Background: an optimization exercise with open tools, aiming at small area and a short achievable clock period. Do not read the settings as production practice. Where RTL was checked, it was by simulation tests only, not by an equivalence proof against the original. Some runs may be left out. An edit can pass the tests and still lose a function that they never use. Function not checked in run 2: the RTL went through the layout flow alone.

[config.mk]
export PLATFORM = sky130hd
export DESIGN_NAME = fp32_adder_tree_8_inputs
export DESIGN_NICKNAME = fp32_adder_tree_8_inputs
export VERILOG_FILES = /design/flow/design.v
export SDC_FILE = /design/flow/constraint.sdc
export NUM_CORES = 8
export LEC_CHECK = 0
export CAP_MARGIN = 20
export CORE_MARGIN = 2
export CORE_UTILIZATION = 40
export SLEW_MARGIN = 20
[constraint.sdc]
create_clock -name core_clock -period 64.0 [get_ports {clk}]
set_input_delay 12.8000 -clock core_clock [delete_from_list [all_inputs] [get_ports {clk}]]
set_output_delay 12.8000 -clock core_clock [all_outputs]
set_load 0.01 [all_outputs]
[design.v]
module full_adder (
    input wire a,
    input wire b,
    input wire cin,
    output wire sum,
    output wire cout
);
    assign sum = a ^ b ^ cin;
    assign cout = (a & b) | (a & cin) | (b & cin);
endmodule
module final_adder #(
    parameter WIDTH = 32
)(
    input  wire [WIDTH-1:0] a,
    input  wire [WIDTH-1:0] b,
    output wire [WIDTH:0] sum   
);
    wire [WIDTH:0] carry;
    wire [WIDTH-1:0] p;  
    wire [WIDTH-1:0] g;  
    assign carry[0] = 1'b0;
    genvar i;
    generate
        for (i=0; i<WIDTH; i=i+1) begin : adder
            assign p[i] = a[i] ^ b[i];       
            assign g[i] = a[i] & b[i];       
            assign sum[i] = p[i] ^ carry[i];
            assign carry[i+1] = g[i] | (p[i] & carry[i]);
        end
    endgenerate
    assign sum[WIDTH] = carry[WIDTH];
endmodule
module fp32_unpacker (
    input wire [32-1:0] fp_in,        
    output wire sign,                          
    output wire [8-1:0] exponent,     
    output wire [23-1:0] mantissa,    
    output wire is_zero,                       
    output wire is_inf,                        
    output wire is_nan                        
);
    assign sign = fp_in[32-1];
    assign exponent = fp_in[32-2 : 23];
    assign mantissa = fp_in[23-1 : 0];
    wire exp_all_zeros = (exponent == {8{1'b0}});
    wire exp_all_ones = (exponent == {8{1'b1}});
    wire mant_all_zeros = (mantissa == {23{1'b0}});
    assign is_zero = exp_all_zeros && mant_all_zeros;
    assign is_inf = exp_all_ones && mant_all_zeros;
    assign is_nan = exp_all_ones && !mant_all_zeros;
endmodule
module fp32_aligner #(
    parameter NUM_INPUTS = 8
) (
    input wire [NUM_INPUTS-1:0] signs,
    input wire [NUM_INPUTS*8-1:0] exponents_flat,   
    input wire [NUM_INPUTS*23-1:0] mantissas_flat,  
    input wire [NUM_INPUTS-1:0] is_zeros,
    input wire [NUM_INPUTS-1:0] is_infs,
    input wire [NUM_INPUTS-1:0] is_nans,
    output wire [8-1:0] max_exponent,
    output wire [NUM_INPUTS*(1+ 23 + 8)-1:0] aligned_mantissas_flat,  
    output wire [NUM_INPUTS-1:0] effective_signs
);
genvar i;
wire [NUM_INPUTS-1:0] valid_for_max_exp;
wire [8-1:0] max_exp_stages [0:NUM_INPUTS];
generate
    for (i = 0; i < NUM_INPUTS; i = i + 1) begin : gen_max_exp
        assign valid_for_max_exp[i] = !is_zeros[i] && !is_infs[i] && !is_nans[i];
    end
endgenerate
assign max_exp_stages[0] = 0;
generate
    for (i = 0; i < NUM_INPUTS; i = i + 1) begin : gen_max_exp_stages
        wire [8-1:0] current_exp_for_max = exponents_flat[(i+1)*8-1 : i*8];
        assign max_exp_stages[i+1] = valid_for_max_exp[i] && (current_exp_for_max > max_exp_stages[i]) ? 
                                    current_exp_for_max : max_exp_stages[i];
    end
endgenerate
assign max_exponent = max_exp_stages[NUM_INPUTS];
generate
    for (i = 0; i < NUM_INPUTS; i = i + 1) begin : align_gen
        wire [8-1:0] current_exp = exponents_flat[i*8 +: 8];
        wire [23-1:0] orig_mant = mantissas_flat[i*23 +: 23];
        wire [8-1:0] effective_biased_exp;
        assign effective_biased_exp = (current_exp == 0 && !is_zeros[i] && max_exponent != 0) ? 1'b1 : current_exp;
        wire [8:0] exp_diff = (effective_biased_exp < max_exponent) ? 
                                     (max_exponent - effective_biased_exp) : 
                                     {(8+1){1'b0}};  
        localparam SHIFT_LIMIT = (1+ 23 + 8);  
        wire [$clog2((1+ 23 + 8)+1)-1:0] shift_amount = 
            (exp_diff > SHIFT_LIMIT) ? SHIFT_LIMIT : exp_diff;
        wire has_implied_bit = !is_zeros[i] && (current_exp != 0);  
        wire [23:0] mant_with_implied = {has_implied_bit, orig_mant};  
        wire [(1+ 23 + 8)-1:0] extended_mant = {mant_with_implied, {8{1'b0}}};  
        wire [(1+ 23 + 8)-1:0] shifted_mant;
        wire sticky_bit;
        wire complete_shift = (shift_amount >= (1+ 23 + 8));
        assign shifted_mant = complete_shift ? 
                            {(1+ 23 + 8){1'b0}} : 
                            (extended_mant >> shift_amount);
        assign sticky_bit = complete_shift ? 
                          |extended_mant : 
                          |(extended_mant & ((1 << shift_amount) - 1));
        wire [(1+ 23 + 8)-1:0] aligned_mant;
        assign aligned_mant = (is_zeros[i] | is_infs[i] | is_nans[i]) ? 
                             {(1+ 23 + 8){1'b0}} : 
                             {shifted_mant[(1+ 23 + 8)-1:1],   
                              shifted_mant[0] | sticky_bit};           
        assign aligned_mantissas_flat[i*(1+ 23 + 8) +: (1+ 23 + 8)] = aligned_mant;
    end
endgenerate
assign effective_signs = signs;
endmodule
module wallace_tree_8_inputs #(
    parameter NUM_INPUTS = 8,                   
    parameter WIDTH = 34           
) (
    input  wire [NUM_INPUTS*WIDTH-1:0] data_in,   
    output wire [WIDTH+1:0] final_result          
);
    wire [WIDTH-1:0] inputs [0:NUM_INPUTS-1];
    genvar i;
    generate
        for (i = 0; i < NUM_INPUTS; i = i + 1) begin : unpack_inputs
            assign inputs[i] = data_in[(i+1)*WIDTH-1 : i*WIDTH];
        end
    endgenerate
    wire [WIDTH-1:0] layer1 [0:5];
    genvar b;
    generate
        for (b = 0; b < WIDTH; b = b + 1) begin : layer1_compress
            wire [7:0] input_bits = {
                inputs[7][b], inputs[6][b], inputs[5][b], inputs[4][b],
                inputs[3][b], inputs[2][b], inputs[1][b], inputs[0][b]
            };
            wire fa1_sum, fa1_carry;
            full_adder fa1 (
                .a(input_bits[0]), 
                .b(input_bits[1]), 
                .cin(input_bits[2]), 
                .sum(fa1_sum), 
                .cout(fa1_carry)
            );
            wire fa2_sum, fa2_carry;
            full_adder fa2 (
                .a(input_bits[3]), 
                .b(input_bits[4]), 
                .cin(input_bits[5]), 
                .sum(fa2_sum), 
                .cout(fa2_carry)
            );
            assign layer1[0][b] = fa1_sum;         
            assign layer1[1][b] = fa2_sum;         
            assign layer1[2][b] = input_bits[6];   
            assign layer1[3][b] = input_bits[7];   
            assign layer1[4][b] = fa1_carry;       
            assign layer1[5][b] = fa2_carry;       
        end
    endgenerate
    wire [WIDTH-1:0] layer2 [0:3];
    generate
        for (b = 0; b < WIDTH; b = b + 1) begin : layer2_compress
            wire carry1_from_prev;
            wire carry2_from_prev;
            if (b == 0) begin
                assign carry1_from_prev = 1'b0;
                assign carry2_from_prev = 1'b0;
            end else begin
                assign carry1_from_prev = layer1[4][b-1];
                assign carry2_from_prev = layer1[5][b-1];
            end
            wire [5:0] input_bits = {
                carry1_from_prev,      
                carry2_from_prev,      
                layer1[0][b],          
                layer1[1][b],          
                layer1[2][b],          
                layer1[3][b]           
            };
            wire fa1_sum, fa1_carry;
            full_adder fa1 (
                .a(input_bits[0]), 
                .b(input_bits[1]), 
                .cin(input_bits[2]), 
                .sum(fa1_sum), 
                .cout(fa1_carry)
            );
            wire fa2_sum, fa2_carry;
            full_adder fa2 (
                .a(input_bits[3]), 
                .b(input_bits[4]), 
                .cin(input_bits[5]), 
                .sum(fa2_sum), 
                .cout(fa2_carry)
            );
            assign layer2[0][b] = fa1_sum;     
            assign layer2[1][b] = fa2_sum;     
            assign layer2[2][b] = fa1_carry;   
            assign layer2[3][b] = fa2_carry;   
        end
    endgenerate
    wire [WIDTH-1:0] layer3 [0:2];
    generate
        for (b = 0; b < WIDTH; b = b + 1) begin : layer3_compress
            wire carry1_from_prev;
            wire carry2_from_prev;
            if (b == 0) begin
                assign carry1_from_prev = 1'b0;
                assign carry2_from_prev = 1'b0;
            end else begin
                assign carry1_from_prev = layer2[2][b-1];
                assign carry2_from_prev = layer2[3][b-1];
            end
            wire [3:0] input_bits = {
                carry1_from_prev,      
                carry2_from_prev,      
                layer2[0][b],          
                layer2[1][b]           
            };
            wire fa_sum, fa_carry;
            full_adder fa (
                .a(input_bits[0]), 
                .b(input_bits[1]), 
                .cin(input_bits[2]), 
                .sum(fa_sum), 
                .cout(fa_carry)
            );
            assign layer3[0][b] = fa_sum;         
            assign layer3[1][b] = input_bits[3];  
            assign layer3[2][b] = fa_carry;       
        end
    endgenerate
    wire [WIDTH-1:0] sum_out, carry_out;
    generate
        for (b = 0; b < WIDTH; b = b + 1) begin : layer4_compress
            wire carry_from_prev;
            if (b == 0) begin
                assign carry_from_prev = 1'b0;
            end else begin
                assign carry_from_prev = layer3[2][b-1];
            end
            wire [2:0] input_bits = {
                carry_from_prev,       
                layer3[0][b],          
                layer3[1][b]           
            };
            wire fa_sum, fa_carry;
            full_adder fa (
                .a(input_bits[0]), 
                .b(input_bits[1]), 
                .cin(input_bits[2]), 
                .sum(fa_sum), 
                .cout(fa_carry)
            );
            assign sum_out[b] = fa_sum;      
            assign carry_out[b] = fa_carry;  
        end
    endgenerate
    wire [WIDTH:0] sum_extended = {1'b0, sum_out};       
    wire [WIDTH:0] carry_extended = {carry_out, 1'b0};   
    final_adder #(
        .WIDTH(WIDTH + 1)   
    ) u_final_adder (
        .a(sum_extended),
        .b(carry_extended),
        .sum(final_result)
    );
endmodule
module fp32_normalizer_rounder #(
    parameter IN_WIDTH = 34 + 1  
) (
    input wire [IN_WIDTH-1:0] mant_raw,             
    input wire [8-1:0] exp_in,       
    input wire sign_in,                             
    output wire [32-1:0] fp_out,          
    output reg overflow,                            
    output reg underflow,                           
    output reg zero_out                             
);
localparam TARGET_POS        = 23 + 1;         
localparam NORM_MANT_WIDTH   = TARGET_POS + 8;     
localparam EXP_MAX           = ((1<<8) - 1);   
localparam ZERO_EXP          = {8{1'b0}};      
reg [32-1:0] fp_out_reg;
assign fp_out = fp_out_reg;
reg signed [8+1:0] adjusted_exp;            
reg [NORM_MANT_WIDTH-1:0] normalized_mant;              
reg [IN_WIDTH+8-1:0] extended_mant;           
integer current_msb_pos;                                
integer logical_shift;                                  
reg [23-1:0] rounded_mant;                
reg signed [8+1:0] final_exp;               
reg carry_out_rounding;                                 
reg g, r, s, lsb;                                       
reg round_up;                                           
reg [NORM_MANT_WIDTH-1:0] denorm_mant;                  
integer denorm_shift;                                   
reg [23:0] dn_mant24_pre;                
reg [23:0] dn_mant24_rounded;            
reg dn_g, dn_r, dn_s, dn_lsb, dn_round_up, dn_carry24;
reg temp_sticky;
reg sticky;                                             
reg is_denorm_input;                                    
reg [IN_WIDTH-1:0] denorm_shifted;                      
integer sticky_i;
always @(*) begin 
    zero_out = 1'b0;
    overflow = 1'b0;
    underflow = 1'b0;
    adjusted_exp = {(8+1){1'b0}};
    normalized_mant = {NORM_MANT_WIDTH{1'b0}};
    current_msb_pos = -1;
    sticky = 1'b0;
    is_denorm_input = (exp_in == 0 && mant_raw != 0);
    extended_mant = {mant_raw, {8{1'b0}}}; 
    if (mant_raw == 0) begin
        zero_out = 1'b1;
    end else begin
        current_msb_pos = -1;
        for (sticky_i = 0; sticky_i < IN_WIDTH; sticky_i = sticky_i + 1) begin
            if (mant_raw[sticky_i]) begin
                current_msb_pos = sticky_i;
            end
        end
        logical_shift = current_msb_pos - (TARGET_POS - 1); 
        if (logical_shift > 0) begin 
            temp_sticky = 1'b0;
            for (sticky_i = 0; sticky_i < (IN_WIDTH + 8); sticky_i = sticky_i + 1) begin
                if (sticky_i < logical_shift) begin
                    temp_sticky = temp_sticky | extended_mant[sticky_i];
                end
            end
            sticky = temp_sticky;
            normalized_mant = extended_mant >> logical_shift;
        end else if (logical_shift < 0) begin 
            normalized_mant = extended_mant << (-logical_shift);
        end else begin
            normalized_mant = extended_mant;
        end
        if (is_denorm_input) begin
            if (current_msb_pos < TARGET_POS - 1) begin
                adjusted_exp = 0;  
            end else begin
                adjusted_exp = 1 + logical_shift - 8;  
            end
        end else begin
            adjusted_exp = exp_in + logical_shift - 8;
        end
    end
end
always @(*) begin
    rounded_mant = normalized_mant[NORM_MANT_WIDTH-1:8];
    final_exp = adjusted_exp;
    carry_out_rounding = 1'b0;
    if (!zero_out) begin
        g   = normalized_mant[8-1];               
        r   = normalized_mant[8-2];               
        s   = |normalized_mant[8-3:0] | sticky;  
        lsb = rounded_mant[0];                              
        round_up = (g & (r | s)) | (g & ~r & ~s & lsb);
        if (round_up) begin
            {carry_out_rounding, rounded_mant} = rounded_mant + 1;
            if (carry_out_rounding) begin
                rounded_mant = {23{1'b0}};   
                final_exp = final_exp + 1;
            end
        end
    end
end
always @(*) begin
    if (zero_out) begin
        fp_out_reg = {sign_in, ZERO_EXP, {23{1'b0}}};
        underflow = 1'b0;
        overflow = 1'b0;
    end else if (final_exp >= EXP_MAX) begin
        fp_out_reg = {sign_in, {8{1'b1}}, {23{1'b0}}};
        overflow = 1'b1;
        underflow = 1'b0;
    end else if (final_exp <= 0) begin
        underflow = 1'b1;
        overflow = 1'b0;
        if (is_denorm_input && final_exp == 0) begin
            denorm_shifted = mant_raw >> 8;
            fp_out_reg = {sign_in, ZERO_EXP, denorm_shifted[23-1:0]};
        end else begin 
            denorm_shift = 1 - final_exp;
            denorm_mant = normalized_mant;
            temp_sticky = 1'b0;
            for (sticky_i = 0; sticky_i < NORM_MANT_WIDTH; sticky_i = sticky_i + 1) begin
                if (sticky_i < denorm_shift) begin
                    temp_sticky = temp_sticky | denorm_mant[sticky_i];
                end
            end
            denorm_mant = denorm_mant >> denorm_shift;
            dn_mant24_pre = denorm_mant[NORM_MANT_WIDTH-1:8];
            dn_g = denorm_mant[8-1];
            dn_r = denorm_mant[8-2];
            dn_s = (|denorm_mant[8-3:0]) | temp_sticky;
            dn_lsb = dn_mant24_pre[0];
            dn_round_up = (dn_g & (dn_r | dn_s)) | (dn_g & ~dn_r & ~dn_s & dn_lsb);
            {dn_carry24, dn_mant24_rounded} = dn_mant24_pre + (dn_round_up ? 1'b1 : 1'b0);
            if (dn_carry24) begin
                fp_out_reg = {sign_in, {8{1'b0}} | 8'd1, {23{1'b0}}};
            end else begin
                fp_out_reg = {sign_in, ZERO_EXP, dn_mant24_rounded[23-1:0]};
            end
        end
    end else begin
        fp_out_reg = {sign_in, final_exp[8-1:0], rounded_mant};
        underflow = 1'b0;
        overflow = 1'b0;
    end
end
endmodule
module fp32_packer (
    input wire final_sign,
    input wire [8-1:0] final_exponent, 
    input wire [23-1:0] final_mantissa, 
    input wire result_is_zero, 
    input wire result_is_inf,  
    input wire result_is_nan,  
    output wire [32-1:0] fp_out 
);
    localparam FP32_QNAN     = {1'b0, {8{1'b1}}, {1'b1, {(23-1){1'b0}}}};  
    localparam FP32_POS_INF  = {1'b0, {8{1'b1}}, {23{1'b0}}};
    localparam FP32_NEG_INF  = {1'b1, {8{1'b1}}, {23{1'b0}}};
    localparam FP32_POS_ZERO = {1'b0, {(8 + 23){1'b0}}};
    localparam FP32_NEG_ZERO = {1'b1, {(8 + 23){1'b0}}};
    assign fp_out = result_is_nan ? FP32_QNAN :
                    result_is_inf ? (final_sign ? FP32_NEG_INF : FP32_POS_INF) :
                    result_is_zero ? (final_sign ? FP32_NEG_ZERO : FP32_POS_ZERO) :
                    {final_sign, final_exponent, final_mantissa};  
endmodule
module fp32_adder_tree_8_inputs (
    input wire clk,                                       
    input wire rst_n,                                     
    input wire [127:0] dvr_fp32addtree8to1_s0,           
    input wire [127:0] dvr_fp32addtree8to1_s1,           
    input wire [2:0] cru_fp32addtree8to1,                
    output reg [127:0] dr_fp32addtree8to1_d               
);
    localparam NUM_INPUTS = 8;
    genvar i, j, k;
    wire cmd_valid;
    wire [1:0] dest_reg_idx;
    assign cmd_valid = cru_fp32addtree8to1[2];             
    assign dest_reg_idx = cru_fp32addtree8to1[1:0];        
    wire [15:0] s0_16bit_data [0:7];   
    wire [15:0] s1_16bit_data [0:7];   
    assign s0_16bit_data[0] = dvr_fp32addtree8to1_s0[15:0];
    assign s0_16bit_data[1] = dvr_fp32addtree8to1_s0[31:16];
    assign s0_16bit_data[2] = dvr_fp32addtree8to1_s0[47:32];
    assign s0_16bit_data[3] = dvr_fp32addtree8to1_s0[63:48];
    assign s0_16bit_data[4] = dvr_fp32addtree8to1_s0[79:64];
    assign s0_16bit_data[5] = dvr_fp32addtree8to1_s0[95:80];
    assign s0_16bit_data[6] = dvr_fp32addtree8to1_s0[111:96];
    assign s0_16bit_data[7] = dvr_fp32addtree8to1_s0[127:112];
    assign s1_16bit_data[0] = dvr_fp32addtree8to1_s1[15:0];
    assign s1_16bit_data[1] = dvr_fp32addtree8to1_s1[31:16];
    assign s1_16bit_data[2] = dvr_fp32addtree8to1_s1[47:32];
    assign s1_16bit_data[3] = dvr_fp32addtree8to1_s1[63:48];
    assign s1_16bit_data[4] = dvr_fp32addtree8to1_s1[79:64];
    assign s1_16bit_data[5] = dvr_fp32addtree8to1_s1[95:80];
    assign s1_16bit_data[6] = dvr_fp32addtree8to1_s1[111:96];
    assign s1_16bit_data[7] = dvr_fp32addtree8to1_s1[127:112];
    wire [32-1:0] current_fp_input [0:NUM_INPUTS-1];
    assign current_fp_input[0] = {s1_16bit_data[0], s0_16bit_data[0]};
    assign current_fp_input[1] = {s1_16bit_data[1], s0_16bit_data[1]};
    assign current_fp_input[2] = {s1_16bit_data[2], s0_16bit_data[2]};
    assign current_fp_input[3] = {s1_16bit_data[3], s0_16bit_data[3]};
    assign current_fp_input[4] = {s1_16bit_data[4], s0_16bit_data[4]};
    assign current_fp_input[5] = {s1_16bit_data[5], s0_16bit_data[5]};
    assign current_fp_input[6] = {s1_16bit_data[6], s0_16bit_data[6]};
    assign current_fp_input[7] = {s1_16bit_data[7], s0_16bit_data[7]};
    wire [8-1:0] temp_exponent [0:NUM_INPUTS-1];
    wire [23-1:0] temp_mantissa [0:NUM_INPUTS-1];
    wire [NUM_INPUTS-1:0] signs;
    wire [NUM_INPUTS*8-1:0] exponents_flat;
    wire [NUM_INPUTS*23-1:0] mantissas_flat;
    wire [NUM_INPUTS-1:0] is_zeros;
    wire [NUM_INPUTS-1:0] is_infs;
    wire [NUM_INPUTS-1:0] is_nans;
    wire any_valid_positive;
    wire no_positive_contribution_present;
    assign any_valid_positive = |(~is_nans & ~is_infs & ~signs);
    assign no_positive_contribution_present = ~any_valid_positive;
    generate
        for (i = 0; i < NUM_INPUTS; i = i + 1) begin : unpack_gen
            fp32_unpacker unpacker_inst (
                .fp_in(current_fp_input[i]),
                .sign(signs[i]),
                .exponent(temp_exponent[i]),
                .mantissa(temp_mantissa[i]),
                .is_zero(is_zeros[i]),
                .is_inf(is_infs[i]),
                .is_nan(is_nans[i])
            );
            assign exponents_flat[(i+1)*8-1 : i*8] = temp_exponent[i];
            assign mantissas_flat[(i+1)*23-1 : i*23] = temp_mantissa[i];
        end
    endgenerate
    wire any_nan_in;
    wire [NUM_INPUTS-1:0] is_pos_inf;
    wire [NUM_INPUTS-1:0] is_neg_inf;
    wire any_pos_inf;
    wire any_neg_inf;
    wire result_is_nan_condition;
    wire result_is_inf_condition;
    wire result_inf_sign;
    assign any_nan_in = |is_nans;
    assign is_pos_inf = is_infs & ~signs;
    assign is_neg_inf = is_infs & signs;
    assign any_pos_inf = |is_pos_inf;
    assign any_neg_inf = |is_neg_inf;
    assign result_is_nan_condition = any_nan_in || (any_pos_inf && any_neg_inf);
    assign result_is_inf_condition = !result_is_nan_condition && (any_pos_inf ^ any_neg_inf);
    assign result_inf_sign = any_neg_inf;
    wire [8-1:0] max_exponent;
    wire [NUM_INPUTS*(1+ 23 + 8)-1:0] aligned_mantissas_flat;
    wire [NUM_INPUTS-1:0] effective_signs;
    fp32_aligner #(
        .NUM_INPUTS(NUM_INPUTS)
    ) aligner_inst (
        .signs(signs),
        .exponents_flat(exponents_flat),
        .mantissas_flat(mantissas_flat),
        .is_zeros(is_zeros),
        .is_infs(is_infs),
        .is_nans(is_nans),
        .max_exponent(max_exponent),
        .aligned_mantissas_flat(aligned_mantissas_flat),
        .effective_signs(effective_signs)
    );
    wire [34-1:0] pos_mants [0:NUM_INPUTS-1];
    wire [34-1:0] neg_mants [0:NUM_INPUTS-1];
    generate
        for (j = 0; j < NUM_INPUTS; j = j + 1) begin : pos_neg_group
            wire [(1+ 23 + 8)-1:0] this_aligned_mantissa;
            wire [34-1:0] mantissa_ext;
            assign this_aligned_mantissa = aligned_mantissas_flat[(j+1)*(1+ 23 + 8)-1 : j*(1+ 23 + 8)];
            assign mantissa_ext = {1'b0, this_aligned_mantissa};
            assign pos_mants[j] = (effective_signs[j] == 1'b0) ? mantissa_ext : {34{1'b0}};
            assign neg_mants[j] = (effective_signs[j] == 1'b1) ? mantissa_ext : {34{1'b0}};
        end
    endgenerate
    wire [NUM_INPUTS*34-1:0] pos_mants_flat;
    wire [NUM_INPUTS*34-1:0] neg_mants_flat;
    generate
        for (k = 0; k < NUM_INPUTS; k = k + 1) begin : flatten_mants
            assign pos_mants_flat[(k+1)*34-1 : k*34] = pos_mants[k];
            assign neg_mants_flat[(k+1)*34-1 : k*34] = neg_mants[k];
        end
    endgenerate
    wire [34+1:0] pos_sum;
    wire [34+1:0] neg_sum;
    wallace_tree_8_inputs #(
        .NUM_INPUTS(NUM_INPUTS),
        .WIDTH(34)
    ) wallace_pos_sum_inst (
        .data_in(pos_mants_flat),
        .final_result(pos_sum)
    );
    wallace_tree_8_inputs #(
        .NUM_INPUTS(NUM_INPUTS),
        .WIDTH(34)
    ) wallace_neg_sum_inst (
        .data_in(neg_mants_flat),
        .final_result(neg_sum)
    );
    wire signed [34+1:0] wallace_final_result;
    assign wallace_final_result = $signed(pos_sum) - $signed(neg_sum);
    wire result_sign;
    wire [34+1:0] result_mant_raw;
    assign result_sign = (wallace_final_result == 0) ? no_positive_contribution_present : (wallace_final_result < 0);
    assign result_mant_raw = result_sign ? -wallace_final_result : wallace_final_result;
    wire [32-1:0] normalized_fp_out;
    wire norm_overflow;
    wire norm_underflow;
    wire norm_zero_out;
    fp32_normalizer_rounder #(
        .IN_WIDTH(34 + 2) 
    ) normalizer_rounder_inst (
        .mant_raw(result_mant_raw),   
        .exp_in(max_exponent),
        .sign_in(result_sign),
        .fp_out(normalized_fp_out),
        .overflow(norm_overflow),
        .underflow(norm_underflow),
        .zero_out(norm_zero_out)
    );
    wire packer_sign;
    wire [8-1:0] packer_exp;
    wire [23-1:0] packer_mant;
    wire is_zero_out;
    wire final_special_sign;
    wire [32-1:0] fp_sum_result;
    assign packer_sign = normalized_fp_out[32-1];
    assign packer_exp = normalized_fp_out[32-2 : 23];
    assign packer_mant = normalized_fp_out[23-1 : 0];
    assign is_zero_out = !result_is_nan_condition && !result_is_inf_condition && !norm_overflow && norm_zero_out;
    assign final_special_sign = (result_is_inf_condition || norm_overflow) ? (result_is_inf_condition ? result_inf_sign : result_sign)
                              : is_zero_out ? result_sign
                              : packer_sign;
    fp32_packer packer_inst (
        .final_sign(final_special_sign),
        .final_exponent(packer_exp),  
        .final_mantissa(packer_mant),
        .result_is_zero(is_zero_out),
        .result_is_inf(result_is_inf_condition || norm_overflow),
        .result_is_nan(result_is_nan_condition),
        .fp_out(fp_sum_result)
    );
    reg [127:0] dr_next;
    always @(*) begin
        dr_next = 128'b0;
        if (cmd_valid) begin
            case (dest_reg_idx)
                2'b00: dr_next[31:0]   = fp_sum_result;
                2'b01: dr_next[63:32]  = fp_sum_result;
                2'b10: dr_next[95:64]  = fp_sum_result;
                2'b11: dr_next[127:96] = fp_sum_result;
            endcase
        end
    end
    always @(posedge clk or negedge rst_n) begin
        if (!rst_n) begin
            dr_fp32addtree8to1_d <= 128'b0;
        end else begin
            dr_fp32addtree8to1_d <= dr_next;
        end
    end
endmodule
[run.sh]
#!/bin/bash
# synth_recipe.tcl (not shown) runs the flow's synth.tcl, then flattens the netlist and writes it again
# the make line also repeats each setting of config.mk as NAME=value (left out here)
make -C /OpenROAD-flow-scripts/flow DESIGN_CONFIG=/design/flow/config.mk WORK_HOME=/design/flow/orfs CLKGATE_MAP_FILE= SYNTH_SCRIPT=/design/flow/synth_recipe.tcl finish
==> notes.md, run 1 <==
* Status: no timing/DRC/antenna violations
* CTS sink count at 128
* Ys flop type: dfrtp_1
* Layout Utilization at 46.7%
* Max-cap violations at 0
* PostCTS Resize Cnt at 0
* Largest Register: dr_fp32addtree8to1_d
* Final setup TNS at 0 ns
* DR vias/cell at ~6.5
* Final Instance Area at 0.0649 mm^2
* Most frequent cells in the layout: nand2_1 (884), nor2_1 (845), inv_1 (805)
* Commonest non-fill, non-tap cell in the layout: nand2_1
* Yosys warns at 4
* Initial Util at between 40% and 50%
* Final hold slack at 12.45 ns
* Synth Register Bits at approximately 130
* Num CTS Buffers at 17
* Area grow syn2layout at 16.2%
* Postcts setup bufs at 0
* CTS tree: yes
* Worst path arrival time at 61.51 ns
* Syn Area/Cell at 7.13 um^2
* Die Ht at about 380 um
* Largest delay share family, worst path: adder cells
* Setup CP Type: in -> reg
* CP Launch Type: primary input
* Die Span X at 378 um
* Fmax at around 0.016 GHz
* Number of distinct library cells after synthesis at 136
* Placed inst area at ~0.064 mm^2
* First-pass GRT wire length at around 450000 um
* Total GRT Usage at between 40% and 50%
* Die area at 0.143 mm^2
* # hold bufs at CTS at 0
* Mapped Area at about 0.056 mm^2
* Crit. End Element: register
* Max reg flops at ~130
* Wire per inst at about 30 um
* Setup WS post-layout at 2.76 ns
* Vias in the first global route at 62600
* Period Utilization, post-route at 95.7%
* Largest stage delay, worst path at around 0.58 ns
* Clk buf depth at 2
* HP Class: in -> async
* Clock Tree Root: clkbuf_16
* Ys async rst share at 100%
* Sequential element share of the synthesized area at around 5.7%
* Total grt overflow at 0
* Post-route ant nets at 0
* Final Max Tran Viols at 0
* Dpl hpwl at 267000 um
* Final Setup Violations at 0
* Post-synth EDFFs at 0
* Critical Path Fanout Max at 28
* Ports at between 300 and 400
* GPL Wtd Cong at about 1.1
* DR DRC count at 0
* Reg clk slew, reported paths at 0.06 ns
* Syn Inst Count at 7827
* Largest net degree at the start of global routing at 69
* Nets at about 9200
* Post-Syn Nets at 8733
* Most used cell, CP: fa_1
* Critical path required time at ~64 ns
* IO buf count at ~390
* # H-tree levels at 4
* Largest registers: dr_fp32addtree8to1_d (128)
* Placed Cells at 10100
[run 1: cell families (layout without fill, tap and decap cells)]
group	after synthesis	after routing	synth area share [%]
AOI/OAI and AO/OA	1848	1848	22.2
and+or+nand+nor	3137	3137	27.2
DFF	128	128	5.74
other	0	11	0
muxes	658	658	12.8
adders and majority gates	648	648	20.6
buffers and inverters	1225	1695	8.55
xor gates and xnor gates	183	183	2.94
[run 1: worst max path at each step]
stage,start,end,slack (ns),cells after the start
finish,dvr_fp32addtree8to1_s1[12],dr_fp32addtree8to1_d[82]$_DFF_PN0_,2.76,184
global route,dvr_fp32addtree8to1_s1[11],dr_fp32addtree8to1_d[18]$_DFF_PN0_,-0.05,200
CTS,dvr_fp32addtree8to1_s1[12],dr_fp32addtree8to1_d[82]$_DFF_PN0_,1.35,196
detailed placement,dvr_fp32addtree8to1_s1[12],dr_fp32addtree8to1_d[82]$_DFF_PN0_,0.95,196
global placement,dvr_fp32addtree8to1_s1[12],dr_fp32addtree8to1_d[82]$_DFF_PN0_,1.46,194
floorplan,dvr_fp32addtree8to1_s1[9],dr_fp32addtree8to1_d[18]$_DFF_PN0_,1.55,207
[run 1: per-layer routing]
metal  global-route usage [%]  vias up  part of all wire [%]
li1                         -    28600                     -
met1                     60.2    32500                    42
met2                     62.2     4298                    41
met3                     12.3      591                    12
met4                     13.4       36                   3.9
met5                    0.789        -                  0.18
[run 1: cell type report]
cell class | instances | area, um^2
Timing Repair Buffer | 848 | 7380
Fill cell | 14300 | 74100
Tap cell | 1876 | 2350
Clock inverter | 13 | 173
Antenna cell | 11 | 27.5
Sequential cell | 128 | 3200
Inverter | 815 | 3060
Multi-Input combinational cell | 6474 | 48200
Clock buffer | 19 | 443
[run 1: cell usage after synthesis, drive strengths merged (128+ instances only)]
cell    count  share of area, %
fa        452                16
nand4     157               1.8
inv       809               5.4
nand2     887               6.0
dfrtp     128               5.7
nor2      852               5.7
nor3      295               2.7
mux2i     550               9.9
o21ai     359               3.2
nor4      128               1.7
a21oi     493               4.5
clkbuf    290               2.0
nand3     212               1.9
ha        193               4.3
Run 1, floorplan with the power grid:
The bar under the picture is 100 um long. Pins as bars on the die edge.
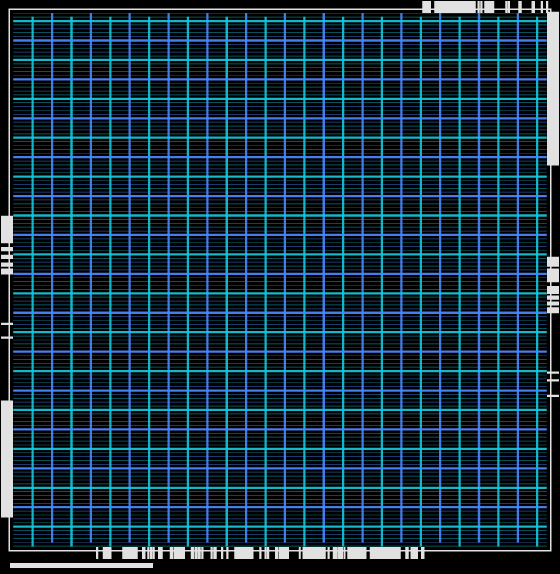
| color | net |
|---|---|
| blue | VDD |
| cyan | VSS |
met4 straps: 27
met1 rails: 138
signal pins: 389
rows: 137

Run 1, wires at chosen ports, followed through buffers:
The bar under the picture is 100 um long.
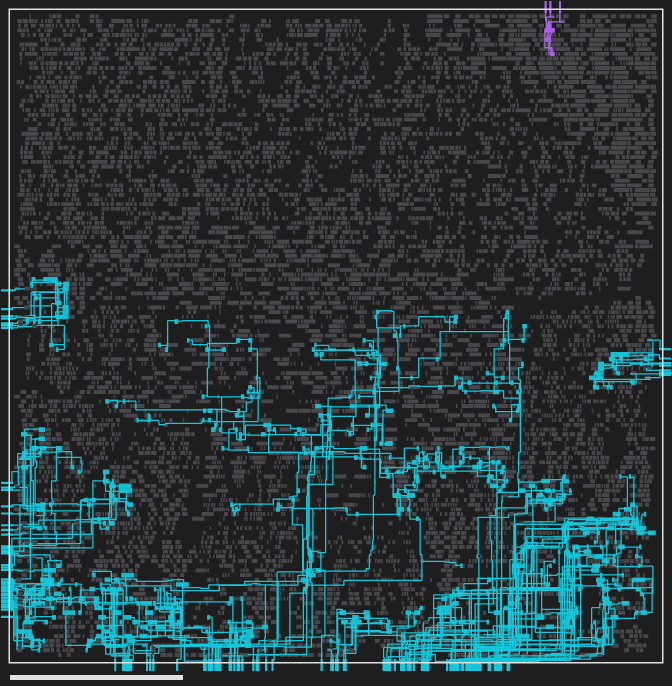
| color | port | direction | edge | end cells | buffers | wire |
|---|---|---|---|---|---|---|
| cyan | dvr_fp32addtree8to1_s1 | input | 84 bottom, 37 left, 7 right | 586 | 136 | 17700 um |
| purple | cru_fp32addtree8to1 | input | top | 5 | 3 | 120 um |

Run 1, signal routing as the flow saved it:
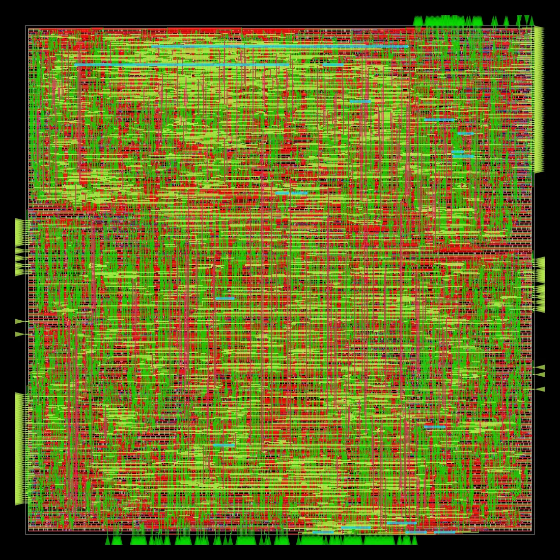
Total Wirelength: 314000 um
met3 WL: 39200 um
via count: 66100

Run 1, clock wiring as the flow saved it:
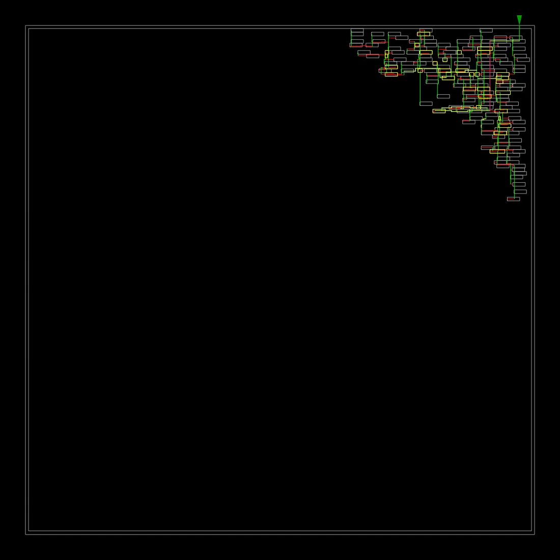

## Run 2: large edit since run 1, in outline
design.v: 634 -> 1625 lines; modules unchanged: 1
  final_adder: edited, 22 -> 422 lines
  fp32_unpacker: edited, 19 -> 20 lines
  fp32_aligner: edited, 64 -> 18 lines
  wallace_tree_8_inputs: edited, 155 -> 505 lines
  fp32_normalizer_rounder: edited, 146 -> 378 lines
  fp32_packer: edited, 19 -> 14 lines
  fp32_adder_tree_8_inputs: edited, 199 -> 258 lines
==> module fp32_adder_tree_8_inputs as of run 2 <==
module fp32_adder_tree_8_inputs (
    input wire clk,
    input wire rst_n,
    input wire [127:0] dvr_fp32addtree8to1_s0,
    input wire [127:0] dvr_fp32addtree8to1_s1,
    input wire [2:0] cru_fp32addtree8to1,
    output wire [127:0] dr_fp32addtree8to1_d
);
    genvar i;
    wire [7:0] sgn, hid, inf, nan;
    wire [7:0] ex [0:7];
    wire [22:0] man [0:7];
    generate
        for (i = 0; i < 8; i = i + 1) begin : unpack_gen
            fp32_unpacker u (
                .fp_in({dvr_fp32addtree8to1_s1[16*i +: 16], dvr_fp32addtree8to1_s0[16*i +: 16]}),
                .sign(sgn[i]), .exponent(ex[i]), .hidden(hid[i]), .mantissa(man[i]),
                .is_inf(inf[i]), .is_nan(nan[i]));
        end
    endgenerate
    wire pinf = |(inf & ~sgn);
    wire ninf = |(inf & sgn);
    wire res_nan = (|nan) | (pinf & ninf);
    wire res_inf = pinf | ninf;
    wire all_neg = &sgn;
    wire [7:0] m01 = (ex[0] > ex[1]) ? ex[0] : ex[1];
    wire [7:0] m23 = (ex[2] > ex[3]) ? ex[2] : ex[3];
    wire [7:0] m45 = (ex[4] > ex[5]) ? ex[4] : ex[5];
    wire [7:0] m67 = (ex[6] > ex[7]) ? ex[6] : ex[7];
    wire [7:0] m03 = (m01 > m23) ? m01 : m23;
    wire [7:0] m47 = (m45 > m67) ? m45 : m67;
    wire [7:0] emax = (m03 > m47) ? m03 : m47;
    wire [255:0] aligned;
    generate
        for (i = 0; i < 8; i = i + 1) begin : align_gen
            fp32_aligner a (
                .sign(sgn[i]), .hidden(hid[i]), .mantissa(man[i]),
                .diff(emax - ex[i]),
                .aligned(aligned[32*i +: 32]));
        end
    endgenerate
    wire [35:0] row_a, row_b, sum;
    wallace_tree_8_inputs tree (.data_in(aligned), .sgn(sgn), .row_a(row_a), .row_b(row_b));
    final_adder cpa (.a(row_a), .b(row_b), .sum(sum));
    wire neg = sum[35];
    wire [34:0] mag;
    wire [34:0] sx = sum[34:0] ^ {35{neg}};
    wire ng_1 = sx[1] & sx[0];
    wire ng_2 = sx[2] & sx[1];
    wire ng_3 = sx[3] & sx[2];
    wire ng_4 = sx[4] & sx[3];
    wire ng_5 = sx[5] & sx[4];
    wire ng_6 = sx[6] & sx[5];
    wire ng_7 = sx[7] & sx[6];
    wire ng_8 = sx[8] & sx[7];
    wire ng_9 = sx[9] & sx[8];
    wire ng_10 = sx[10] & sx[9];
    wire ng_11 = sx[11] & sx[10];
    wire ng_12 = sx[12] & sx[11];
    wire ng_13 = sx[13] & sx[12];
    wire ng_14 = sx[14] & sx[13];
    wire ng_15 = sx[15] & sx[14];
    wire ng_16 = sx[16] & sx[15];
    wire ng_17 = sx[17] & sx[16];
    wire ng_18 = sx[18] & sx[17];
    wire ng_19 = sx[19] & sx[18];
    wire ng_20 = sx[20] & sx[19];
    wire ng_21 = sx[21] & sx[20];
    wire ng_22 = sx[22] & sx[21];
    wire ng_23 = sx[23] & sx[22];
    wire ng_24 = sx[24] & sx[23];
    wire ng_25 = sx[25] & sx[24];
    wire ng_26 = sx[26] & sx[25];
    wire ng_27 = sx[27] & sx[26];
    wire ng_28 = sx[28] & sx[27];
    wire ng_29 = sx[29] & sx[28];
    wire ng_30 = sx[30] & sx[29];
    wire ng_31 = sx[31] & sx[30];
    wire ng_32 = sx[32] & sx[31];
    wire ng_33 = sx[33] & sx[32];
    wire ng_34 = sx[34] & sx[33];
    wire ng_35 = ng_2 & sx[0];
    wire ng_36 = ng_3 & ng_1;
    wire ng_37 = ng_4 & ng_2;
    wire ng_38 = ng_5 & ng_3;
    wire ng_39 = ng_6 & ng_4;
    wire ng_40 = ng_7 & ng_5;
    wire ng_41 = ng_8 & ng_6;
    wire ng_42 = ng_9 & ng_7;
    wire ng_43 = ng_10 & ng_8;
    wire ng_44 = ng_11 & ng_9;
    wire ng_45 = ng_12 & ng_10;
    wire ng_46 = ng_13 & ng_11;
    wire ng_47 = ng_14 & ng_12;
    wire ng_48 = ng_15 & ng_13;
    wire ng_49 = ng_16 & ng_14;
    wire ng_50 = ng_17 & ng_15;
    wire ng_51 = ng_18 & ng_16;
    wire ng_52 = ng_19 & ng_17;
    wire ng_53 = ng_20 & ng_18;
    wire ng_54 = ng_21 & ng_19;
    wire ng_55 = ng_22 & ng_20;
    wire ng_56 = ng_23 & ng_21;
    wire ng_57 = ng_24 & ng_22;
    wire ng_58 = ng_25 & ng_23;
    wire ng_59 = ng_26 & ng_24;
    wire ng_60 = ng_27 & ng_25;
    wire ng_61 = ng_28 & ng_26;
    wire ng_62 = ng_29 & ng_27;
    wire ng_63 = ng_30 & ng_28;
    wire ng_64 = ng_31 & ng_29;
    wire ng_65 = ng_32 & ng_30;
    wire ng_66 = ng_33 & ng_31;
    wire ng_67 = ng_34 & ng_32;
    wire ng_68 = ng_37 & sx[0];
    wire ng_69 = ng_38 & ng_1;
    wire ng_70 = ng_39 & ng_35;
    wire ng_71 = ng_40 & ng_36;
    wire ng_72 = ng_41 & ng_37;
    wire ng_73 = ng_42 & ng_38;
    wire ng_74 = ng_43 & ng_39;
    wire ng_75 = ng_44 & ng_40;
    wire ng_76 = ng_45 & ng_41;
    wire ng_77 = ng_46 & ng_42;
    wire ng_78 = ng_47 & ng_43;
    wire ng_79 = ng_48 & ng_44;
    wire ng_80 = ng_49 & ng_45;
    wire ng_81 = ng_50 & ng_46;
    wire ng_82 = ng_51 & ng_47;
    wire ng_83 = ng_52 & ng_48;
    wire ng_84 = ng_53 & ng_49;
    wire ng_85 = ng_54 & ng_50;
    wire ng_86 = ng_55 & ng_51;
    wire ng_87 = ng_56 & ng_52;
    wire ng_88 = ng_57 & ng_53;
    wire ng_89 = ng_58 & ng_54;
    wire ng_90 = ng_59 & ng_55;
    wire ng_91 = ng_60 & ng_56;
    wire ng_92 = ng_61 & ng_57;
    wire ng_93 = ng_62 & ng_58;
    wire ng_94 = ng_63 & ng_59;
    wire ng_95 = ng_64 & ng_60;
    wire ng_96 = ng_65 & ng_61;
    wire ng_97 = ng_66 & ng_62;
    wire ng_98 = ng_67 & ng_63;
    wire ng_99 = ng_72 & sx[0];
    wire ng_100 = ng_73 & ng_1;
    wire ng_101 = ng_74 & ng_35;
    wire ng_102 = ng_75 & ng_36;
    wire ng_103 = ng_76 & ng_68;
    wire ng_104 = ng_77 & ng_69;
    wire ng_105 = ng_78 & ng_70;
    wire ng_106 = ng_79 & ng_71;
    wire ng_107 = ng_80 & ng_72;
    wire ng_108 = ng_81 & ng_73;
    wire ng_109 = ng_82 & ng_74;
    wire ng_110 = ng_83 & ng_75;
    wire ng_111 = ng_84 & ng_76;
    wire ng_112 = ng_85 & ng_77;
    wire ng_113 = ng_86 & ng_78;
    wire ng_114 = ng_87 & ng_79;
    wire ng_115 = ng_88 & ng_80;
    wire ng_116 = ng_89 & ng_81;
    wire ng_117 = ng_90 & ng_82;
    wire ng_118 = ng_91 & ng_83;
    wire ng_119 = ng_92 & ng_84;
    wire ng_120 = ng_93 & ng_85;
    wire ng_121 = ng_94 & ng_86;
    wire ng_122 = ng_95 & ng_87;
    wire ng_123 = ng_96 & ng_88;
    wire ng_124 = ng_97 & ng_89;
    wire ng_125 = ng_98 & ng_90;
    wire ng_126 = ng_107 & sx[0];
    wire ng_127 = ng_108 & ng_1;
    wire ng_128 = ng_109 & ng_35;
    wire ng_129 = ng_110 & ng_36;
    wire ng_130 = ng_111 & ng_68;
    wire ng_131 = ng_112 & ng_69;
    wire ng_132 = ng_113 & ng_70;
    wire ng_133 = ng_114 & ng_71;
    wire ng_134 = ng_115 & ng_99;
    wire ng_135 = ng_116 & ng_100;
    wire ng_136 = ng_117 & ng_101;
    wire ng_137 = ng_118 & ng_102;
    wire ng_138 = ng_119 & ng_103;
    wire ng_139 = ng_120 & ng_104;
    wire ng_140 = ng_121 & ng_105;
    wire ng_141 = ng_122 & ng_106;
    wire ng_142 = ng_123 & ng_107;
    wire ng_143 = ng_124 & ng_108;
    wire ng_144 = ng_125 & ng_109;
    wire ng_145 = ng_142 & sx[0];
    wire ng_146 = ng_143 & ng_1;
    wire ng_147 = ng_144 & ng_35;
    assign mag[0] = sx[0] ^ neg;
    assign mag[1] = sx[1] ^ (neg & sx[0]);
    assign mag[2] = sx[2] ^ (neg & ng_1);
    assign mag[3] = sx[3] ^ (neg & ng_35);
    assign mag[4] = sx[4] ^ (neg & ng_36);
    assign mag[5] = sx[5] ^ (neg & ng_68);
    assign mag[6] = sx[6] ^ (neg & ng_69);
    assign mag[7] = sx[7] ^ (neg & ng_70);
    assign mag[8] = sx[8] ^ (neg & ng_71);
    assign mag[9] = sx[9] ^ (neg & ng_99);
    assign mag[10] = sx[10] ^ (neg & ng_100);
    assign mag[11] = sx[11] ^ (neg & ng_101);
    assign mag[12] = sx[12] ^ (neg & ng_102);
    assign mag[13] = sx[13] ^ (neg & ng_103);
    assign mag[14] = sx[14] ^ (neg & ng_104);
    assign mag[15] = sx[15] ^ (neg & ng_105);
    assign mag[16] = sx[16] ^ (neg & ng_106);
    assign mag[17] = sx[17] ^ (neg & ng_126);
    assign mag[18] = sx[18] ^ (neg & ng_127);
    assign mag[19] = sx[19] ^ (neg & ng_128);
    assign mag[20] = sx[20] ^ (neg & ng_129);
    assign mag[21] = sx[21] ^ (neg & ng_130);
    assign mag[22] = sx[22] ^ (neg & ng_131);
    assign mag[23] = sx[23] ^ (neg & ng_132);
    assign mag[24] = sx[24] ^ (neg & ng_133);
    assign mag[25] = sx[25] ^ (neg & ng_134);
    assign mag[26] = sx[26] ^ (neg & ng_135);
    assign mag[27] = sx[27] ^ (neg & ng_136);
    assign mag[28] = sx[28] ^ (neg & ng_137);
    assign mag[29] = sx[29] ^ (neg & ng_138);
    assign mag[30] = sx[30] ^ (neg & ng_139);
    assign mag[31] = sx[31] ^ (neg & ng_140);
    assign mag[32] = sx[32] ^ (neg & ng_141);
    assign mag[33] = sx[33] ^ (neg & ng_145);
    assign mag[34] = sx[34] ^ (neg & ng_146);
    wire ng_148 = neg & ng_147;
    wire zero = ~|sum;
    wire sign = neg | (zero & all_neg);
    wire [30:0] res;
    wire overflow;
    fp32_normalizer_rounder nr (.mag(mag), .exp_in(emax), .res(res), .overflow(overflow));
    wire [31:0] fp_sum_result;
    fp32_packer pk (.res_nan(res_nan), .res_inf(res_inf), .inf_sign(ninf),
                    .overflow(overflow), .sign(sign), .res(res), .fp_out(fp_sum_result));
    reg [31:0] sum_q;
    reg        valid_q;
    reg [1:0]  seg_q;
    always @(posedge clk or negedge rst_n) begin
        if (!rst_n) begin
            sum_q   <= 32'b0;
            valid_q <= 1'b0;
            seg_q   <= 2'b0;
        end else begin
            sum_q   <= fp_sum_result;
            valid_q <= cru_fp32addtree8to1[2];
            seg_q   <= cru_fp32addtree8to1[1:0];
        end
    end
    assign dr_fp32addtree8to1_d = {
        {32{valid_q & (seg_q == 2'b11)}} & sum_q,
        {32{valid_q & (seg_q == 2'b10)}} & sum_q,
        {32{valid_q & (seg_q == 2'b01)}} & sum_q,
        {32{valid_q & (seg_q == 2'b00)}} & sum_q};
endmodule
==> module fp32_aligner as of run 2 <==
module fp32_aligner (
    input  wire        sign,
    input  wire        hidden,
    input  wire [22:0] mantissa,
    input  wire [7:0]  diff,         
    output wire [31:0] aligned
);
    wire [31:0] ext = {hidden, mantissa, 8'b0};
    wire big = |diff[7:5];
    wire [31:0] s1 = diff[0] ? {1'b0,  ext[31:1]}  : ext;
    wire [31:0] s2 = diff[1] ? {2'b0,  s1[31:2]}   : s1;
    wire [31:0] s3 = diff[2] ? {4'b0,  s2[31:4]}   : s2;
    wire [31:0] s4 = diff[3] ? {8'b0,  s3[31:8]}   : s3;
    wire [31:0] s5 = diff[4] ? {16'b0, s4[31:16]}  : s4;
    wire sticky = (diff[3] & |s3[7:1]) | (diff[4] & |s4[15:0]) | (big & (hidden | |mantissa));
    wire [31:0] sh = big ? 32'b0 : s5;
    assign aligned = {sh[31:1], sh[0] | sticky} ^ {32{sign}};
endmodule
==> module fp32_packer as of run 2 <==
module fp32_packer (
    input  wire        res_nan,
    input  wire        res_inf,
    input  wire        inf_sign,
    input  wire        overflow,
    input  wire        sign,
    input  wire [30:0] res,
    output wire [31:0] fp_out
);
    assign fp_out = res_nan ? 32'h7FC00000 :
                    res_inf ? {inf_sign, 8'hFF, 23'b0} :
                    overflow ? {sign, 8'hFF, 23'b0} :
                    {sign, res};
endmodule
==> module fp32_unpacker as of run 2 <==
module fp32_unpacker (
    input  wire [31:0] fp_in,
    output wire        sign,
    output wire [7:0]  exponent,    
    output wire        hidden,      
    output wire [22:0] mantissa,
    output wire        is_inf,
    output wire        is_nan
);
    wire [7:0] e = fp_in[30:23];
    wire e_zero = ~|e;
    wire e_ones = &e;
    wire m_zero = ~|fp_in[22:0];
    assign sign = fp_in[31];
    assign exponent = {e[7:1], e[0] | e_zero};
    assign hidden = ~e_zero;
    assign mantissa = fp_in[22:0];
    assign is_inf = e_ones & m_zero;
    assign is_nan = e_ones & ~m_zero;
endmodule
--- a/config.mk
+++ b/config.mk
@@ -6,4 +6,5 @@
 export NUM_CORES = 8
 export LEC_CHECK = 0
+export ABC_AREA = 1
 export CAP_MARGIN = 20
 export CORE_MARGIN = 2
Run 2, clock wiring as the flow saved it:
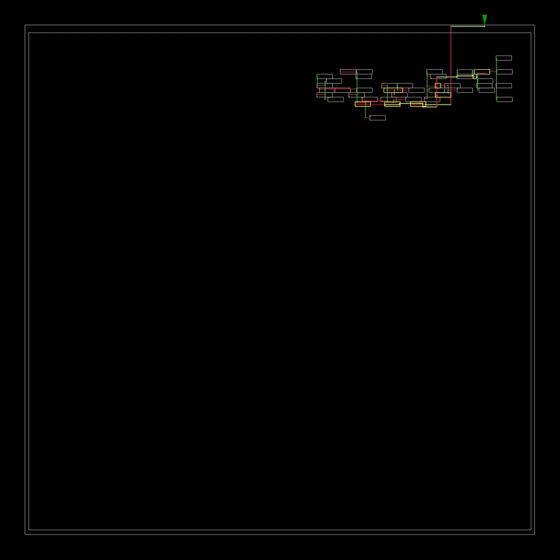
CTS sink count: 35
Num CTS Buffers: 5

Run 2, signal routing as the flow saved it:
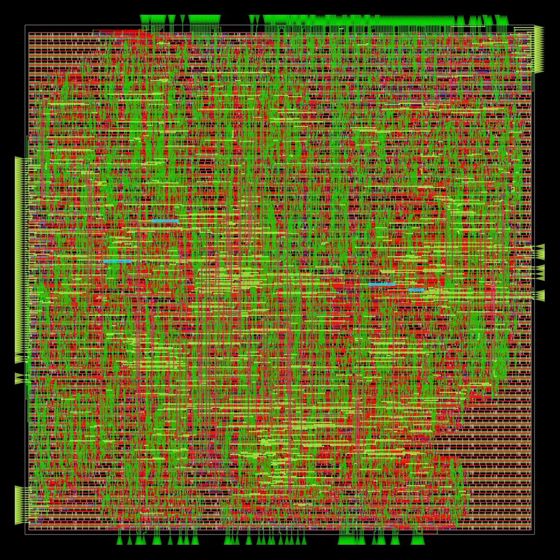
via count: 40500
Met1 Wirelength: 65900 um
Highest Signal Layer: met5

==> run 2 against run 1 <==
Synthesized cell count down 21%. Die area down 36%. Sequential share of layout area down 2.8 points. Highest routed layer unchanged. Fmax up 79%. Critical endpoint is now sum_q[1]$_DFF_PN0_.
==> notes.md, run 2 <==
* Number of distinct library cells after synthesis at 58
* Final hold slack at roughly 13 ns
* Crit. End Element: register
* PostCTS Resize Cnt at 0
* Critical Path Fanout Max at 38
* Initial DRC count at approximately 3600
* Postcts setup bufs at 0
* Tmin final at ~34 ns
* IO buf count at about 390
* GPL Wtd Cong at around 1.0
* Worst path arrival time at approximately 34 ns
* Dpl hpwl at approximately 130000 um
* Worst setup startpoint: dvr_fp32addtree8to1_s1[105]
* CTS tree: yes
* Total GRT Usage at between 30% and 40%
* DRT Pass-1 Iters at 6
* Commonest non-fill, non-tap cell in the layout: nand2_1
* Max-slew headroom at ~28%
* Total Wirelength at between 100000 and 150000 um
* Die area at 0.0906 mm^2
* Yosys warns at 1
* Slew @ Worst Pin at 1.08 ns
* Antenna violations before repair at 6
* Total grt overflow at 0
* First-pass GRT wire length at approximately 220000 um
* Largest stage delay, worst path at 1.03 ns
* Clk buf depth at 2
* Most frequent cells in the layout: nand2_1 (1570), inv_1 (828), o21ai_0 (701)
* Vias in the first global route at 37700
* Syn Inst Count at 6154
* Ports at roughly 400
* # H-tree levels at 2
* Die Ht at between 300 and 400 um
* Final Max Tran Viols at 0
* Mapped Area at around 0.035 mm^2
* Largest Register: sum_q
* # hold bufs at CTS at 0
* Final Setup Violations at 0
* Largest net degree at the start of global routing at 42
* Max-cap violations at 0
* Ys flop type: dfrtp_1
* Initial Util at between 40% and 50%
* Most used cell, CP: nand2_1
* Post-Syn Nets at between 6000 and 7000
* Ys async rst share at 100%
* Fmax at between 0.02 and 0.03 GHz
* Max reg flops at 32
* Final hold vios at 0
* Worst path slowest cell: fa_1
* Core ar. at around 0.087 mm^2
* Area grow syn2layout at 13.5%
* Die Span X at approximately 300 um
* Layout cells sized above 1 at under 10%
* Post-route ant nets at 0
* HP Class: in -> async
* Largest registers: sum_q (32), seg_q (2), valid_q (1)
* Yosys top cell by area: nand2_1
* Ranking of synthesized cells by area: nand2_1 (17%), fa_1 (12%), o21ai_0 (10%)
* Area share of the largest cell type after synthesis at between 15 and 20%
* Wire per inst at 19.9 um
* Setup CP Type: in -> reg
* Clock Tree Root: clkbuf_16
* Syn Area/Cell at about 5.7 um^2
* WL met2 at between 60000 and 70000 um
* RSZ-0062 raised after global routing: no
* Met3 WL at approximately 9500 um
* Count leader, synth: nand2_1
* Nets at 6995
* Period Utilization, post-route at between 50% and 60%
* Sequential element share of the synthesized area at about 2.5%
* Final setup TNS at 0 ns
* DR DRC count at 0
* Row Count at around 110
* CP Launch Type: primary input
* Critical path required time at 64.19 ns
* Reg clk slew, reported paths at approximately 0.05 ns
* Synth Register Bits at 35
* Post-synth EDFFs at 0
* DR vias/cell at between 5 and 6
* Status: no timing/DRC/antenna violations
* Commonest cells post-synth: nand2_1 (1570), inv_1 (828), o21ai_0 (703)
* Crit path to: sum_q[1]$_DFF_PN0_
## run 2: cell types whose count changed after synthesis, sizes merged, moves of 97 or more
cell and change:
o21ai +366, nand2 +719, mux2i -404, a21o -108, a21oi -310, and2 -106, fa -245, nor2b -97
nand3 +237, nor3 -225, nor2 -206, xor2 +272
## run 2: stage by stage
step	std cells	cell area, um^2	util [%]	worst slack, ns
global placement	7477	39900	45.7	29.41
floorplan	6154	35300	-	35.67
global route	7487	40100	46.0	28.13
CTS	7485	40000	45.9	29.85
finish	7490	40100	46.0	29.79
detailed placement	7477	39900	45.7	29.63
## run 2: layout make-up
class,instances,area [um^2]
Timing Repair Buffer,443,4300
Antenna cell,4,10.0
Tap cell,1155,1450
Multi-Input combinational cell,4990,30100
Clock buffer,5,125
Inverter,855,3210
Sequential cell,35,876
Clock inverter,3,43.8
Fill cell,9665,47100
## run 2: logic make-up (layout without fill, tap and decap cells)
family	count (synthesis)	count (layout)	share of synthesized area, %
and+or+nand+nor	3025	3025	37.0
buffers and inverters	1129	1306	12.6
AOI/OAI and AO/OA	1040	1040	15.8
adders and majority gates	404	404	18.7
xor gates and xnor gates	375	375	9.31
muxes	146	146	4.14
DFF	35	35	2.48
other	0	4	0
## run 2: per-layer routing
| metal | vias to the layer above | global-route usage, % |
|---|---|---|
| li1 | 20200 | - |
| met1 | 18800 | 43.1 |
| met2 | 1329 | 53.5 |
| met3 | 193 | 3.13 |
| met4 | 8 | 8.58 |
| met5 | - | 0 |
## run 2: critical path: cells and delay by family
kind / cells / cell delay, ns
xor+xnor: 4 / 1.27
buf+inv: 16 / 2.84
fa+ha+maj: 14 / 5.93
compound gates: 13 / 3.22
simple gates: 49 / 8.23
Run 2, floorplan with the power grid:
The bar under the picture is 100 um long. Pins as bars on the die edge.
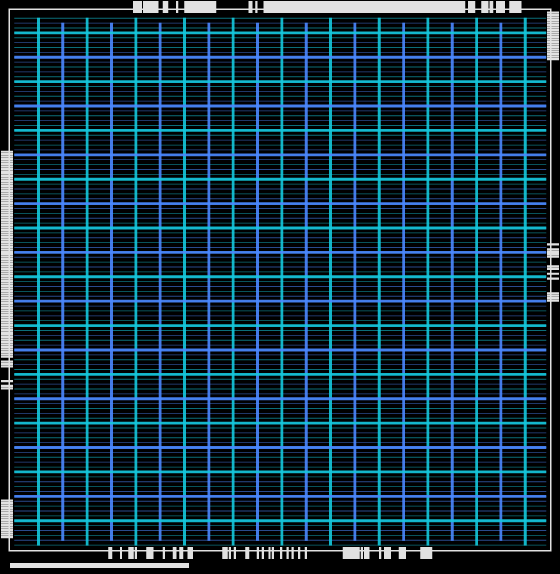

--- run 3 (diff from run 2) ---
--- a/design.v
+++ b/design.v
@@ -1391,11 +1391,21 @@
     wire res_inf = pinf | ninf;
     wire all_neg = &sgn;
-    wire [7:0] m01 = (ex[0] > ex[1]) ? ex[0] : ex[1];
-    wire [7:0] m23 = (ex[2] > ex[3]) ? ex[2] : ex[3];
-    wire [7:0] m45 = (ex[4] > ex[5]) ? ex[4] : ex[5];
-    wire [7:0] m67 = (ex[6] > ex[7]) ? ex[6] : ex[7];
-    wire [7:0] m03 = (m01 > m23) ? m01 : m23;
-    wire [7:0] m47 = (m45 > m67) ? m45 : m67;
-    wire [7:0] emax = (m03 > m47) ? m03 : m47;
+    function [7:0] max2(input [7:0] a, input [7:0] b);
+        reg c;
+        integer k;
+        begin
+            c = 1'b1;
+            for (k = 0; k < 8; k = k + 1)
+                c = (a[k] & ~b[k]) | ((a[k] | ~b[k]) & c);
+            max2 = c ? a : b;
+        end
+    endfunction
+    wire [7:0] m01 = max2(ex[0], ex[1]);
+    wire [7:0] m23 = max2(ex[2], ex[3]);
+    wire [7:0] m45 = max2(ex[4], ex[5]);
+    wire [7:0] m67 = max2(ex[6], ex[7]);
+    wire [7:0] m03 = max2(m01, m23);
+    wire [7:0] m47 = max2(m45, m67);
+    wire [7:0] emax = max2(m03, m47);
     wire [255:0] aligned;
     generate
==> flow/run.sh (new file) <==
#!/bin/bash
# Layout flow: ORFS, with two changes to its synthesis script and a setup
# margin for timing repair.
#  - synthesis: Yosys's generic synth step runs without its quick ABC pass, so
#    the full adders written in the RTL reach extract_fa as written (no
#    inverters around them); the final ABC mapping uses flow/abc.script.
#  - layout: standard steps; repair_timing aims at SETUP_SLACK_MARGIN.
# Each tool's output goes to ORFS's own logs (orfs/logs/...); make's output to flow.log.
set -euo pipefail
HERE=$(pwd)
FL=$HERE/flow
source $FL/params.sh
sed -e 's#^source \$::env(SCRIPTS_DIR)/synth_preamble.tcl#&\nset abc_args [lreplace $abc_args 1 1 '"$FL"'/abc.script]#' \
    -e 's#synth -top \$::env(DESIGN_NAME) -run fine: {\*}\$synth_full_args#& -noabc#' \
    $FLOW_HOME/scripts/synth.tcl > $HERE/my_synth.tcl
grep -q -- '-noabc' $HERE/my_synth.tcl
grep -q 'abc.script\]' $HERE/my_synth.tcl
sed -e "s#source \$::env(SCRIPTS_DIR)/synth.tcl#source $HERE/my_synth.tcl#" synth_recipe.tcl > my_synth_recipe.tcl
grep -q my_synth.tcl my_synth_recipe.tcl
sed -e "s#SYNTH_SCRIPT=[^ ]*#SYNTH_SCRIPT=$HERE/my_synth_recipe.tcl#" standard.sh > my_standard.sh
grep -q my_synth_recipe.tcl my_standard.sh
export SETUP_SLACK_MARGIN=$MARGIN
bash my_standard.sh finish > flow.log 2>&1
==> flow/abc.script (new file) <==
strash
dch
amap
topo
stime -c
buffer -c
upsize -c
dnsize -c
==> flow/params.sh (new file) <==
MARGIN=30
==> standard.sh (new file) <==
#!/bin/bash
# synth_recipe.tcl (not shown) runs the flow's synth.tcl, then flattens the netlist and writes it again
# the make line also repeats each setting of config.mk as NAME=value (left out here)
make -C /OpenROAD-flow-scripts/flow DESIGN_CONFIG=/design/flow/config.mk WORK_HOME=/design/flow/orfs CLKGATE_MAP_FILE= SYNTH_SCRIPT=/design/flow/synth_recipe.tcl "${@:-finish}"
removed: run.sh
Run 3, floorplan with the power grid:
The bar under the picture is 100 um long. Pins as bars on the die edge.
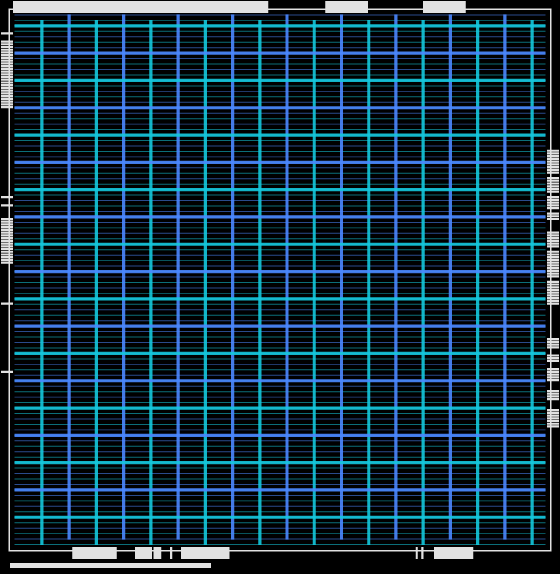
| color | net |
|---|---|
| blue | VDD |
| cyan | VSS |
rows: 97
met5 straps: 19
met1 rails: 98
signal pins: 389
met4 straps: 19

==> run 3 against run 2 <==
Worst setup slack got worse by 3.2 ns. Critical path type unchanged. Die area down 20%. Area after synthesis is 20% lower. Global-route usage is 3.9 points higher. Flip-flop and latch count unchanged. Core utilization up 10 points.
==> notes.md, run 3 <==
* Largest stage delay, worst path at 0.64 ns
* Post-Synth Simple-Gate Area at between 20% and 30%
* Synth Area in XOR/XNOR at less than 1%
* Met3 GRT Util at 5.25%
* Commonest cells post-synth: nor2_1 (521), o22ai_1 (465), o21ai_0 (393)
* Largest net degree at the start of global routing at 69
* Nets at 5457
* Commonest non-fill, non-tap cell in the layout: nor2_1
* # fillers at ~6700
* CTS sink count at 35
* Via count at about 36000
* Area share of the largest cell type after synthesis at between 10% and 20%
* PostCTS Resize Cnt at 475
* IO buf count at around 390
* Core ar. at about 0.07 mm^2
* Die area at slightly above 0.07 mm^2
* Ys async rst share at 100%
* Critical path required time at approximately 64 ns
* Post-Syn Nets at between 4000 and 5000
* Met3 WL at 11900 um
* Multiplexer area fraction after synthesis at 0%
* Total Wirelength at around 140000 um
* Syn Inst Count at around 4300
* Post-synth EDFFs at 0
* Initial DRC count at around 4300
* Mapped Area at about 0.028 mm^2
* Dpl hpwl at between 100000 and 150000 um
* Fmax at roughly 0.027 GHz
* Largest registers: sum_q (32), seg_q (2), valid_q (1)
* Setup CP Type: in -> reg
* Number of distinct library cells after synthesis at 80
* Period Utilization, post-route at 58.4%
* Status: no timing/DRC/antenna violations
* Largest Register: sum_q
* Ports at roughly 390
* Total GRT Usage at a little over a third
* Worst path bufs/invs at 71
* Worst path arrival time at 37.53 ns
* Final setup TNS at 0 ns
* HP Class: in -> async
* First-pass GRT wire length at between 150000 and 200000 um
* Sequential element share of the synthesized area at a little over 3%
* Die Span X at roughly 270 um
* Largest family of logic cells by synthesized area: compound AO/OA/AOI/OAI gates
* Worst path slowest cell: fa_2
* RSZ-0062 raised after global routing: yes
* DRT Pass-1 Iters at 6
* Critical Path Fanout Max at 25
* Total grt overflow at 0
* DR DRC count at 0
* # hold bufs at CTS at 0
* Grt peak-use layer: met2
* Max-cap violations at 0
* Met1 Wirelength at ~57000 um
* Largest delay share family, worst path: compound AO/OA/AOI/OAI gates
* Most used cell, CP: buf_4
* Ys flop type: dfrtp_1
* Num CTS Buffers at 5
* Count leader, synth: nor2_1
* WL met2 at around 62000 um
* Crit. End Element: register
* Final hold vios at 0
* Area grow syn2layout at 39.1%
* Compound-Gate Fraction of Synth Area at between 40% and 50%
* Tmin final at about 37 ns
* Die Ht at about 270 um
* Wire per inst at 23.8 um
* CP Launch Type: primary input
* Highest Signal Layer: met5
* Vias in the first global route at between 30000 and 40000
* Postcts setup bufs at roughly 310
* Post-route ant nets at 0
* Final Setup Violations at 0
* Adder-Cell Fraction of Synth Area at between 20% and 30%
* CTS tree: yes
* # H-tree levels at 2
* Ranking of synthesized cells by area: fa_1 (15%), o22a_1 (11%), o22ai_1 (10%)
* Row Count at just under 100
* Syn Area/Cell at between 6 and 7 um^2
* Antenna violations before repair at 7
* Clk buf depth at 2
* Max reg flops at 32
* Reg clk slew, reported paths at 0.05 ns
* Yosys top cell by area: fa_1
* Clock Tree Root: clkbuf_16
* Max-slew headroom at between 15 and 20%
* Synth Register Bits at 35
* Most frequent cells in the layout: nor2_1 (484), o22ai_1 (429), buf_4 (402)
* Initial Util at about two fifths
* DR vias/cell at around 6.3
* Layout cells sized above 1 at between 20 and 25%
* Final Max Tran Viols at 0
* Met2 GRT Util at roughly 58%
* Met1 Resource Use GR at between 40 and 50%
* Yosys warns at 1
* GPL Wtd Cong at ~1.0
* Slew @ Worst Pin at 1.22 ns
Run 3, routed metal, one color a layer:
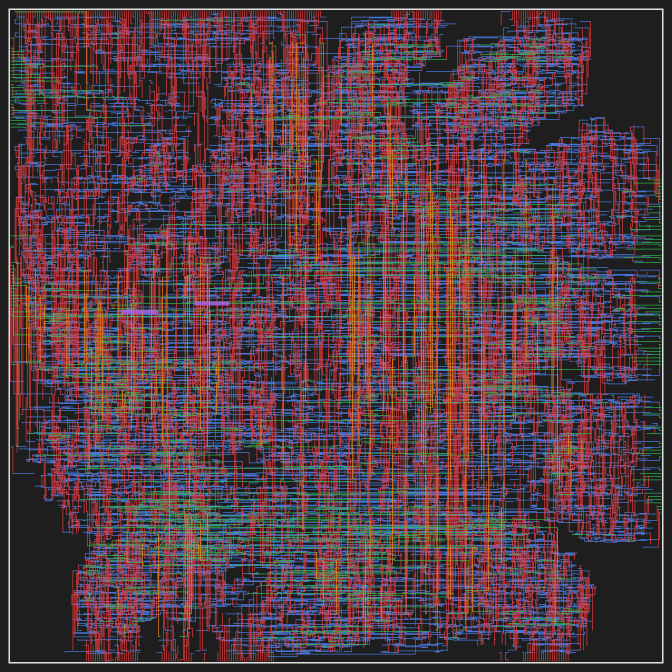
| color | layer | wire length |
|---|---|---|
| orange | metal 4 | 6700 um |
| blue | metal 1 | 57.2 mm |
| purple | metal 5 | 26.7 um |
| red | metal 2 | 61.7 mm |
| green | metal 3 | 11900 um |

## run 3: changes by cell type after synthesis, moves of 74 or more
cell / delta
o22ai_1: +465
nand2_1: -1180
o22a_1: +363
mux2i_1: -146
nor2_1: -74
o21ai_0: -310
xor2_1: -339
nand3_1: -293
inv_1: -546
o221ai_1: +130
## run 3: logic make-up (layout without fill, tap and decap cells)
kind of cell             after synthesis  after routing
AO/OA/AOI/OAI                       1745           1752
XOR/XNOR                               6              6
adder cells (fa/ha/maj)              355            355
buffers and inverters                673           1257
flip-flops                            35             35
other                                  0              5
AND/OR/NAND/NOR                     1436           1437
## run 3: area by class of cell
class	instances	area (um^2)	share of cell area, %
Clock buffer	8	156	0.400
Timing Repair inverter	16	98.8	0.253
Timing Repair Buffer	878	8340	21.3
Inverter	355	1610	4.11
Tap cell	940	1180	3.01
Multi-Input combinational cell	3550	26800	68.6
Antenna cell	5	12.5	0.0320
Sequential cell	35	876	2.24
## run 3: through the flow
stage | cells | worst slack (ns) | instance area, um^2 | utilization (%) | hold slack (ns)
floorplan | 4250 | 28.28 | 28900 | - | 12.50
finish | 5787 | 26.62 | 39100 | 56.0 | 12.61
global placement | 5321 | 21.88 | 33000 | 47.2 | 12.92
CTS | 5674 | 27.34 | 37500 | 53.8 | 12.63
global route | 5786 | 25.14 | 39100 | 56.0 | 12.68
detailed placement | 5322 | 21.61 | 33000 | 47.3 | 12.92
## run 3: worst max path at each step
stage | to | startpoint | cells after the start | slack, ns
after global placement | sum_q[21]$_DFF_PN0_ | dvr_fp32addtree8to1_s1[40] | 159 | 21.88
after floorplan | sum_q[14]$_DFF_PN0_ | dvr_fp32addtree8to1_s1[110] | 171 | 28.28
after global routing | sum_q[22]$_DFF_PN0_ | dvr_fp32addtree8to1_s1[103] | 176 | 25.14
after detailed placement | sum_q[0]$_DFF_PN0_ | dvr_fp32addtree8to1_s1[40] | 166 | 21.61
final | sum_q[22]$_DFF_PN0_ | dvr_fp32addtree8to1_s1[103] | 168 | 26.62
after CTS | sum_q[28]$_DFF_PN0_ | dvr_fp32addtree8to1_s1[110] | 166 | 27.34
Run 3, placed cells, one color a class:
The bar under the picture is 100 um long.
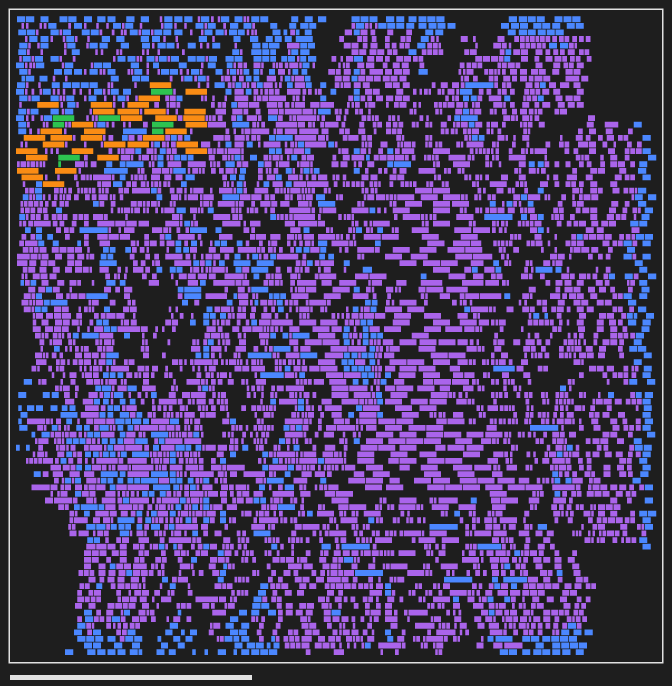

--- run 4 (diff from run 3) ---
==> flow/params.sh (replaced) <==
MARGIN=0
Run 4, placed cells, one color a class:
The bar under the picture is 100 um long.
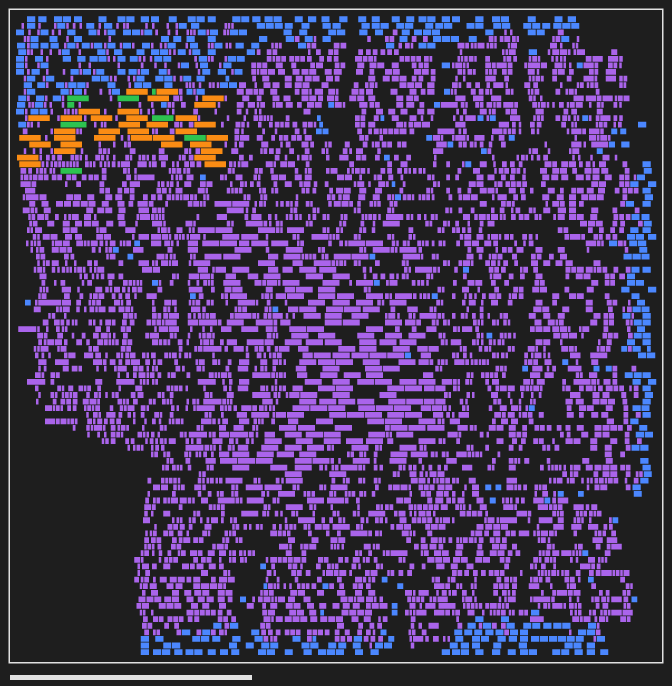
| color | class | cells | share of their area |
|---|---|---|---|
| orange | sequential cells | 35 | 2.8% |
| purple | combinational and other logic | 3897 | 83% |
| green | clock drivers and dummy loads | 8 | 0.54% |
| blue | remaining buffers and delay cells | 449 | 14% |

==> run 4 against run 3 <==
Largest cell class unchanged. Fmax down 13%. Count of clock-buffer cells in the layout fell by 3. Cell count fell by 7.9%. Critical path type unchanged. Global-route usage down 4.4 points. Cell area shrank 16%. Critical endpoint is now sum_q[5]$_DFF_PN0_. Via count decreased by 8.9%. Still clean on timing, DRC and antenna. Critical path depth fell by 4.
==> notes.md, run 4 <==
* Num CTS Buffers at 5
* Placed Cells at 5321
* Mapped Area at about 0.028 mm^2
* Reg clk slew, reported paths at ~0.05 ns
* Nets at around 5000
* Placed inst area at ~0.032 mm^2
* Critical Path Fanout Max at 44
* CTS tree: yes
* Total grt overflow at 0
* Initial DRC count at roughly 4000
* Die area at between 0.07 and 0.08 mm^2
* Status: no timing/DRC/antenna violations
* Count leader, synth: nor2_1
* Die Span X at ~270 um
* Commonest non-fill, non-tap cell in the layout: nor2_1
* Core ar. at between 0.06 and 0.07 mm^2
* Initial Util at between 40% and 50%
* Number of distinct library cells after synthesis at 80
* Syn Area/Cell at 6.61 um^2
* Largest stage delay, worst path at a little under 0.9 ns
* Setup WS post-layout at 21.03 ns
* Yosys top cell by area: fa_1
* HP Class: in -> async
* Clock Tree Root: clkbuf_16
* Area grow syn2layout at 16.2%
* # H-tree levels at 2
* Most used cell, CP: inv_2
* PostCTS Resize Cnt at 0
* Final setup TNS at 0 ns
* Vias in the first global route at about 30000
* DR vias/cell at 6.19
* DRT Pass-1 Iters at 10
* Final hold vios at 0
* Final Setup Violations at 0
* Max reg flops at 32
* Max-cap violations at 0
* Slew @ Worst Pin at around 1.1 ns
* Critical path required time at 64.15 ns
* Yosys warns at 1
* Place WS at roughly 21 ns
* Fmax at 0.0233 GHz
* Worst path slowest cell: clkinv_1
* Final hold slack at roughly 13 ns
* Ys async rst share at 100%
* Total Wirelength at 118000 um
* Tmin final at approximately 43 ns
* Post-route ant nets at 0
* Ports at 389
* Period Utilization, post-route at 67.1%
* Via count at about 33000
* Post-Syn Nets at 4866
* Largest registers: sum_q (32), seg_q (2), valid_q (1)
* Final Instance Area at 0.0326 mm^2
* Die Ht at between 200 and 300 um
* Postcts setup bufs at 0
* Area share of the largest cell type after synthesis at between 10% and 20%
* Row Count at between 90 and 100
* First-pass GRT wire length at between 150000 and 200000 um
* Wire per inst at ~22 um
* Crit. End Element: register
* RSZ-0062 raised after global routing: no
* CP Launch Type: primary input
* DR DRC count at 0
* Max-slew headroom at between 20% and 30%
* Layout cells sized above 1 at 6.08%
* Largest net degree at the start of global routing at between 60 and 70
* Post-synth EDFFs at 0
* Syn Inst Count at 4250
* Total GRT Usage at between 30 and 40%
* Sequential element share of the synthesized area at 3.12%
* Synth Register Bits at 35
* GPL Wtd Cong at slightly above 1
* Worst path arrival time at between 40 and 50 ns
Run 4, clock wiring as the flow saved it:
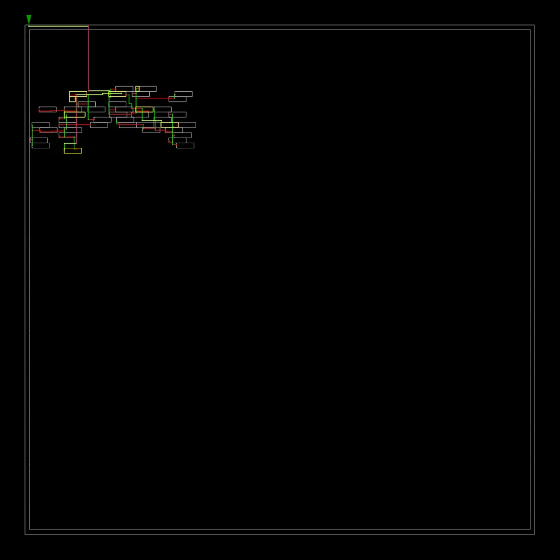
CLK BUF: 5
sequential cells: 35

==> run 4: worst paths after layout <==
path                                       startpoint                   to
max in group asynchronous                       rst_n   sum_q[0]$_DFF_PN0_
worst min-delay path                            rst_n  sum_q[22]$_DFF_PN0_
min in group core_clock        cru_fp32addtree8to1[1]   seg_q[1]$_DFF_PN0_
worst max-delay path       dvr_fp32addtree8to1_s1[40]   sum_q[5]$_DFF_PN0_
==> run 4: worst max-delay path, delay by kind of cell <==
kind	cells	cell delay, ns
buffers and inverters	40	6.77
adder cells (fa/ha/maj)	8	3.86
AND/OR/NAND/NOR	54	6.75
AO/OA/AOI/OAI	62	12.86
==> run 4: kinds of logic (layout without fill, tap and decap cells) <==
| logic type | Yosys count | count (layout) | synth area share, % |
|---|---|---|---|
| XOR/XNOR | 6 | 6 | 0.187 |
| AND/OR/NAND/NOR | 1436 | 1436 | 23.6 |
| flip-flops | 35 | 35 | 3.12 |
| buffers and inverters | 673 | 812 | 9.18 |
| adder cells (fa/ha/maj) | 355 | 355 | 21.3 |
| other | 0 | 2 | 0 |
| AO/OA/AOI/OAI | 1745 | 1745 | 42.6 |
==> run 4: layout make-up <==
class | instances | area, um^2 | share of cell area, %
Multi-Input combinational cell | 3542 | 24800 | 75.9
Timing Repair Buffer | 449 | 4300 | 13.2
Inverter | 355 | 1330 | 4.09
Tap cell | 940 | 1180 | 3.60
Sequential cell | 35 | 876 | 2.68
Clock buffer | 5 | 125 | 0.383
Clock inverter | 3 | 43.8 | 0.134
Antenna cell | 2 | 5.00 | 0.0153
==> run 4: metal layers <==
layer | vias up | GRT usage [%] | wire, um
li1 | 16300 | - | -
met1 | 15200 | 43.3 | 51500
met2 | 1356 | 50.8 | 53300
met3 | 200 | 3.24 | 8720
met4 | 2 | 10.5 | 4630
met5 | - | 0 | 8
==> run 4: per-stage QoR <==
| stage | util, % |
|---|---|
| floorplan | - |
| CTS | 46.7 |
| detailed placement | 46.5 |
| finish | 46.8 |
| global route | 46.8 |
| global placement | 46.5 |
Run 4, signal routing as the flow saved it:
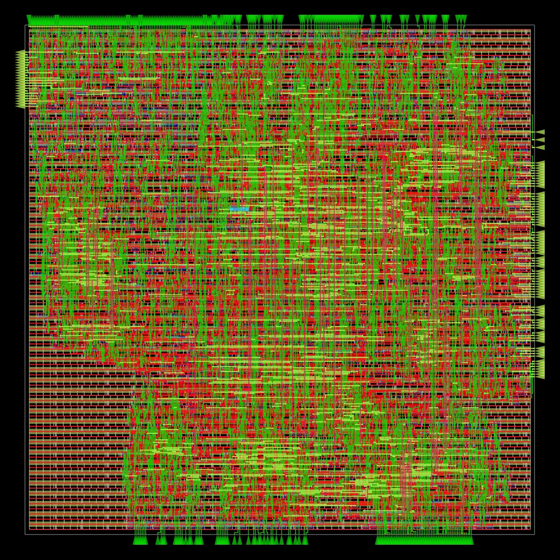

--- run 5 (diff from run 4) ---
==> flow/params.sh (replaced) <==
MARGIN=24
Run 5, signal routing as the flow saved it:
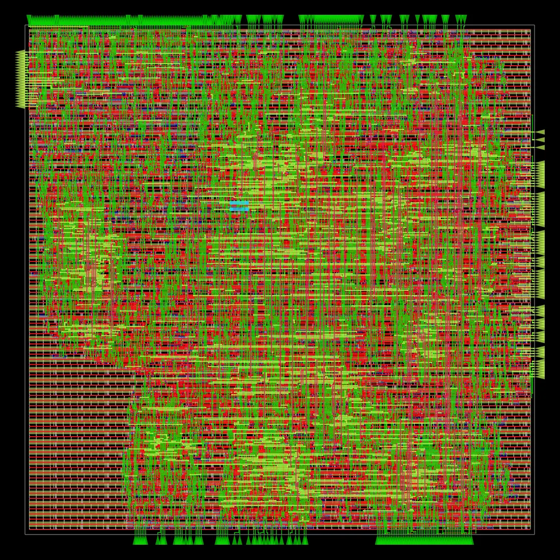
WL met2: 56200 um
met3 WL: 10900 um
via count: 34500
Total GRT Usage: 31.6%

==> run 5 against run 4 <==
First-iteration DRC count rose by 13%. Highest routed layer unchanged. Still clean on timing, DRC and antenna. Flip-flop and latch count did not move. Largest cell class unchanged.
==> notes.md, run 5 <==
* Status: no timing/DRC/antenna violations
* Ys flop type: dfrtp_1
* Largest net degree at the start of global routing at 69
* Crit. End Element: register
* Die Span X at around 270 um
* Final Setup Violations at 0
* Die area at a little over 0.07 mm^2
* Largest stage delay, worst path at 0.66 ns
* Syn Area/Cell at about 6.6 um^2
* HP Class: in -> async
* Ranking of synthesized cells by area: fa_1 (15%), o22a_1 (11%), o22ai_1 (10%)
* Largest family of logic cells by synthesized area: compound AO/OA/AOI/OAI gates
* Final Instance Area at approximately 0.035 mm^2
* Max-cap violations at 0
* DRT Pass-1 Iters at 6
* Placed inst area at approximately 0.032 mm^2
* Worst path arrival time at 38.49 ns
* Most used cell, CP: inv_2
* Max reg flops at 32
* Compound-Gate Fraction of Synth Area at 42.6%
* Mapped Area at around 0.028 mm^2
* Yosys top cell by area: fa_1
* Period Utilization, post-route at ~60%
* RSZ-0062 raised after global routing: no
* Nets at approximately 5200
* Reg clk slew, reported paths at approximately 0.060 ns
* Initial DRC count at 4495
* Dpl hpwl at approximately 100000 um
* CP Launch Type: primary input
* Antenna violations before repair at 5
* Vias in the first global route at around 30000
* Adder-Cell Fraction of Synth Area at 21.3%
* GPL Wtd Cong at 1.04
* Slew @ Worst Pin at roughly 1.2 ns
* Commonest non-fill, non-tap cell in the layout: nor2_1
* Setup CP Type: in -> reg
* Final Max Tran Viols at 0
* Ports at ~390
* Critical Path Fanout Max at 11
* Area share of the largest cell type after synthesis at about 15%
* Post-Synth Simple-Gate Area at a little under a quarter
* Num CTS Buffers at 5
* Syn Inst Count at between 4000 and 5000
* Post-synth EDFFs at 0
* Commonest cells post-synth: nor2_1 (521), o22ai_1 (465), o21ai_0 (393)
* Ys async rst share at 100%
* CTS sink count at 35
* Worst path slowest cell: fa_2
* Area grow syn2layout at 26.1%
* Post-Syn Nets at ~4900
* DR vias/cell at ~6.3
* Tmin final at approximately 38 ns
* Wire per inst at approximately 23 um
* Final hold vios at 0
* Multiplexer area fraction after synthesis at 0%
* IO buf count at approximately 390
* Post-route ant nets at 0
* Number of distinct library cells after synthesis at 80
* Setup WS post-layout at 25.68 ns
* Critical path required time at 64.16 ns
* # fillers at 7073
* Count leader, synth: nor2_1
* # H-tree levels at 2
* Total grt overflow at 0
* Synth Area in XOR/XNOR at less than 1%
* Die Ht at between 200 and 300 um
* CTS tree: yes
* Most frequent cells in the layout: nor2_1 (507), o22ai_1 (443), nand2_1 (388)
* DR DRC count at 0
* Largest registers: sum_q (32), seg_q (2), valid_q (1)
* Synth Register Bits at 35
Run 5, wires at chosen ports, followed through buffers:
The bar under the picture is 100 um long.
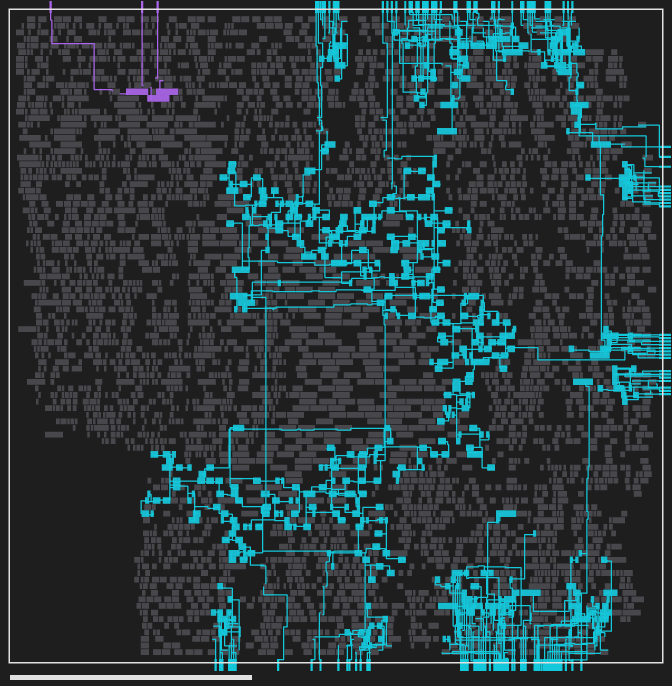
| color | port | direction | edge | end cells | buffers | wire |
|---|---|---|---|---|---|---|
| purple | cru_fp32addtree8to1 | input | top | 3 | 3 | 134 um |
| cyan | dvr_fp32addtree8to1_s1 | input | 56 bottom, 47 top, 25 right | 759 | 136 | 8450 um |

## run 5: stage by stage
step	hold slack, ns	util (%)	std cells
2_1_floorplan	12.50	-	4250
3_3_place_gp	12.94	46.5	5321
3_5_place_dp	12.94	46.5	5321
4_1_cts	12.64	47.2	5343
5_1_grt	12.70	50.8	5508
6_report	12.62	50.8	5508
## run 5: layout make-up
cell class / instances / area (um^2) / share of cell area (%)
flip-flops and latches: 35 / 876 / 2.47
clock buffers: 5 / 125 / 0.353
repair buffers: 604 / 5910 / 16.7
inverters: 355 / 1530 / 4.31
clock inverters: 3 / 43.8 / 0.124
well taps: 940 / 1180 / 3.32
repair inverters: 17 / 91.3 / 0.258
diodes: 1 / 2.50 / 0.00707
multi-input cells: 3548 / 25700 / 72.5
## run 5: layer usage
layer | vias up | wire [um] | GRT usage, % | part of all wire, %
met2 | 1672 | 56200 | 50.9 | 45
met3 | 278 | 10900 | 3.56 | 8.7
li1 | 16700 | - | - | -
met1 | 15800 | 52700 | 43.5 | 42
met4 | 4 | 5750 | 11.5 | 4.6
met5 | - | 16 | 0 | 0.013
## run 5: repair_timing
action / CTS / global route
setup endpoints to repair: 31 / 31
buffers inserted: 8 / 130
pin swaps: 7 / 84
gates resized for setup: 75 / 330
cloned: 6 / 34
## run 5: worst paths after layout
| path | startpoint | to | cells after the start | slack, ns |
|---|---|---|---|---|
| setup / recovery | dvr_fp32addtree8to1_s1[24] | sum_q[25]$_DFF_PN0_ | 173 | 25.68 |
| hold / removal | rst_n | sum_q[22]$_DFF_PN0_ | 1 | 12.62 |
| max in group asynchronous | rst_n | sum_q[0]$_DFF_PN0_ | 1 | 50.85 |
| min in group core_clock | cru_fp32addtree8to1[1] | seg_q[1]$_DFF_PN0_ | 1 | 12.96 |
## run 5: worst max-delay path, delay by kind of cell
family                   cells  cell delay, ns
AND/OR/NAND/NOR             60            8.17
AO/OA/AOI/OAI               64           10.01
adder cells (fa/ha/maj)      7            2.67
buffers and inverters       42            4.79
Run 5, clock wiring as the flow saved it:
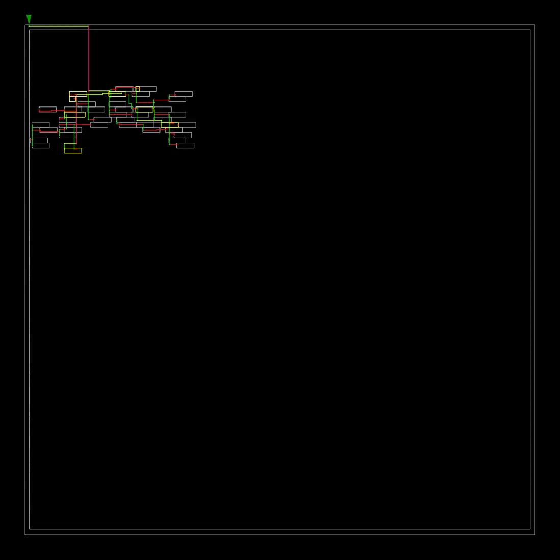

--- run 6 (diff from run 5) ---
==> flow/abc.script (replaced) <==
strash
dch
map -B 0.9
topo
stime -c
buffer -c
upsize -c
dnsize -c
==> flow/params.sh (replaced) <==
MARGIN=0
Run 6, clock wiring as the flow saved it:
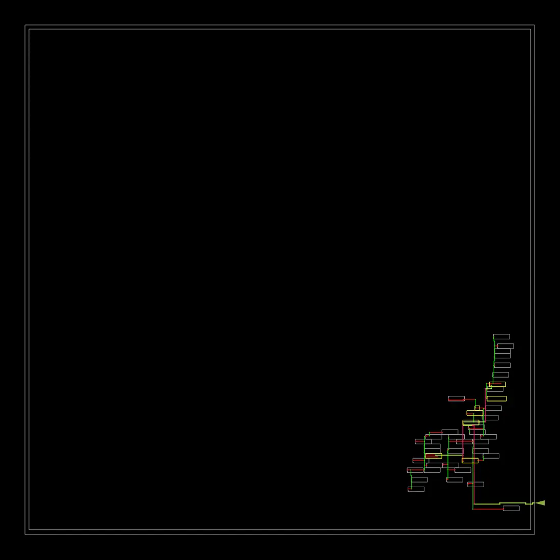

Run 6, routed metal, one color a layer:
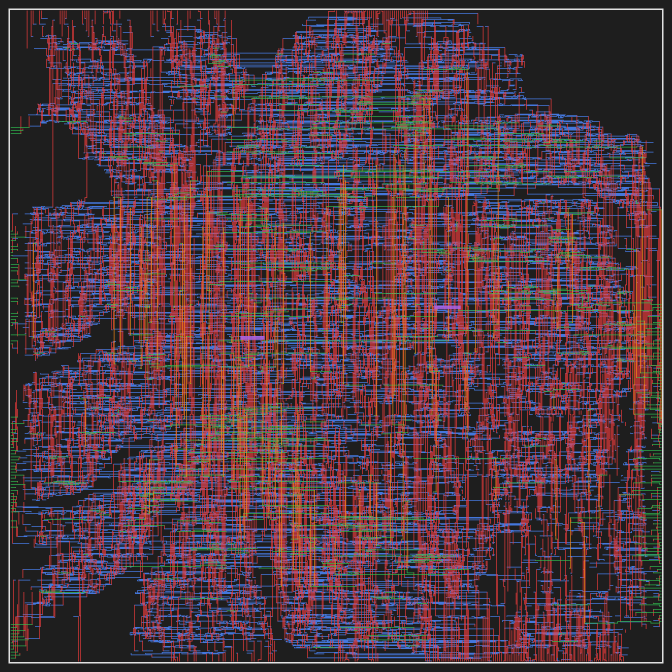
| color | layer | wire length |
|---|---|---|
| red | metal 2 | 63.1 mm |
| orange | metal 4 | 5530 um |
| green | metal 3 | 7560 um |
| purple | metal 5 | 19.3 um |
| blue | metal 1 | 59.3 mm |

==> run 6 against run 5 <==
Still clean on timing, DRC and antenna. Flip-flop and latch count stayed put. Count of clock-buffer cells in the layout stayed put. Critical path depth is 70 lower. Die area is 17% higher. Global-route usage is 0.86 points lower. Critical path type unchanged.
==> notes.md, run 6 <==
* Status: no timing/DRC/antenna violations
* First-pass GRT wire length at 205000 um
* Die Span X at 291 um
* Largest registers: sum_q (32), seg_q (2), valid_q (1)
* Final Setup Violations at 0
* Wire per inst at 19.9 um
* Met1 Wirelength at 59300 um
* Largest net degree at the start of global routing at 40
* CTS tree: yes
* Max-slew headroom at 28.7%
* Nets at 6335
* Layout cells sized above 1 at under 10%
* # hold bufs at CTS at 0
* Critical path required time at between 60 and 70 ns
* Reg clk slew, reported paths at ~0.06 ns
* Yosys top cell by area: nand2_1
* Ys flop type: dfrtp_1
* DR vias/cell at approximately 5.5
* Mapped Area at ~0.033 mm^2
* DR DRC count at 0
* Crit. End Element: register
* Synth Register Bits at 35
* Initial Util at roughly two fifths
* Clock Tree Root: clkbuf_16
* Postcts setup bufs at 0
* IO buf count at approximately 390
* Largest stage delay, worst path at 1.06 ns
* Final Max Tran Viols at 0
* Area share of the largest cell type after synthesis at 17.1%
* Dpl hpwl at approximately 120000 um
* DRT Pass-1 Iters at 8
* Placed Cells at around 6800
* Highest Signal Layer: met5
* Most frequent cells in the layout: nand2_1 (1495), inv_1 (558), o21ai_0 (556)
* Total Wirelength at about 140000 um
* Ranking of synthesized cells by area: nand2_1 (17%), fa_1 (13%), xor2_1 (9.4%)
* Clk buf depth at 2
* Syn Inst Count at 5542
* Post-route ant nets at 0
* Max-cap violations at 0
* FF+latch area at roughly 900 um^2
* Initial DRC count at ~3500
* Worst path bufs/invs at 13
* HP Class: in -> async
* Ports at ~390
* Multi-input logic area at ~0.029 mm^2
* Worst path arrival time at 34.06 ns
* Final Instance Count excl. Fillers at ~7000
* Via count at between 30000 and 40000
* # fillers at 8950
* Count leader, synth: nand2_1
* Largest delay share family, worst path: simple AND/OR/NAND/NOR gates
* Die area at between 0.08 and 0.09 mm^2
* Final hold vios at 0
* Total GRT Usage at 30.8%
* Period Utilization, post-route at 52.9%
* Post-synth EDFFs at 0
* Ys async rst share at 100%
* Critical Path Fanout Max at 30
* Setup CP Type: in -> reg
* Row Count at about 110
* WL met2 at roughly 63000 um
* PostCTS Resize Cnt at 0
* Vias in the first global route at roughly 35000
* Num CTS Buffers at 5
* Total grt overflow at 0
* Worst path slowest cell: fa_1
* Yosys warns at 1
* Fmax at ~0.03 GHz
* Number of distinct library cells after synthesis at slightly above 60
* Largest Register: sum_q
* # H-tree levels at 2
* Layout Utilization at between 40% and 50%
* Max reg flops at 32
* Area grow syn2layout at 14.3%
* Core ar. at about 0.082 mm^2
* GPL Wtd Cong at a little over 1
* RSZ-0062 raised after global routing: no
* Post-Syn Nets at 6158
* Most used cell, CP: nand2_1
* Met3 WL at ~7600 um
* Sequential element share of the synthesized area at approximately 2.7%
## run 6: cell types whose count changed after synthesis, sizes merged, moves of 106 or more
cell	before	now
nand2	397	1546
o22a	363	0
o211ai	9	115
o21ai	417	603
o221ai	130	0
xor2	1	354
nand3	148	368
inv	330	585
mux2i	0	141
o22ai	466	25
## run 6: kinds of logic after synthesis
logic type | Yosys count | synth area share (%)
AOI/OAI and AO/OA | 959 | 16.5
xor gates and xnor gates | 395 | 10.5
adders and majority gates | 355 | 18.2
buffers and inverters | 870 | 10.5
DFF | 35 | 2.66
muxes | 141 | 4.29
and+or+nand+nor | 2787 | 37.2
## run 6: layout make-up
class	count	area share [%]
multi-input cells	4637	76.3
inverters	603	6.03
clock buffers	5	0.333
diodes	8	0.0533
flip-flops and latches	35	2.33
repair buffers	437	11.3
well taps	1070	3.56
clock inverters	2	0.0999
## run 6: layer usage
| metal | up-vias | GRT usage, % |
|---|---|---|
| met1 | 17300 | 41.4 |
| met3 | 214 | 2.39 |
| li1 | 18500 | - |
| met4 | 4 | 11.3 |
| met2 | 1336 | 51.4 |
| met5 | - | 0 |
## run 6: stage by stage
| stage | cell area [um^2] | hold WS, ns | setup WS [ns] |
|---|---|---|---|
| 6_report | 37600 | 12.60 | 30.13 |
| 3_3_place_gp | 37400 | 12.92 | 30.51 |
| 5_1_grt | 37600 | 12.66 | 28.36 |
| 4_1_cts | 37500 | 12.63 | 30.44 |
| 2_1_floorplan | 32900 | 12.50 | 35.58 |
| 3_5_place_dp | 37400 | 12.93 | 30.19 |
## run 6: final timing paths
| kind | from | end | depth (start not counted) |
|---|---|---|---|
| hold / removal | rst_n | sum_q[15]$_DFF_PN0_ | 1 |
| max in group asynchronous | rst_n | sum_q[2]$_DFF_PN0_ | 1 |
| setup / recovery | dvr_fp32addtree8to1_s1[24] | sum_q[1]$_DFF_PN0_ | 103 |
| min in group core_clock | cru_fp32addtree8to1[0] | seg_q[0]$_DFF_PN0_ | 1 |
--- run 7 (diff from run 6) ---
==> flow/params.sh (replaced) <==
MARGIN=25
Run 7, wires at chosen ports, followed through buffers:
The bar under the picture is 100 um long.
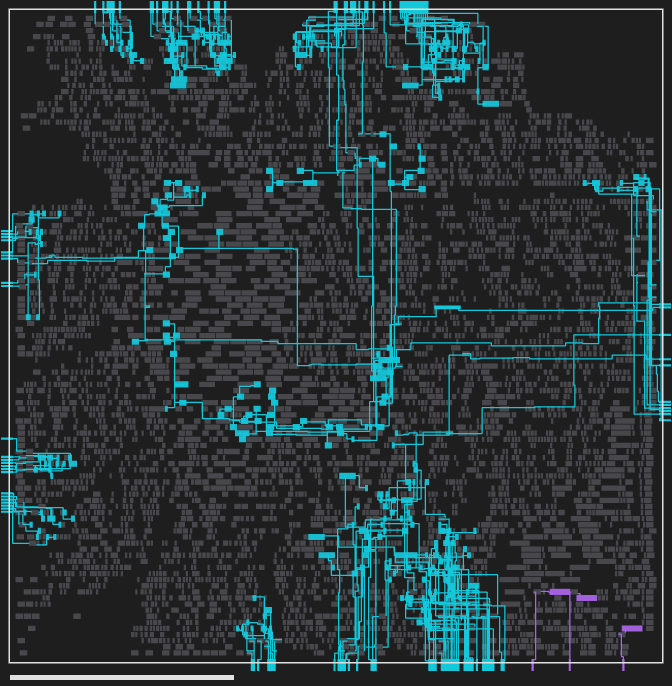
| color | port | direction | edge | end cells | buffers | wire |
|---|---|---|---|---|---|---|
| purple | cru_fp32addtree8to1 | input | bottom | 3 | 3 | 89.2 um |
| cyan | dvr_fp32addtree8to1_s1 | input | 50 top, 44 bottom, 23 left, 11 right | 374 | 132 | 9290 um |

==> run 7 against run 6 <==
Sequential share of layout area stayed put. Synthesized cell count is the same. First-iteration DRC count stayed put. Via count unchanged. Count of clock-buffer cells in the layout did not move. Flip-flop and latch count unchanged. Die area stayed put. Non-clock buffer count unchanged. Critical path depth unchanged. Global-route usage did not move. Wire length unchanged. Highest routed layer unchanged.
==> notes.md, run 7 <==
* Period Utilization, post-route at between 50% and 60%
* Final hold vios at 0
* Critical path required time at ~64 ns
* Final Setup Violations at 0
* Status: no timing/DRC/antenna violations
* Yosys top cell by area: nand2_1
* Most used cell, CP: nand2_1
* Largest delay share family, worst path: simple AND/OR/NAND/NOR gates
* Compound-Gate Fraction of Synth Area at approximately 16%
* Post-route ant nets at 0
* Final Instance Area at 0.0376 mm^2
* First-pass GRT wire length at 205000 um
* Number of distinct library cells after synthesis at 62
* Largest family of logic cells by synthesized area: simple AND/OR/NAND/NOR gates
* Multiplexer area fraction after synthesis at 4.29%
* Ranking of synthesized cells by area: nand2_1 (17%), fa_1 (13%), xor2_1 (9.4%)
* Clk buf depth at 2
* Vias in the first global route at around 35000
* Commonest non-fill, non-tap cell in the layout: nand2_1
* Max-cap violations at 0
* Total Wirelength at between 100000 and 150000 um
* Row Count at roughly 110
* Placed Cells at 6782
* CTS tree: yes
* Largest registers: sum_q (32), seg_q (2), valid_q (1)
* Core ar. at roughly 0.082 mm^2
* Dpl hpwl at between 100000 and 150000 um
* Layout Utilization at 46.0%
* Final setup TNS at 0 ns
* CTS sink count at 35
* Layout cells sized above 1 at about 5%
* Post-Syn Nets at between 6000 and 7000
* Largest Register: sum_q
* Die area at 0.0845 mm^2
* # hold bufs at CTS at 0
* DRT Pass-1 Iters at 8
* Adder-Cell Fraction of Synth Area at 18.2%
* Synth Area in XOR/XNOR at between 10% and 20%
* Antenna violations before repair at 9
* Mapped Area at approximately 0.033 mm^2
* Total grt overflow at 0
* HP Class: in -> async
* Die Ht at 291 um
* Setup CP Type: in -> reg
* GPL Wtd Cong at around 1
* RSZ-0062 raised after global routing: no
* Slew @ Worst Pin at 1.07 ns
* # fillers at between 8000 and 9000
* Commonest cells post-synth: nand2_1 (1496), inv_1 (558), o21ai_0 (556)
* Syn Inst Count at roughly 5500
* Die Span X at ~290 um
* Yosys warns at 1
* Worst path arrival time at ~34 ns
Run 7, floorplan with the power grid:
The bar under the picture is 100 um long. Pins as bars on the die edge.
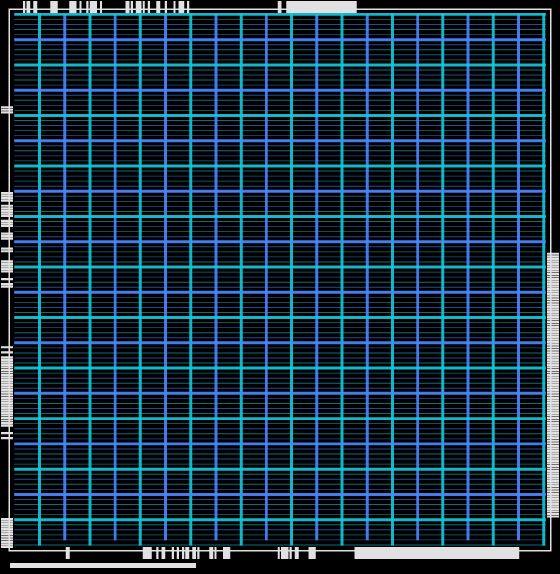
| color | net |
|---|---|
| blue | VDD |
| cyan | VSS |
met4 straps: 21
met1 rails: 106
signal pins: 389
met5 straps: 21
rows: 105

## run 7: cell counts after synthesis
Identical to the previous run, type by type.
## run 7: metrics by stage
step	hold WS, ns	worst slack [ns]
after floorplan	12.50	35.58
after global placement	12.92	30.51
after detailed placement	12.93	30.19
after CTS	12.63	30.44
after global routing	12.66	28.36
final	12.60	30.13
## run 7: worst paths after layout
kind	startpoint	to	slack, ns	cells after the start
worst max-delay path	dvr_fp32addtree8to1_s1[24]	sum_q[1]$_DFF_PN0_	30.13	103
worst min-delay path	rst_n	sum_q[15]$_DFF_PN0_	12.60	1
max in group asynchronous	rst_n	sum_q[2]$_DFF_PN0_	50.90	1
min in group core_clock	cru_fp32addtree8to1[0]	seg_q[0]$_DFF_PN0_	12.96	1
## run 7: logic make-up after synthesis
family	Yosys count
fa+ha+maj	355
compound gates	959
xor+xnor	395
simple gates	2787
mux	141
flops	35
buf+inv	870
## run 7: layer usage
layer / GRT usage (%) / vias to the layer above / share of wire, %
li1: - / 18500 / -
met1: 41.4 / 17300 / 44
met2: 51.4 / 1336 / 47
met3: 2.39 / 214 / 5.6
met4: 11.3 / 4 / 4.1
met5: 0 / - / 0.014
## run 7: area by class of cell
class                   instances  area (um^2)  share of cell area, %
repair buffers                437         4250                   11.3
inverters                     603         2270                   6.03
well taps                    1070         1340                   3.56
diodes                          8         20.0                 0.0533
multi-input cells            4637        28700                   76.3
flip-flops and latches         35          876                   2.33
clock inverters                 2         37.5                 0.0999
clock buffers                   5          125                  0.333
Run 7, placed cells, one color a class:
The bar under the picture is 100 um long.
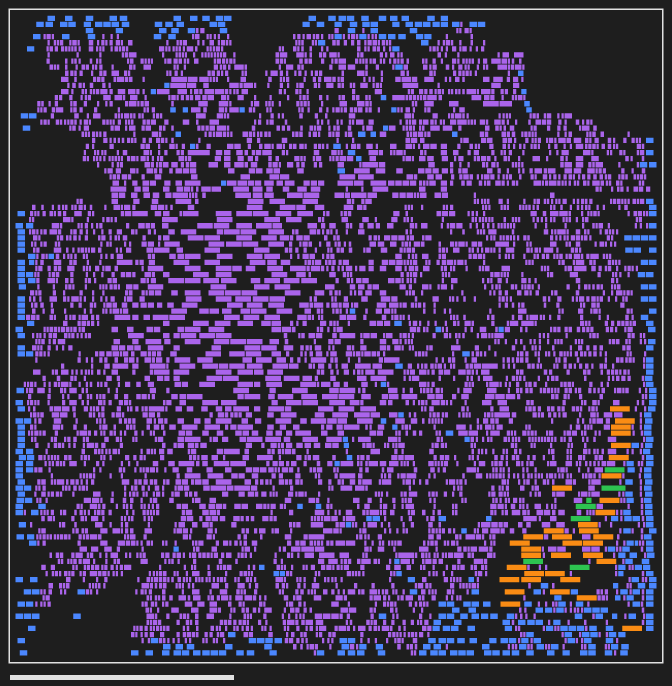

--- run 8 (diff from run 7) ---
==> flow/abc.script (replaced) <==
strash
dc2
dch
map -B 0.9
topo
stime -c
buffer -c
upsize -c
dnsize -c
Run 8, placed cells, one color a class:
The bar under the picture is 100 um long.
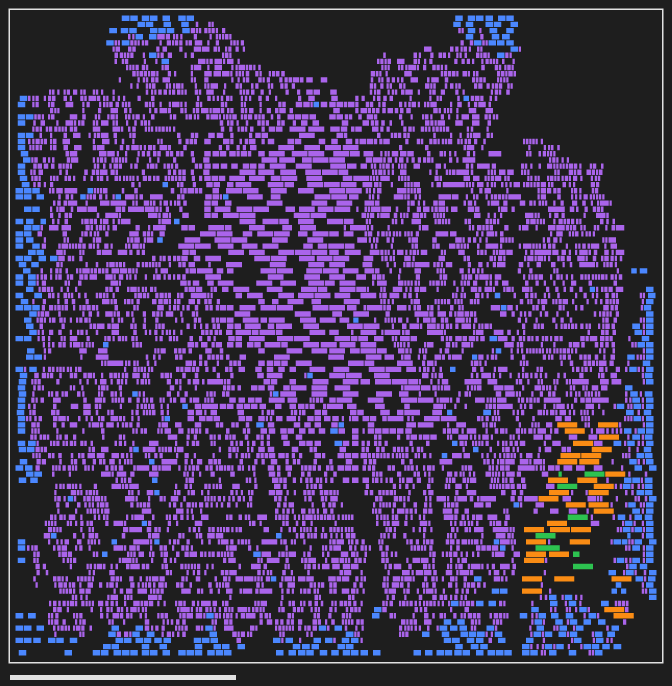
| color | class | cells | share of their area |
|---|---|---|---|
| blue | remaining buffers and delay cells | 436 | 12% |
| orange | sequential cells | 35 | 2.5% |
| purple | combinational and other logic | 5158 | 85% |
| green | clock drivers and dummy loads | 8 | 0.48% |

==> run 8 against run 7 <==
Flip-flop and latch count stayed put. Non-clock buffer count is 1 lower. Synthesized cell count shrank 1.3%. Fmax decreased by 5.4%. Sequential share of layout area is essentially flat. Critical path depth up 51. Worst setup slack worse by 1.9 ns. Critical endpoint is now sum_q[0]$_DFF_PN0_.
==> notes.md, run 8 <==
* Status: no timing/DRC/antenna violations
* Mapped Area at approximately 0.032 mm^2
* DR DRC count at 0
* Number of distinct library cells after synthesis at 74
* Wire per inst at approximately 19 um
* Final Setup Violations at 0
* Worst path arrival time at 36.00 ns
* Worst path bufs/invs at 12
* Post-Syn Nets at 6086
* Placed Cells at 6689
* Commonest non-fill, non-tap cell in the layout: nand2_1
* Row Count at ~100
* Total Wirelength at ~130000 um
* CTS tree: yes
* Largest net degree at the start of global routing at 39
* RSZ-0062 raised after global routing: no
* PostCTS Resize Cnt at 0
* Largest stage delay, worst path at a little under 1 ns
* Most used cell, CP: nand2_1
* CP Launch Type: primary input
* DRT Pass-1 Iters at 6
* Final setup TNS at 0 ns
* Final hold vios at 0
* Yosys warns at 1
* Fmax at about 0.028 GHz
* Crit. End Element: register
* GPL Wtd Cong at about 1.1
* Placed inst area at around 0.037 mm^2
* Postcts setup bufs at 0
* DR vias/cell at approximately 5.4
* # fillers at between 8000 and 9000
* # hold bufs at CTS at 0
* Clock Tree Root: clkbuf_16
* Post-route ant nets at 0
* Core ar. at 0.0802 mm^2
* Layout cells sized above 1 at around 4.6%
* Post-synth EDFFs at 0
* Ports at between 300 and 400
* Max reg flops at 32
* Worst setup startpoint: dvr_fp32addtree8to1_s1[104]
* Final Instance Area at between 0.03 and 0.04 mm^2
* Initial DRC count at 3409
* Clk buf depth at 2
* Syn Area/Cell at between 5 and 6 um^2
* Max-slew headroom at between 20% and 30%
* Tmin final at approximately 36 ns
* CTS sink count at 35
* Final Instance Count excl. Fillers at 6699
* Syn Inst Count at around 5500
* Nets at about 6300
* Synth Register Bits at 35
* Area grow syn2layout at 14.1%
* Largest Register: sum_q
* Via count at around 36000
* Slew @ Worst Pin at ~1.2 ns
* Setup CP Type: in -> reg
* Largest registers: sum_q (32), seg_q (2), valid_q (1)
* Sequential element share of the synthesized area at 2.72%
* Max-cap violations at 0
* Final Max Tran Viols at 0
* Yosys top cell by area: nand2_1
* Area share of the largest cell type after synthesis at roughly 16%
* Ys async rst share at 100%
* Most frequent cells in the layout: nand2_1 (1381), o21ai_0 (762), inv_1 (696)
* # H-tree levels at 2
* Total GRT Usage at around 30%
* Critical Path Fanout Max at 31
* Die Span X at between 200 and 300 um
* Dpl hpwl at between 100000 and 150000 um
* Num CTS Buffers at 5
* Commonest cells post-synth: nand2_1 (1381), o21ai_0 (765), inv_1 (696)
* First-pass GRT wire length at 194000 um
* Largest delay share family, worst path: simple AND/OR/NAND/NOR gates
* Die Ht at ~290 um
* Layout Utilization at 45.9%
* Count leader, synth: nand2_1
* Initial Util at about 40%
* Vias in the first global route at between 30000 and 40000
* Period Utilization, post-route at 56.0%
* Antenna violations before repair at 3
* Ranking of synthesized cells by area: nand2_1 (16%), fa_1 (13%), o21ai_0 (12%)
* Die area at approximately 0.083 mm^2
* Worst path slowest cell: o21ai_0
* Total grt overflow at 0
* Critical path required time at roughly 64 ns
* Critical path depth at between 150 and 200
* HP Class: in -> async
Run 8, wires at chosen ports, followed through buffers:
The bar under the picture is 100 um long.
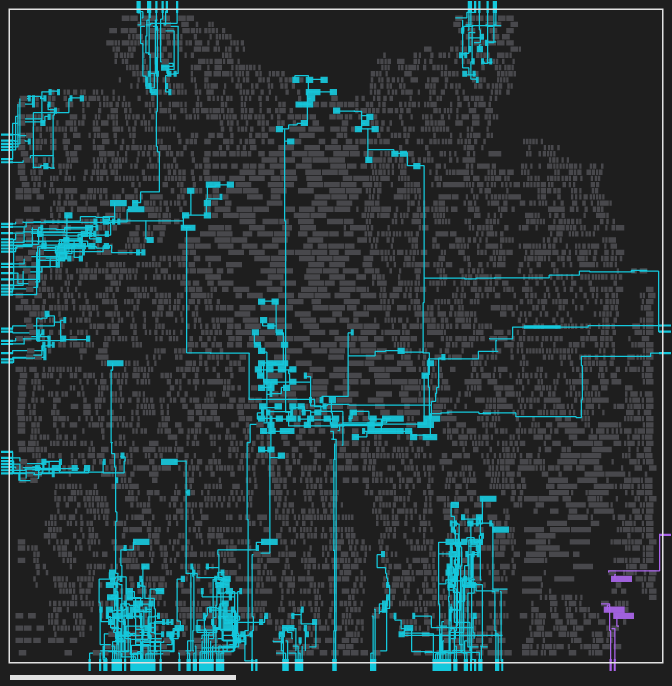
| color | port | direction | edge | end cells | buffers | wire |
|---|---|---|---|---|---|---|
| cyan | dvr_fp32addtree8to1_s1 | input | 73 bottom, 37 left, 15 top, 3 right | 401 | 133 | 7810 um |
| purple | cru_fp32addtree8to1 | input | 2 bottom, 1 right | 3 | 3 | 94.7 um |

==> run 8: cell count changes after synthesis, sizes merged, moves of 49 or more <==
cell / delta
o211ai: -102
nand3: -119
inv: +132
o21ai: +208
nand2: -129
a21oi: +49
==> run 8: final timing paths <==
path	endpoint
setup / recovery	sum_q[0]$_DFF_PN0_
max in group asynchronous	sum_q[22]$_DFF_PN0_
min in group core_clock	valid_q$_DFF_PN0_
hold / removal	valid_q$_DFF_PN0_
==> run 8: area by class of cell <==
type                    instances  area [um^2]  area share, %
diodes                          2         5.00         0.0136
well taps                    1060         1330           3.60
clock buffers                   5          125          0.340
multi-input cells            4431        27500           74.6
inverters                     727         2730           7.42
clock inverters                 3         43.8          0.119
flip-flops and latches         35          876           2.38
repair buffers                436         4240           11.5
==> run 8: metrics by stage <==
| stage | setup WS (ns) | hold slack [ns] |
|---|---|---|
| after CTS | 28.62 | 12.63 |
| after global placement | 28.71 | 12.92 |
| after detailed placement | 28.41 | 12.92 |
| final | 28.19 | 12.60 |
| after floorplan | 33.97 | 12.50 |
| after global routing | 25.91 | 12.67 |
==> run 8: logic make-up after synthesis <==
group | count (synthesis) | synth area share, %
and+or+nand+nor | 2469 | 33.8
xor gates and xnor gates | 350 | 9.75
AOI/OAI and AO/OA | 1120 | 18.5
adders and majority gates | 355 | 18.6
muxes | 137 | 4.25
buffers and inverters | 1004 | 12.4
DFF | 35 | 2.72
==> run 8: layer usage <==
metal	share of wire [%]	routed length, um	track usage, %	up-vias
met1	41	53300	36.8	16400
met2	47	60000	51.6	1308
met3	5.7	7290	3.08	288
met4	6.4	8290	16.1	2
met5	0.011	14	0	-
li1	-	-	-	18000
Run 8, clock wiring as the flow saved it:
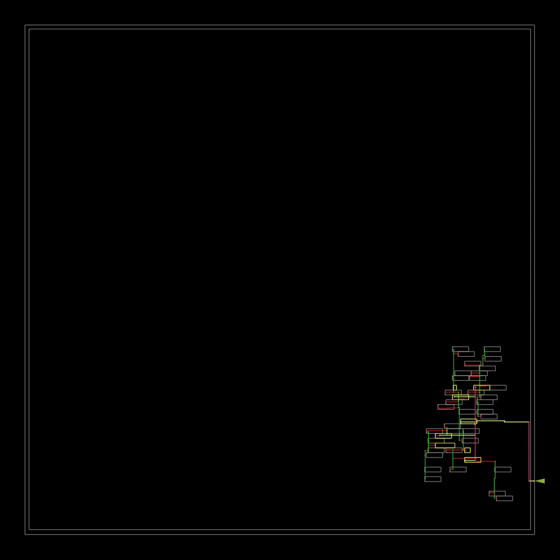

--- run 9 (diff from run 8) ---
==> flow/abc.script (replaced) <==
strash
dch
map -B 0.9
topo
stime -c
buffer -c
upsize -c
dnsize -c
==> flow/params.sh (replaced) <==
MARGIN=31
Run 9, clock wiring as the flow saved it:
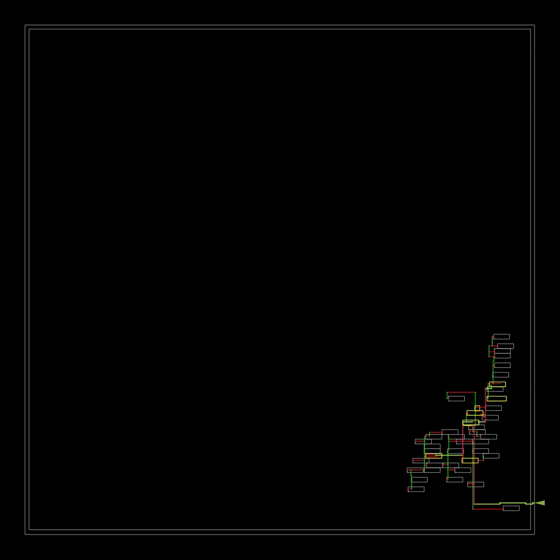

Run 9, signal routing as the flow saved it:
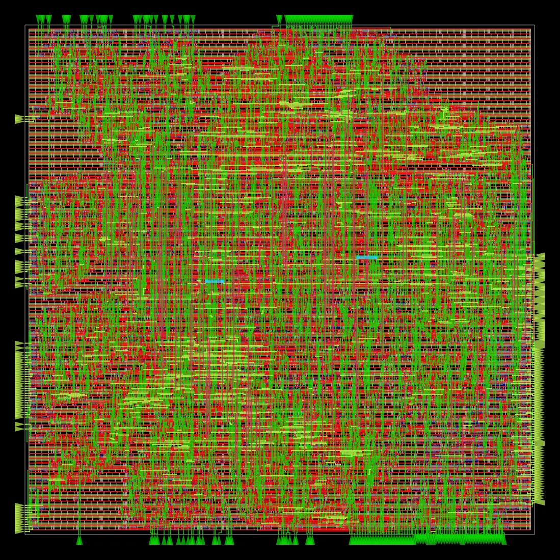
via count: 37400
wire per inst: 20.1 um
met3 WL: 7820 um
Total GRT Usage: 30.8%

==> run 9 against run 8 <==
Still clean on timing, DRC and antenna. Via count is 3.8% higher. Non-clock buffer count increased by 10. Hold slack gained 0.0075 ns. Core utilization grew 0.39 points. Synthesized cell count is 1.3% higher. Global-route usage is 0.76 points higher. Flip-flop and latch count stayed put. Critical path depth fell by 45. Die area rose by 1.9%.
==> notes.md, run 9 <==
* Status: no timing/DRC/antenna violations
* Dpl hpwl at 117000 um
* Critical path required time at approximately 64 ns
* Largest stage delay, worst path at just under 0.6 ns
* Slew @ Worst Pin at approximately 1.1 ns
* Yosys top cell by area: nand2_1
* Max reg flops at 32
* Final Instance Count excl. Fillers at 6814
* Final setup TNS at 0 ns
* Mapped Area at ~0.033 mm^2
* Ports at around 390
* Syn Inst Count at approximately 5500
* Number of distinct library cells after synthesis at slightly above 60
* Largest registers: sum_q (32), seg_q (2), valid_q (1)
* Nets at around 6400
* Layout Utilization at 46.3%
* Post-synth EDFFs at 0
* Adder-Cell Fraction of Synth Area at 18.2%
* Commonest cells post-synth: nand2_1 (1496), inv_1 (558), o21ai_0 (556)
* Final hold vios at 0
* Layout cells sized above 1 at between 5 and 6%
* Synth Register Bits at 35
* RSZ-0062 raised after global routing: no
* Max-cap violations at 0
* Initial Util at approximately 40%
* CP Launch Type: primary input
* Sequential element share of the synthesized area at between 2 and 3%
* GPL Wtd Cong at between 1 and 1.5
* DR DRC count at 0
* Fmax at about 0.032 GHz
* Commonest non-fill, non-tap cell in the layout: nand2_1
* Syn Area/Cell at 5.93 um^2
* IO buf count at a little under 400
* Row Count at approximately 110
* Worst path arrival time at around 32 ns
* CTS sink count at 35
* Ranking of synthesized cells by area: nand2_1 (17%), fa_1 (13%), xor2_1 (9.4%)
* Largest net degree at the start of global routing at 40
* Tmin final at 31.46 ns
* HP Class: in -> async
* Largest family of logic cells by synthesized area: simple AND/OR/NAND/NOR gates
* Num CTS Buffers at 5
* Most frequent cells in the layout: nand2_1 (1493), inv_1 (555), o21ai_0 (553)
* Multiplexer area fraction after synthesis at about 4.3%
* Final Instance Area at between 0.03 and 0.04 mm^2
* Ys async rst share at 100%
* Area grow syn2layout at 15.1%
* Area share of the largest cell type after synthesis at about 17%
* Critical Path Fanout Max at 30
* Synth Area in XOR/XNOR at a little over a tenth
* Core ar. at 0.0817 mm^2
* Clock Tree Root: clkbuf_16
* Highest Signal Layer: met5
* Clk buf depth at 2
* CTS tree: yes
* Setup CP Type: in -> reg
* # H-tree levels at 2
* Count leader, synth: nand2_1
* Final Max Tran Viols at 0
* Post-Syn Nets at between 6000 and 7000
* Max-slew headroom at approximately 27%
* DRT Pass-1 Iters at 9
* Vias in the first global route at between 30000 and 40000
* Compound-Gate Fraction of Synth Area at around 16%
* Largest Register: sum_q
* Total grt overflow at 0
* Worst path slowest cell: fa_1
* Final Setup Violations at 0
* Die area at between 0.08 and 0.09 mm^2
* Most used cell, CP: nand2_1
* Crit. End Element: register
* Antenna violations before repair at 9
* Post-Synth Simple-Gate Area at 37.2%
* Placed inst area at ~0.037 mm^2
* DR vias/cell at between 5 and 6
* Die Span X at 291 um
* Initial DRC count at 3471
* Period Utilization, post-route at 49.2%
* Met1 Wirelength at 59500 um
* Post-route ant nets at 0
* Die Ht at 291 um
* WL met2 at ~64000 um
* First-pass GRT wire length at 205000 um
* Placed Cells at roughly 6800
* Ys flop type: dfrtp_1
* Total Wirelength at around 140000 um
* Yosys warns at 1
* Reg clk slew, reported paths at 0.06 ns
==> run 9: changes by cell type after synthesis, sizes merged, moves of 12 or more <==
cell    before   now
a21oi      172   123
clkbuf     232   216
o21ai      811   603
inv        717   585
a31oi       34    22
nor4        42    79
nor2       485   526
xor2       324   354
xnor2       26    41
nand2     1417  1546
and2         2    15
nand3      249   368
nand4      114    89
o211ai      13   115
==> run 9: area by class of cell <==
cell class                      count  area, um^2
Inverter                          603        2300
Antenna cell                        8        20.0
Tap cell                         1070        1340
Clock buffer                        5         125
Timing Repair inverter              3        22.5
Multi-Input combinational cell   4642       28800
Timing Repair Buffer              446        4330
Fill cell                        8944       43900
Clock inverter                      2        37.5
Sequential cell                    35         876
==> run 9: repair_timing <==
item	in CTS	in global routing
cloned	0	8
endpoints found under the setup margin	27	31
endpoints found under the hold margin	0	0
pin swaps	1	6
setup buffers	0	9
hold buffers	0	0
gates resized for setup	4	43
==> run 9: critical path, delay by kind of cell <==
family | cells | cell delay, ns
XOR/XNOR | 4 | 0.68
buffers and inverters | 20 | 3.30
AO/OA/AOI/OAI | 11 | 1.97
AND/OR/NAND/NOR | 64 | 8.68
adder cells (fa/ha/maj) | 10 | 4.15
==> run 9: metrics by stage <==
| stage | worst slack, ns | hold WS, ns |
|---|---|---|
| after floorplan | 35.58 | 12.50 |
| after global placement | 30.51 | 12.92 |
| after detailed placement | 30.19 | 12.93 |
| after CTS | 31.12 | 12.63 |
| after global routing | 30.98 | 12.66 |
| final | 32.54 | 12.60 |
==> run 9: path summary, 6_finish.rpt <==
kind                                  endpoint                        from  slack, ns  cells after the start
hold / removal             sum_q[14]$_DFF_PN0_                       rst_n      12.60                      1
min in group core_clock     seg_q[0]$_DFF_PN0_      cru_fp32addtree8to1[0]      12.96                      1
max in group asynchronous  sum_q[23]$_DFF_PN0_                       rst_n      50.90                      1
setup / recovery           sum_q[16]$_DFF_PN0_  dvr_fp32addtree8to1_s1[24]      32.54                    109
==> run 9: routing by layer <==
layer / up-vias / global-route usage [%]
met4: 4 / 11.3
met2: 1358 / 51.4
met3: 213 / 2.36
li1: 18500 / -
met1: 17300 / 41.4
met5: - / 0

==> layout pictures side by side <==
Placed cells, one color a class.
The bar under the picture is 100 um long.
Plate I
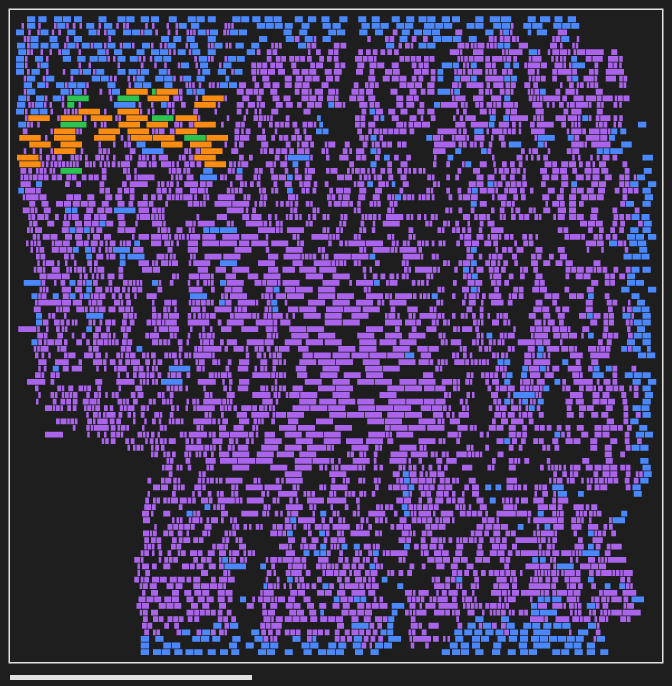
Plate II
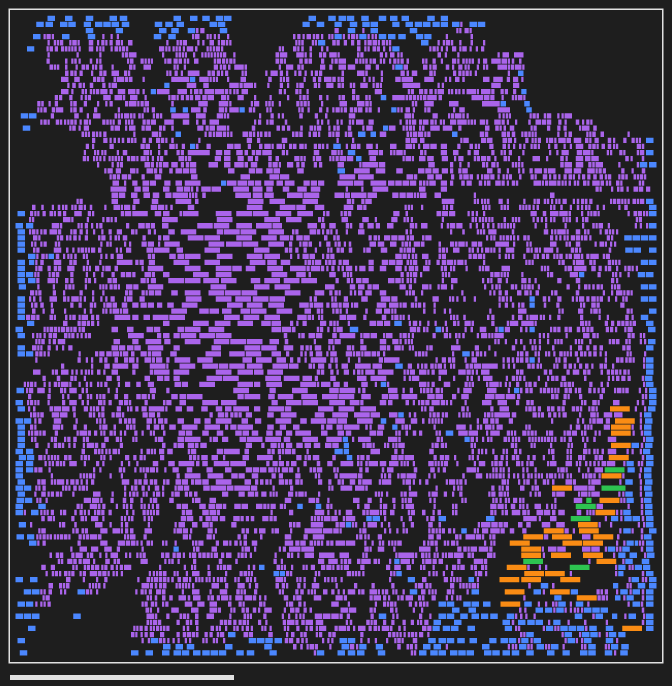
Plate III
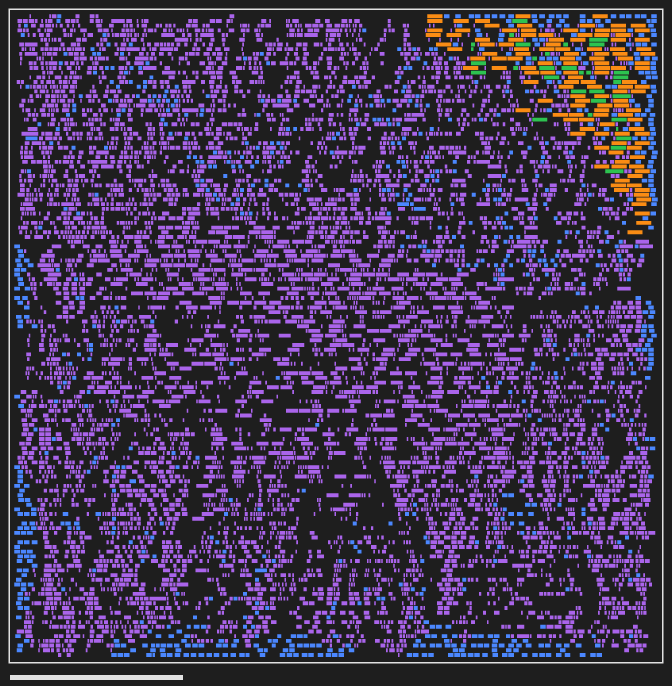
Plate IV
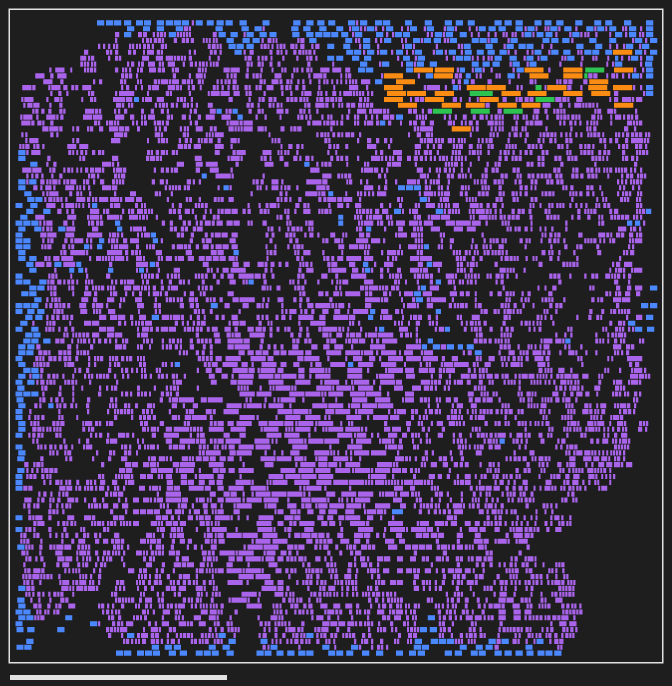
- run 1 = Plate III
- run 9 = Plate II
- run 5 = Plate I
- run 2 = Plate IV
- most cells: Plate III
- fewest cells: Plate I

Key to Plate I:
| color | class | cells | share of their area |
|---|---|---|---|
| green | clock drivers and dummy loads | 8 | 0.49% |
| purple | combinational and other logic | 3920 | 80% |
| blue | remaining buffers and delay cells | 604 | 17% |
| orange | sequential cells | 35 | 2.6% |


==> gallery <==
Signal routing as the flow saved it.
picture 1
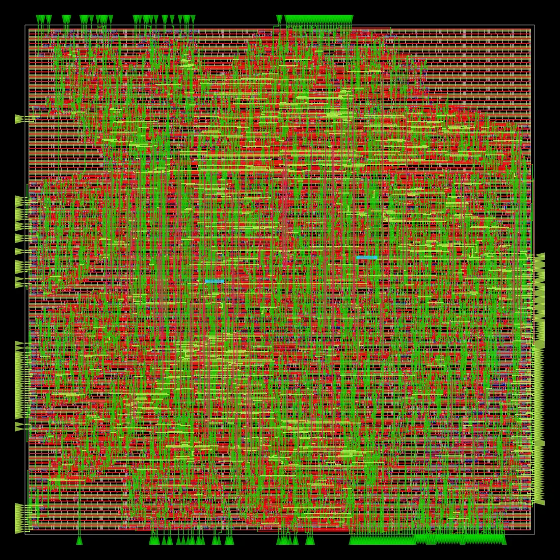
picture 2
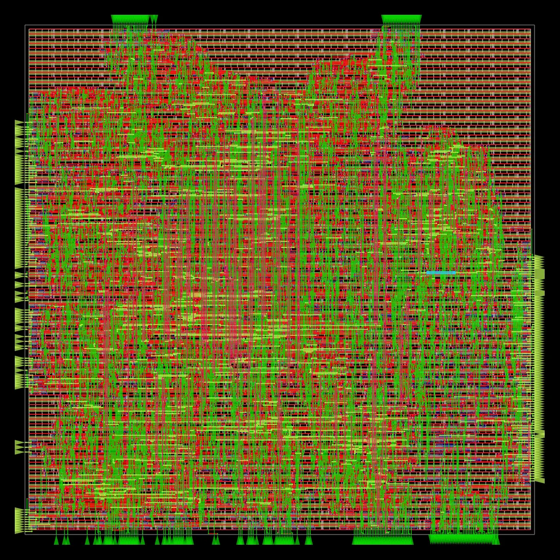
picture 3
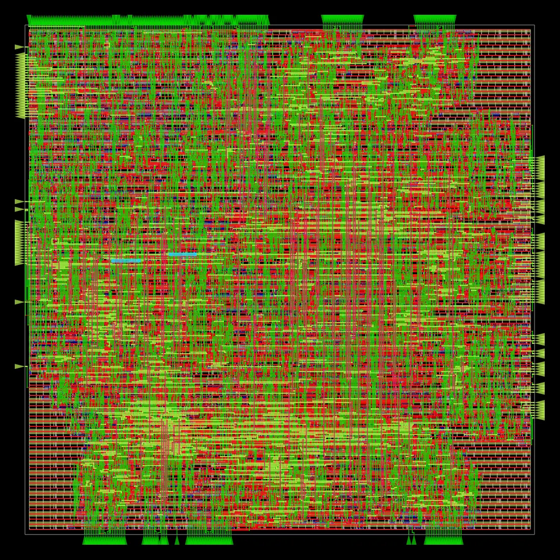
| from | picture |
|---|---|
| run 6 | picture 1 |
| run 8 | picture 2 |
| run 3 | picture 3 |
- highest track usage: picture 3
- most wire per cell: picture 3

==> afterwards: timing with drivers on the ports <==
The flow's constraints put no driver on any port. The routed layouts listed below were extracted and timed again, unchanged, in two steps.
Step 1 sets driving cells, clkbuf_16 on the clock port and buf_2 on the other inputs (assumed; they add their load-dependent delay and slew).
Step 2 moves the port delays by t, midway between the first and last clock arrival at a register: inputs arrive t later, outputs are due t later. That takes back most of the time a late clock gives input paths.
a / b / c = ideal ports / drivers / drivers and shift; a / b = the first two.
run	t (ns)	setup slack, ns	worst setup path after step 2	slew at the worst register clock pin (ns)	pins driven straight from the clock port
run 1	0.455	2.757 / 2.781 / 2.326	input to register	0.06 / 0.06	1
run 2	0.311	29.791 / 29.805 / 29.494	input to register	0.06 / 0.06	1
run 3	0.305	26.617 / 26.613 / 26.308	input to register	0.05 / 0.05	1
run 4	0.311	21.025 / 21.029 / 20.717	input to register	0.05 / 0.05	1
run 5	0.312	25.677 / 25.686 / 25.374	input to register	0.06 / 0.06	1
run 6	0.312	30.127 / 30.132 / 29.820	input to register	0.06 / 0.06	1
run 7	0.312	30.127 / 30.132 / 29.820	input to register	0.06 / 0.06	1
run 8	0.307	28.191 / 28.202 / 27.895	input to register	0.05 / 0.05	1
run 9	0.312	32.539 / 32.543 / 32.231	input to register	0.06 / 0.06	1
After both steps setup and hold are still met in every run listed. For run 1, which loses most, drivers alone change the setup slack by +0.024 ns; drivers and shift together by -0.431 ns.
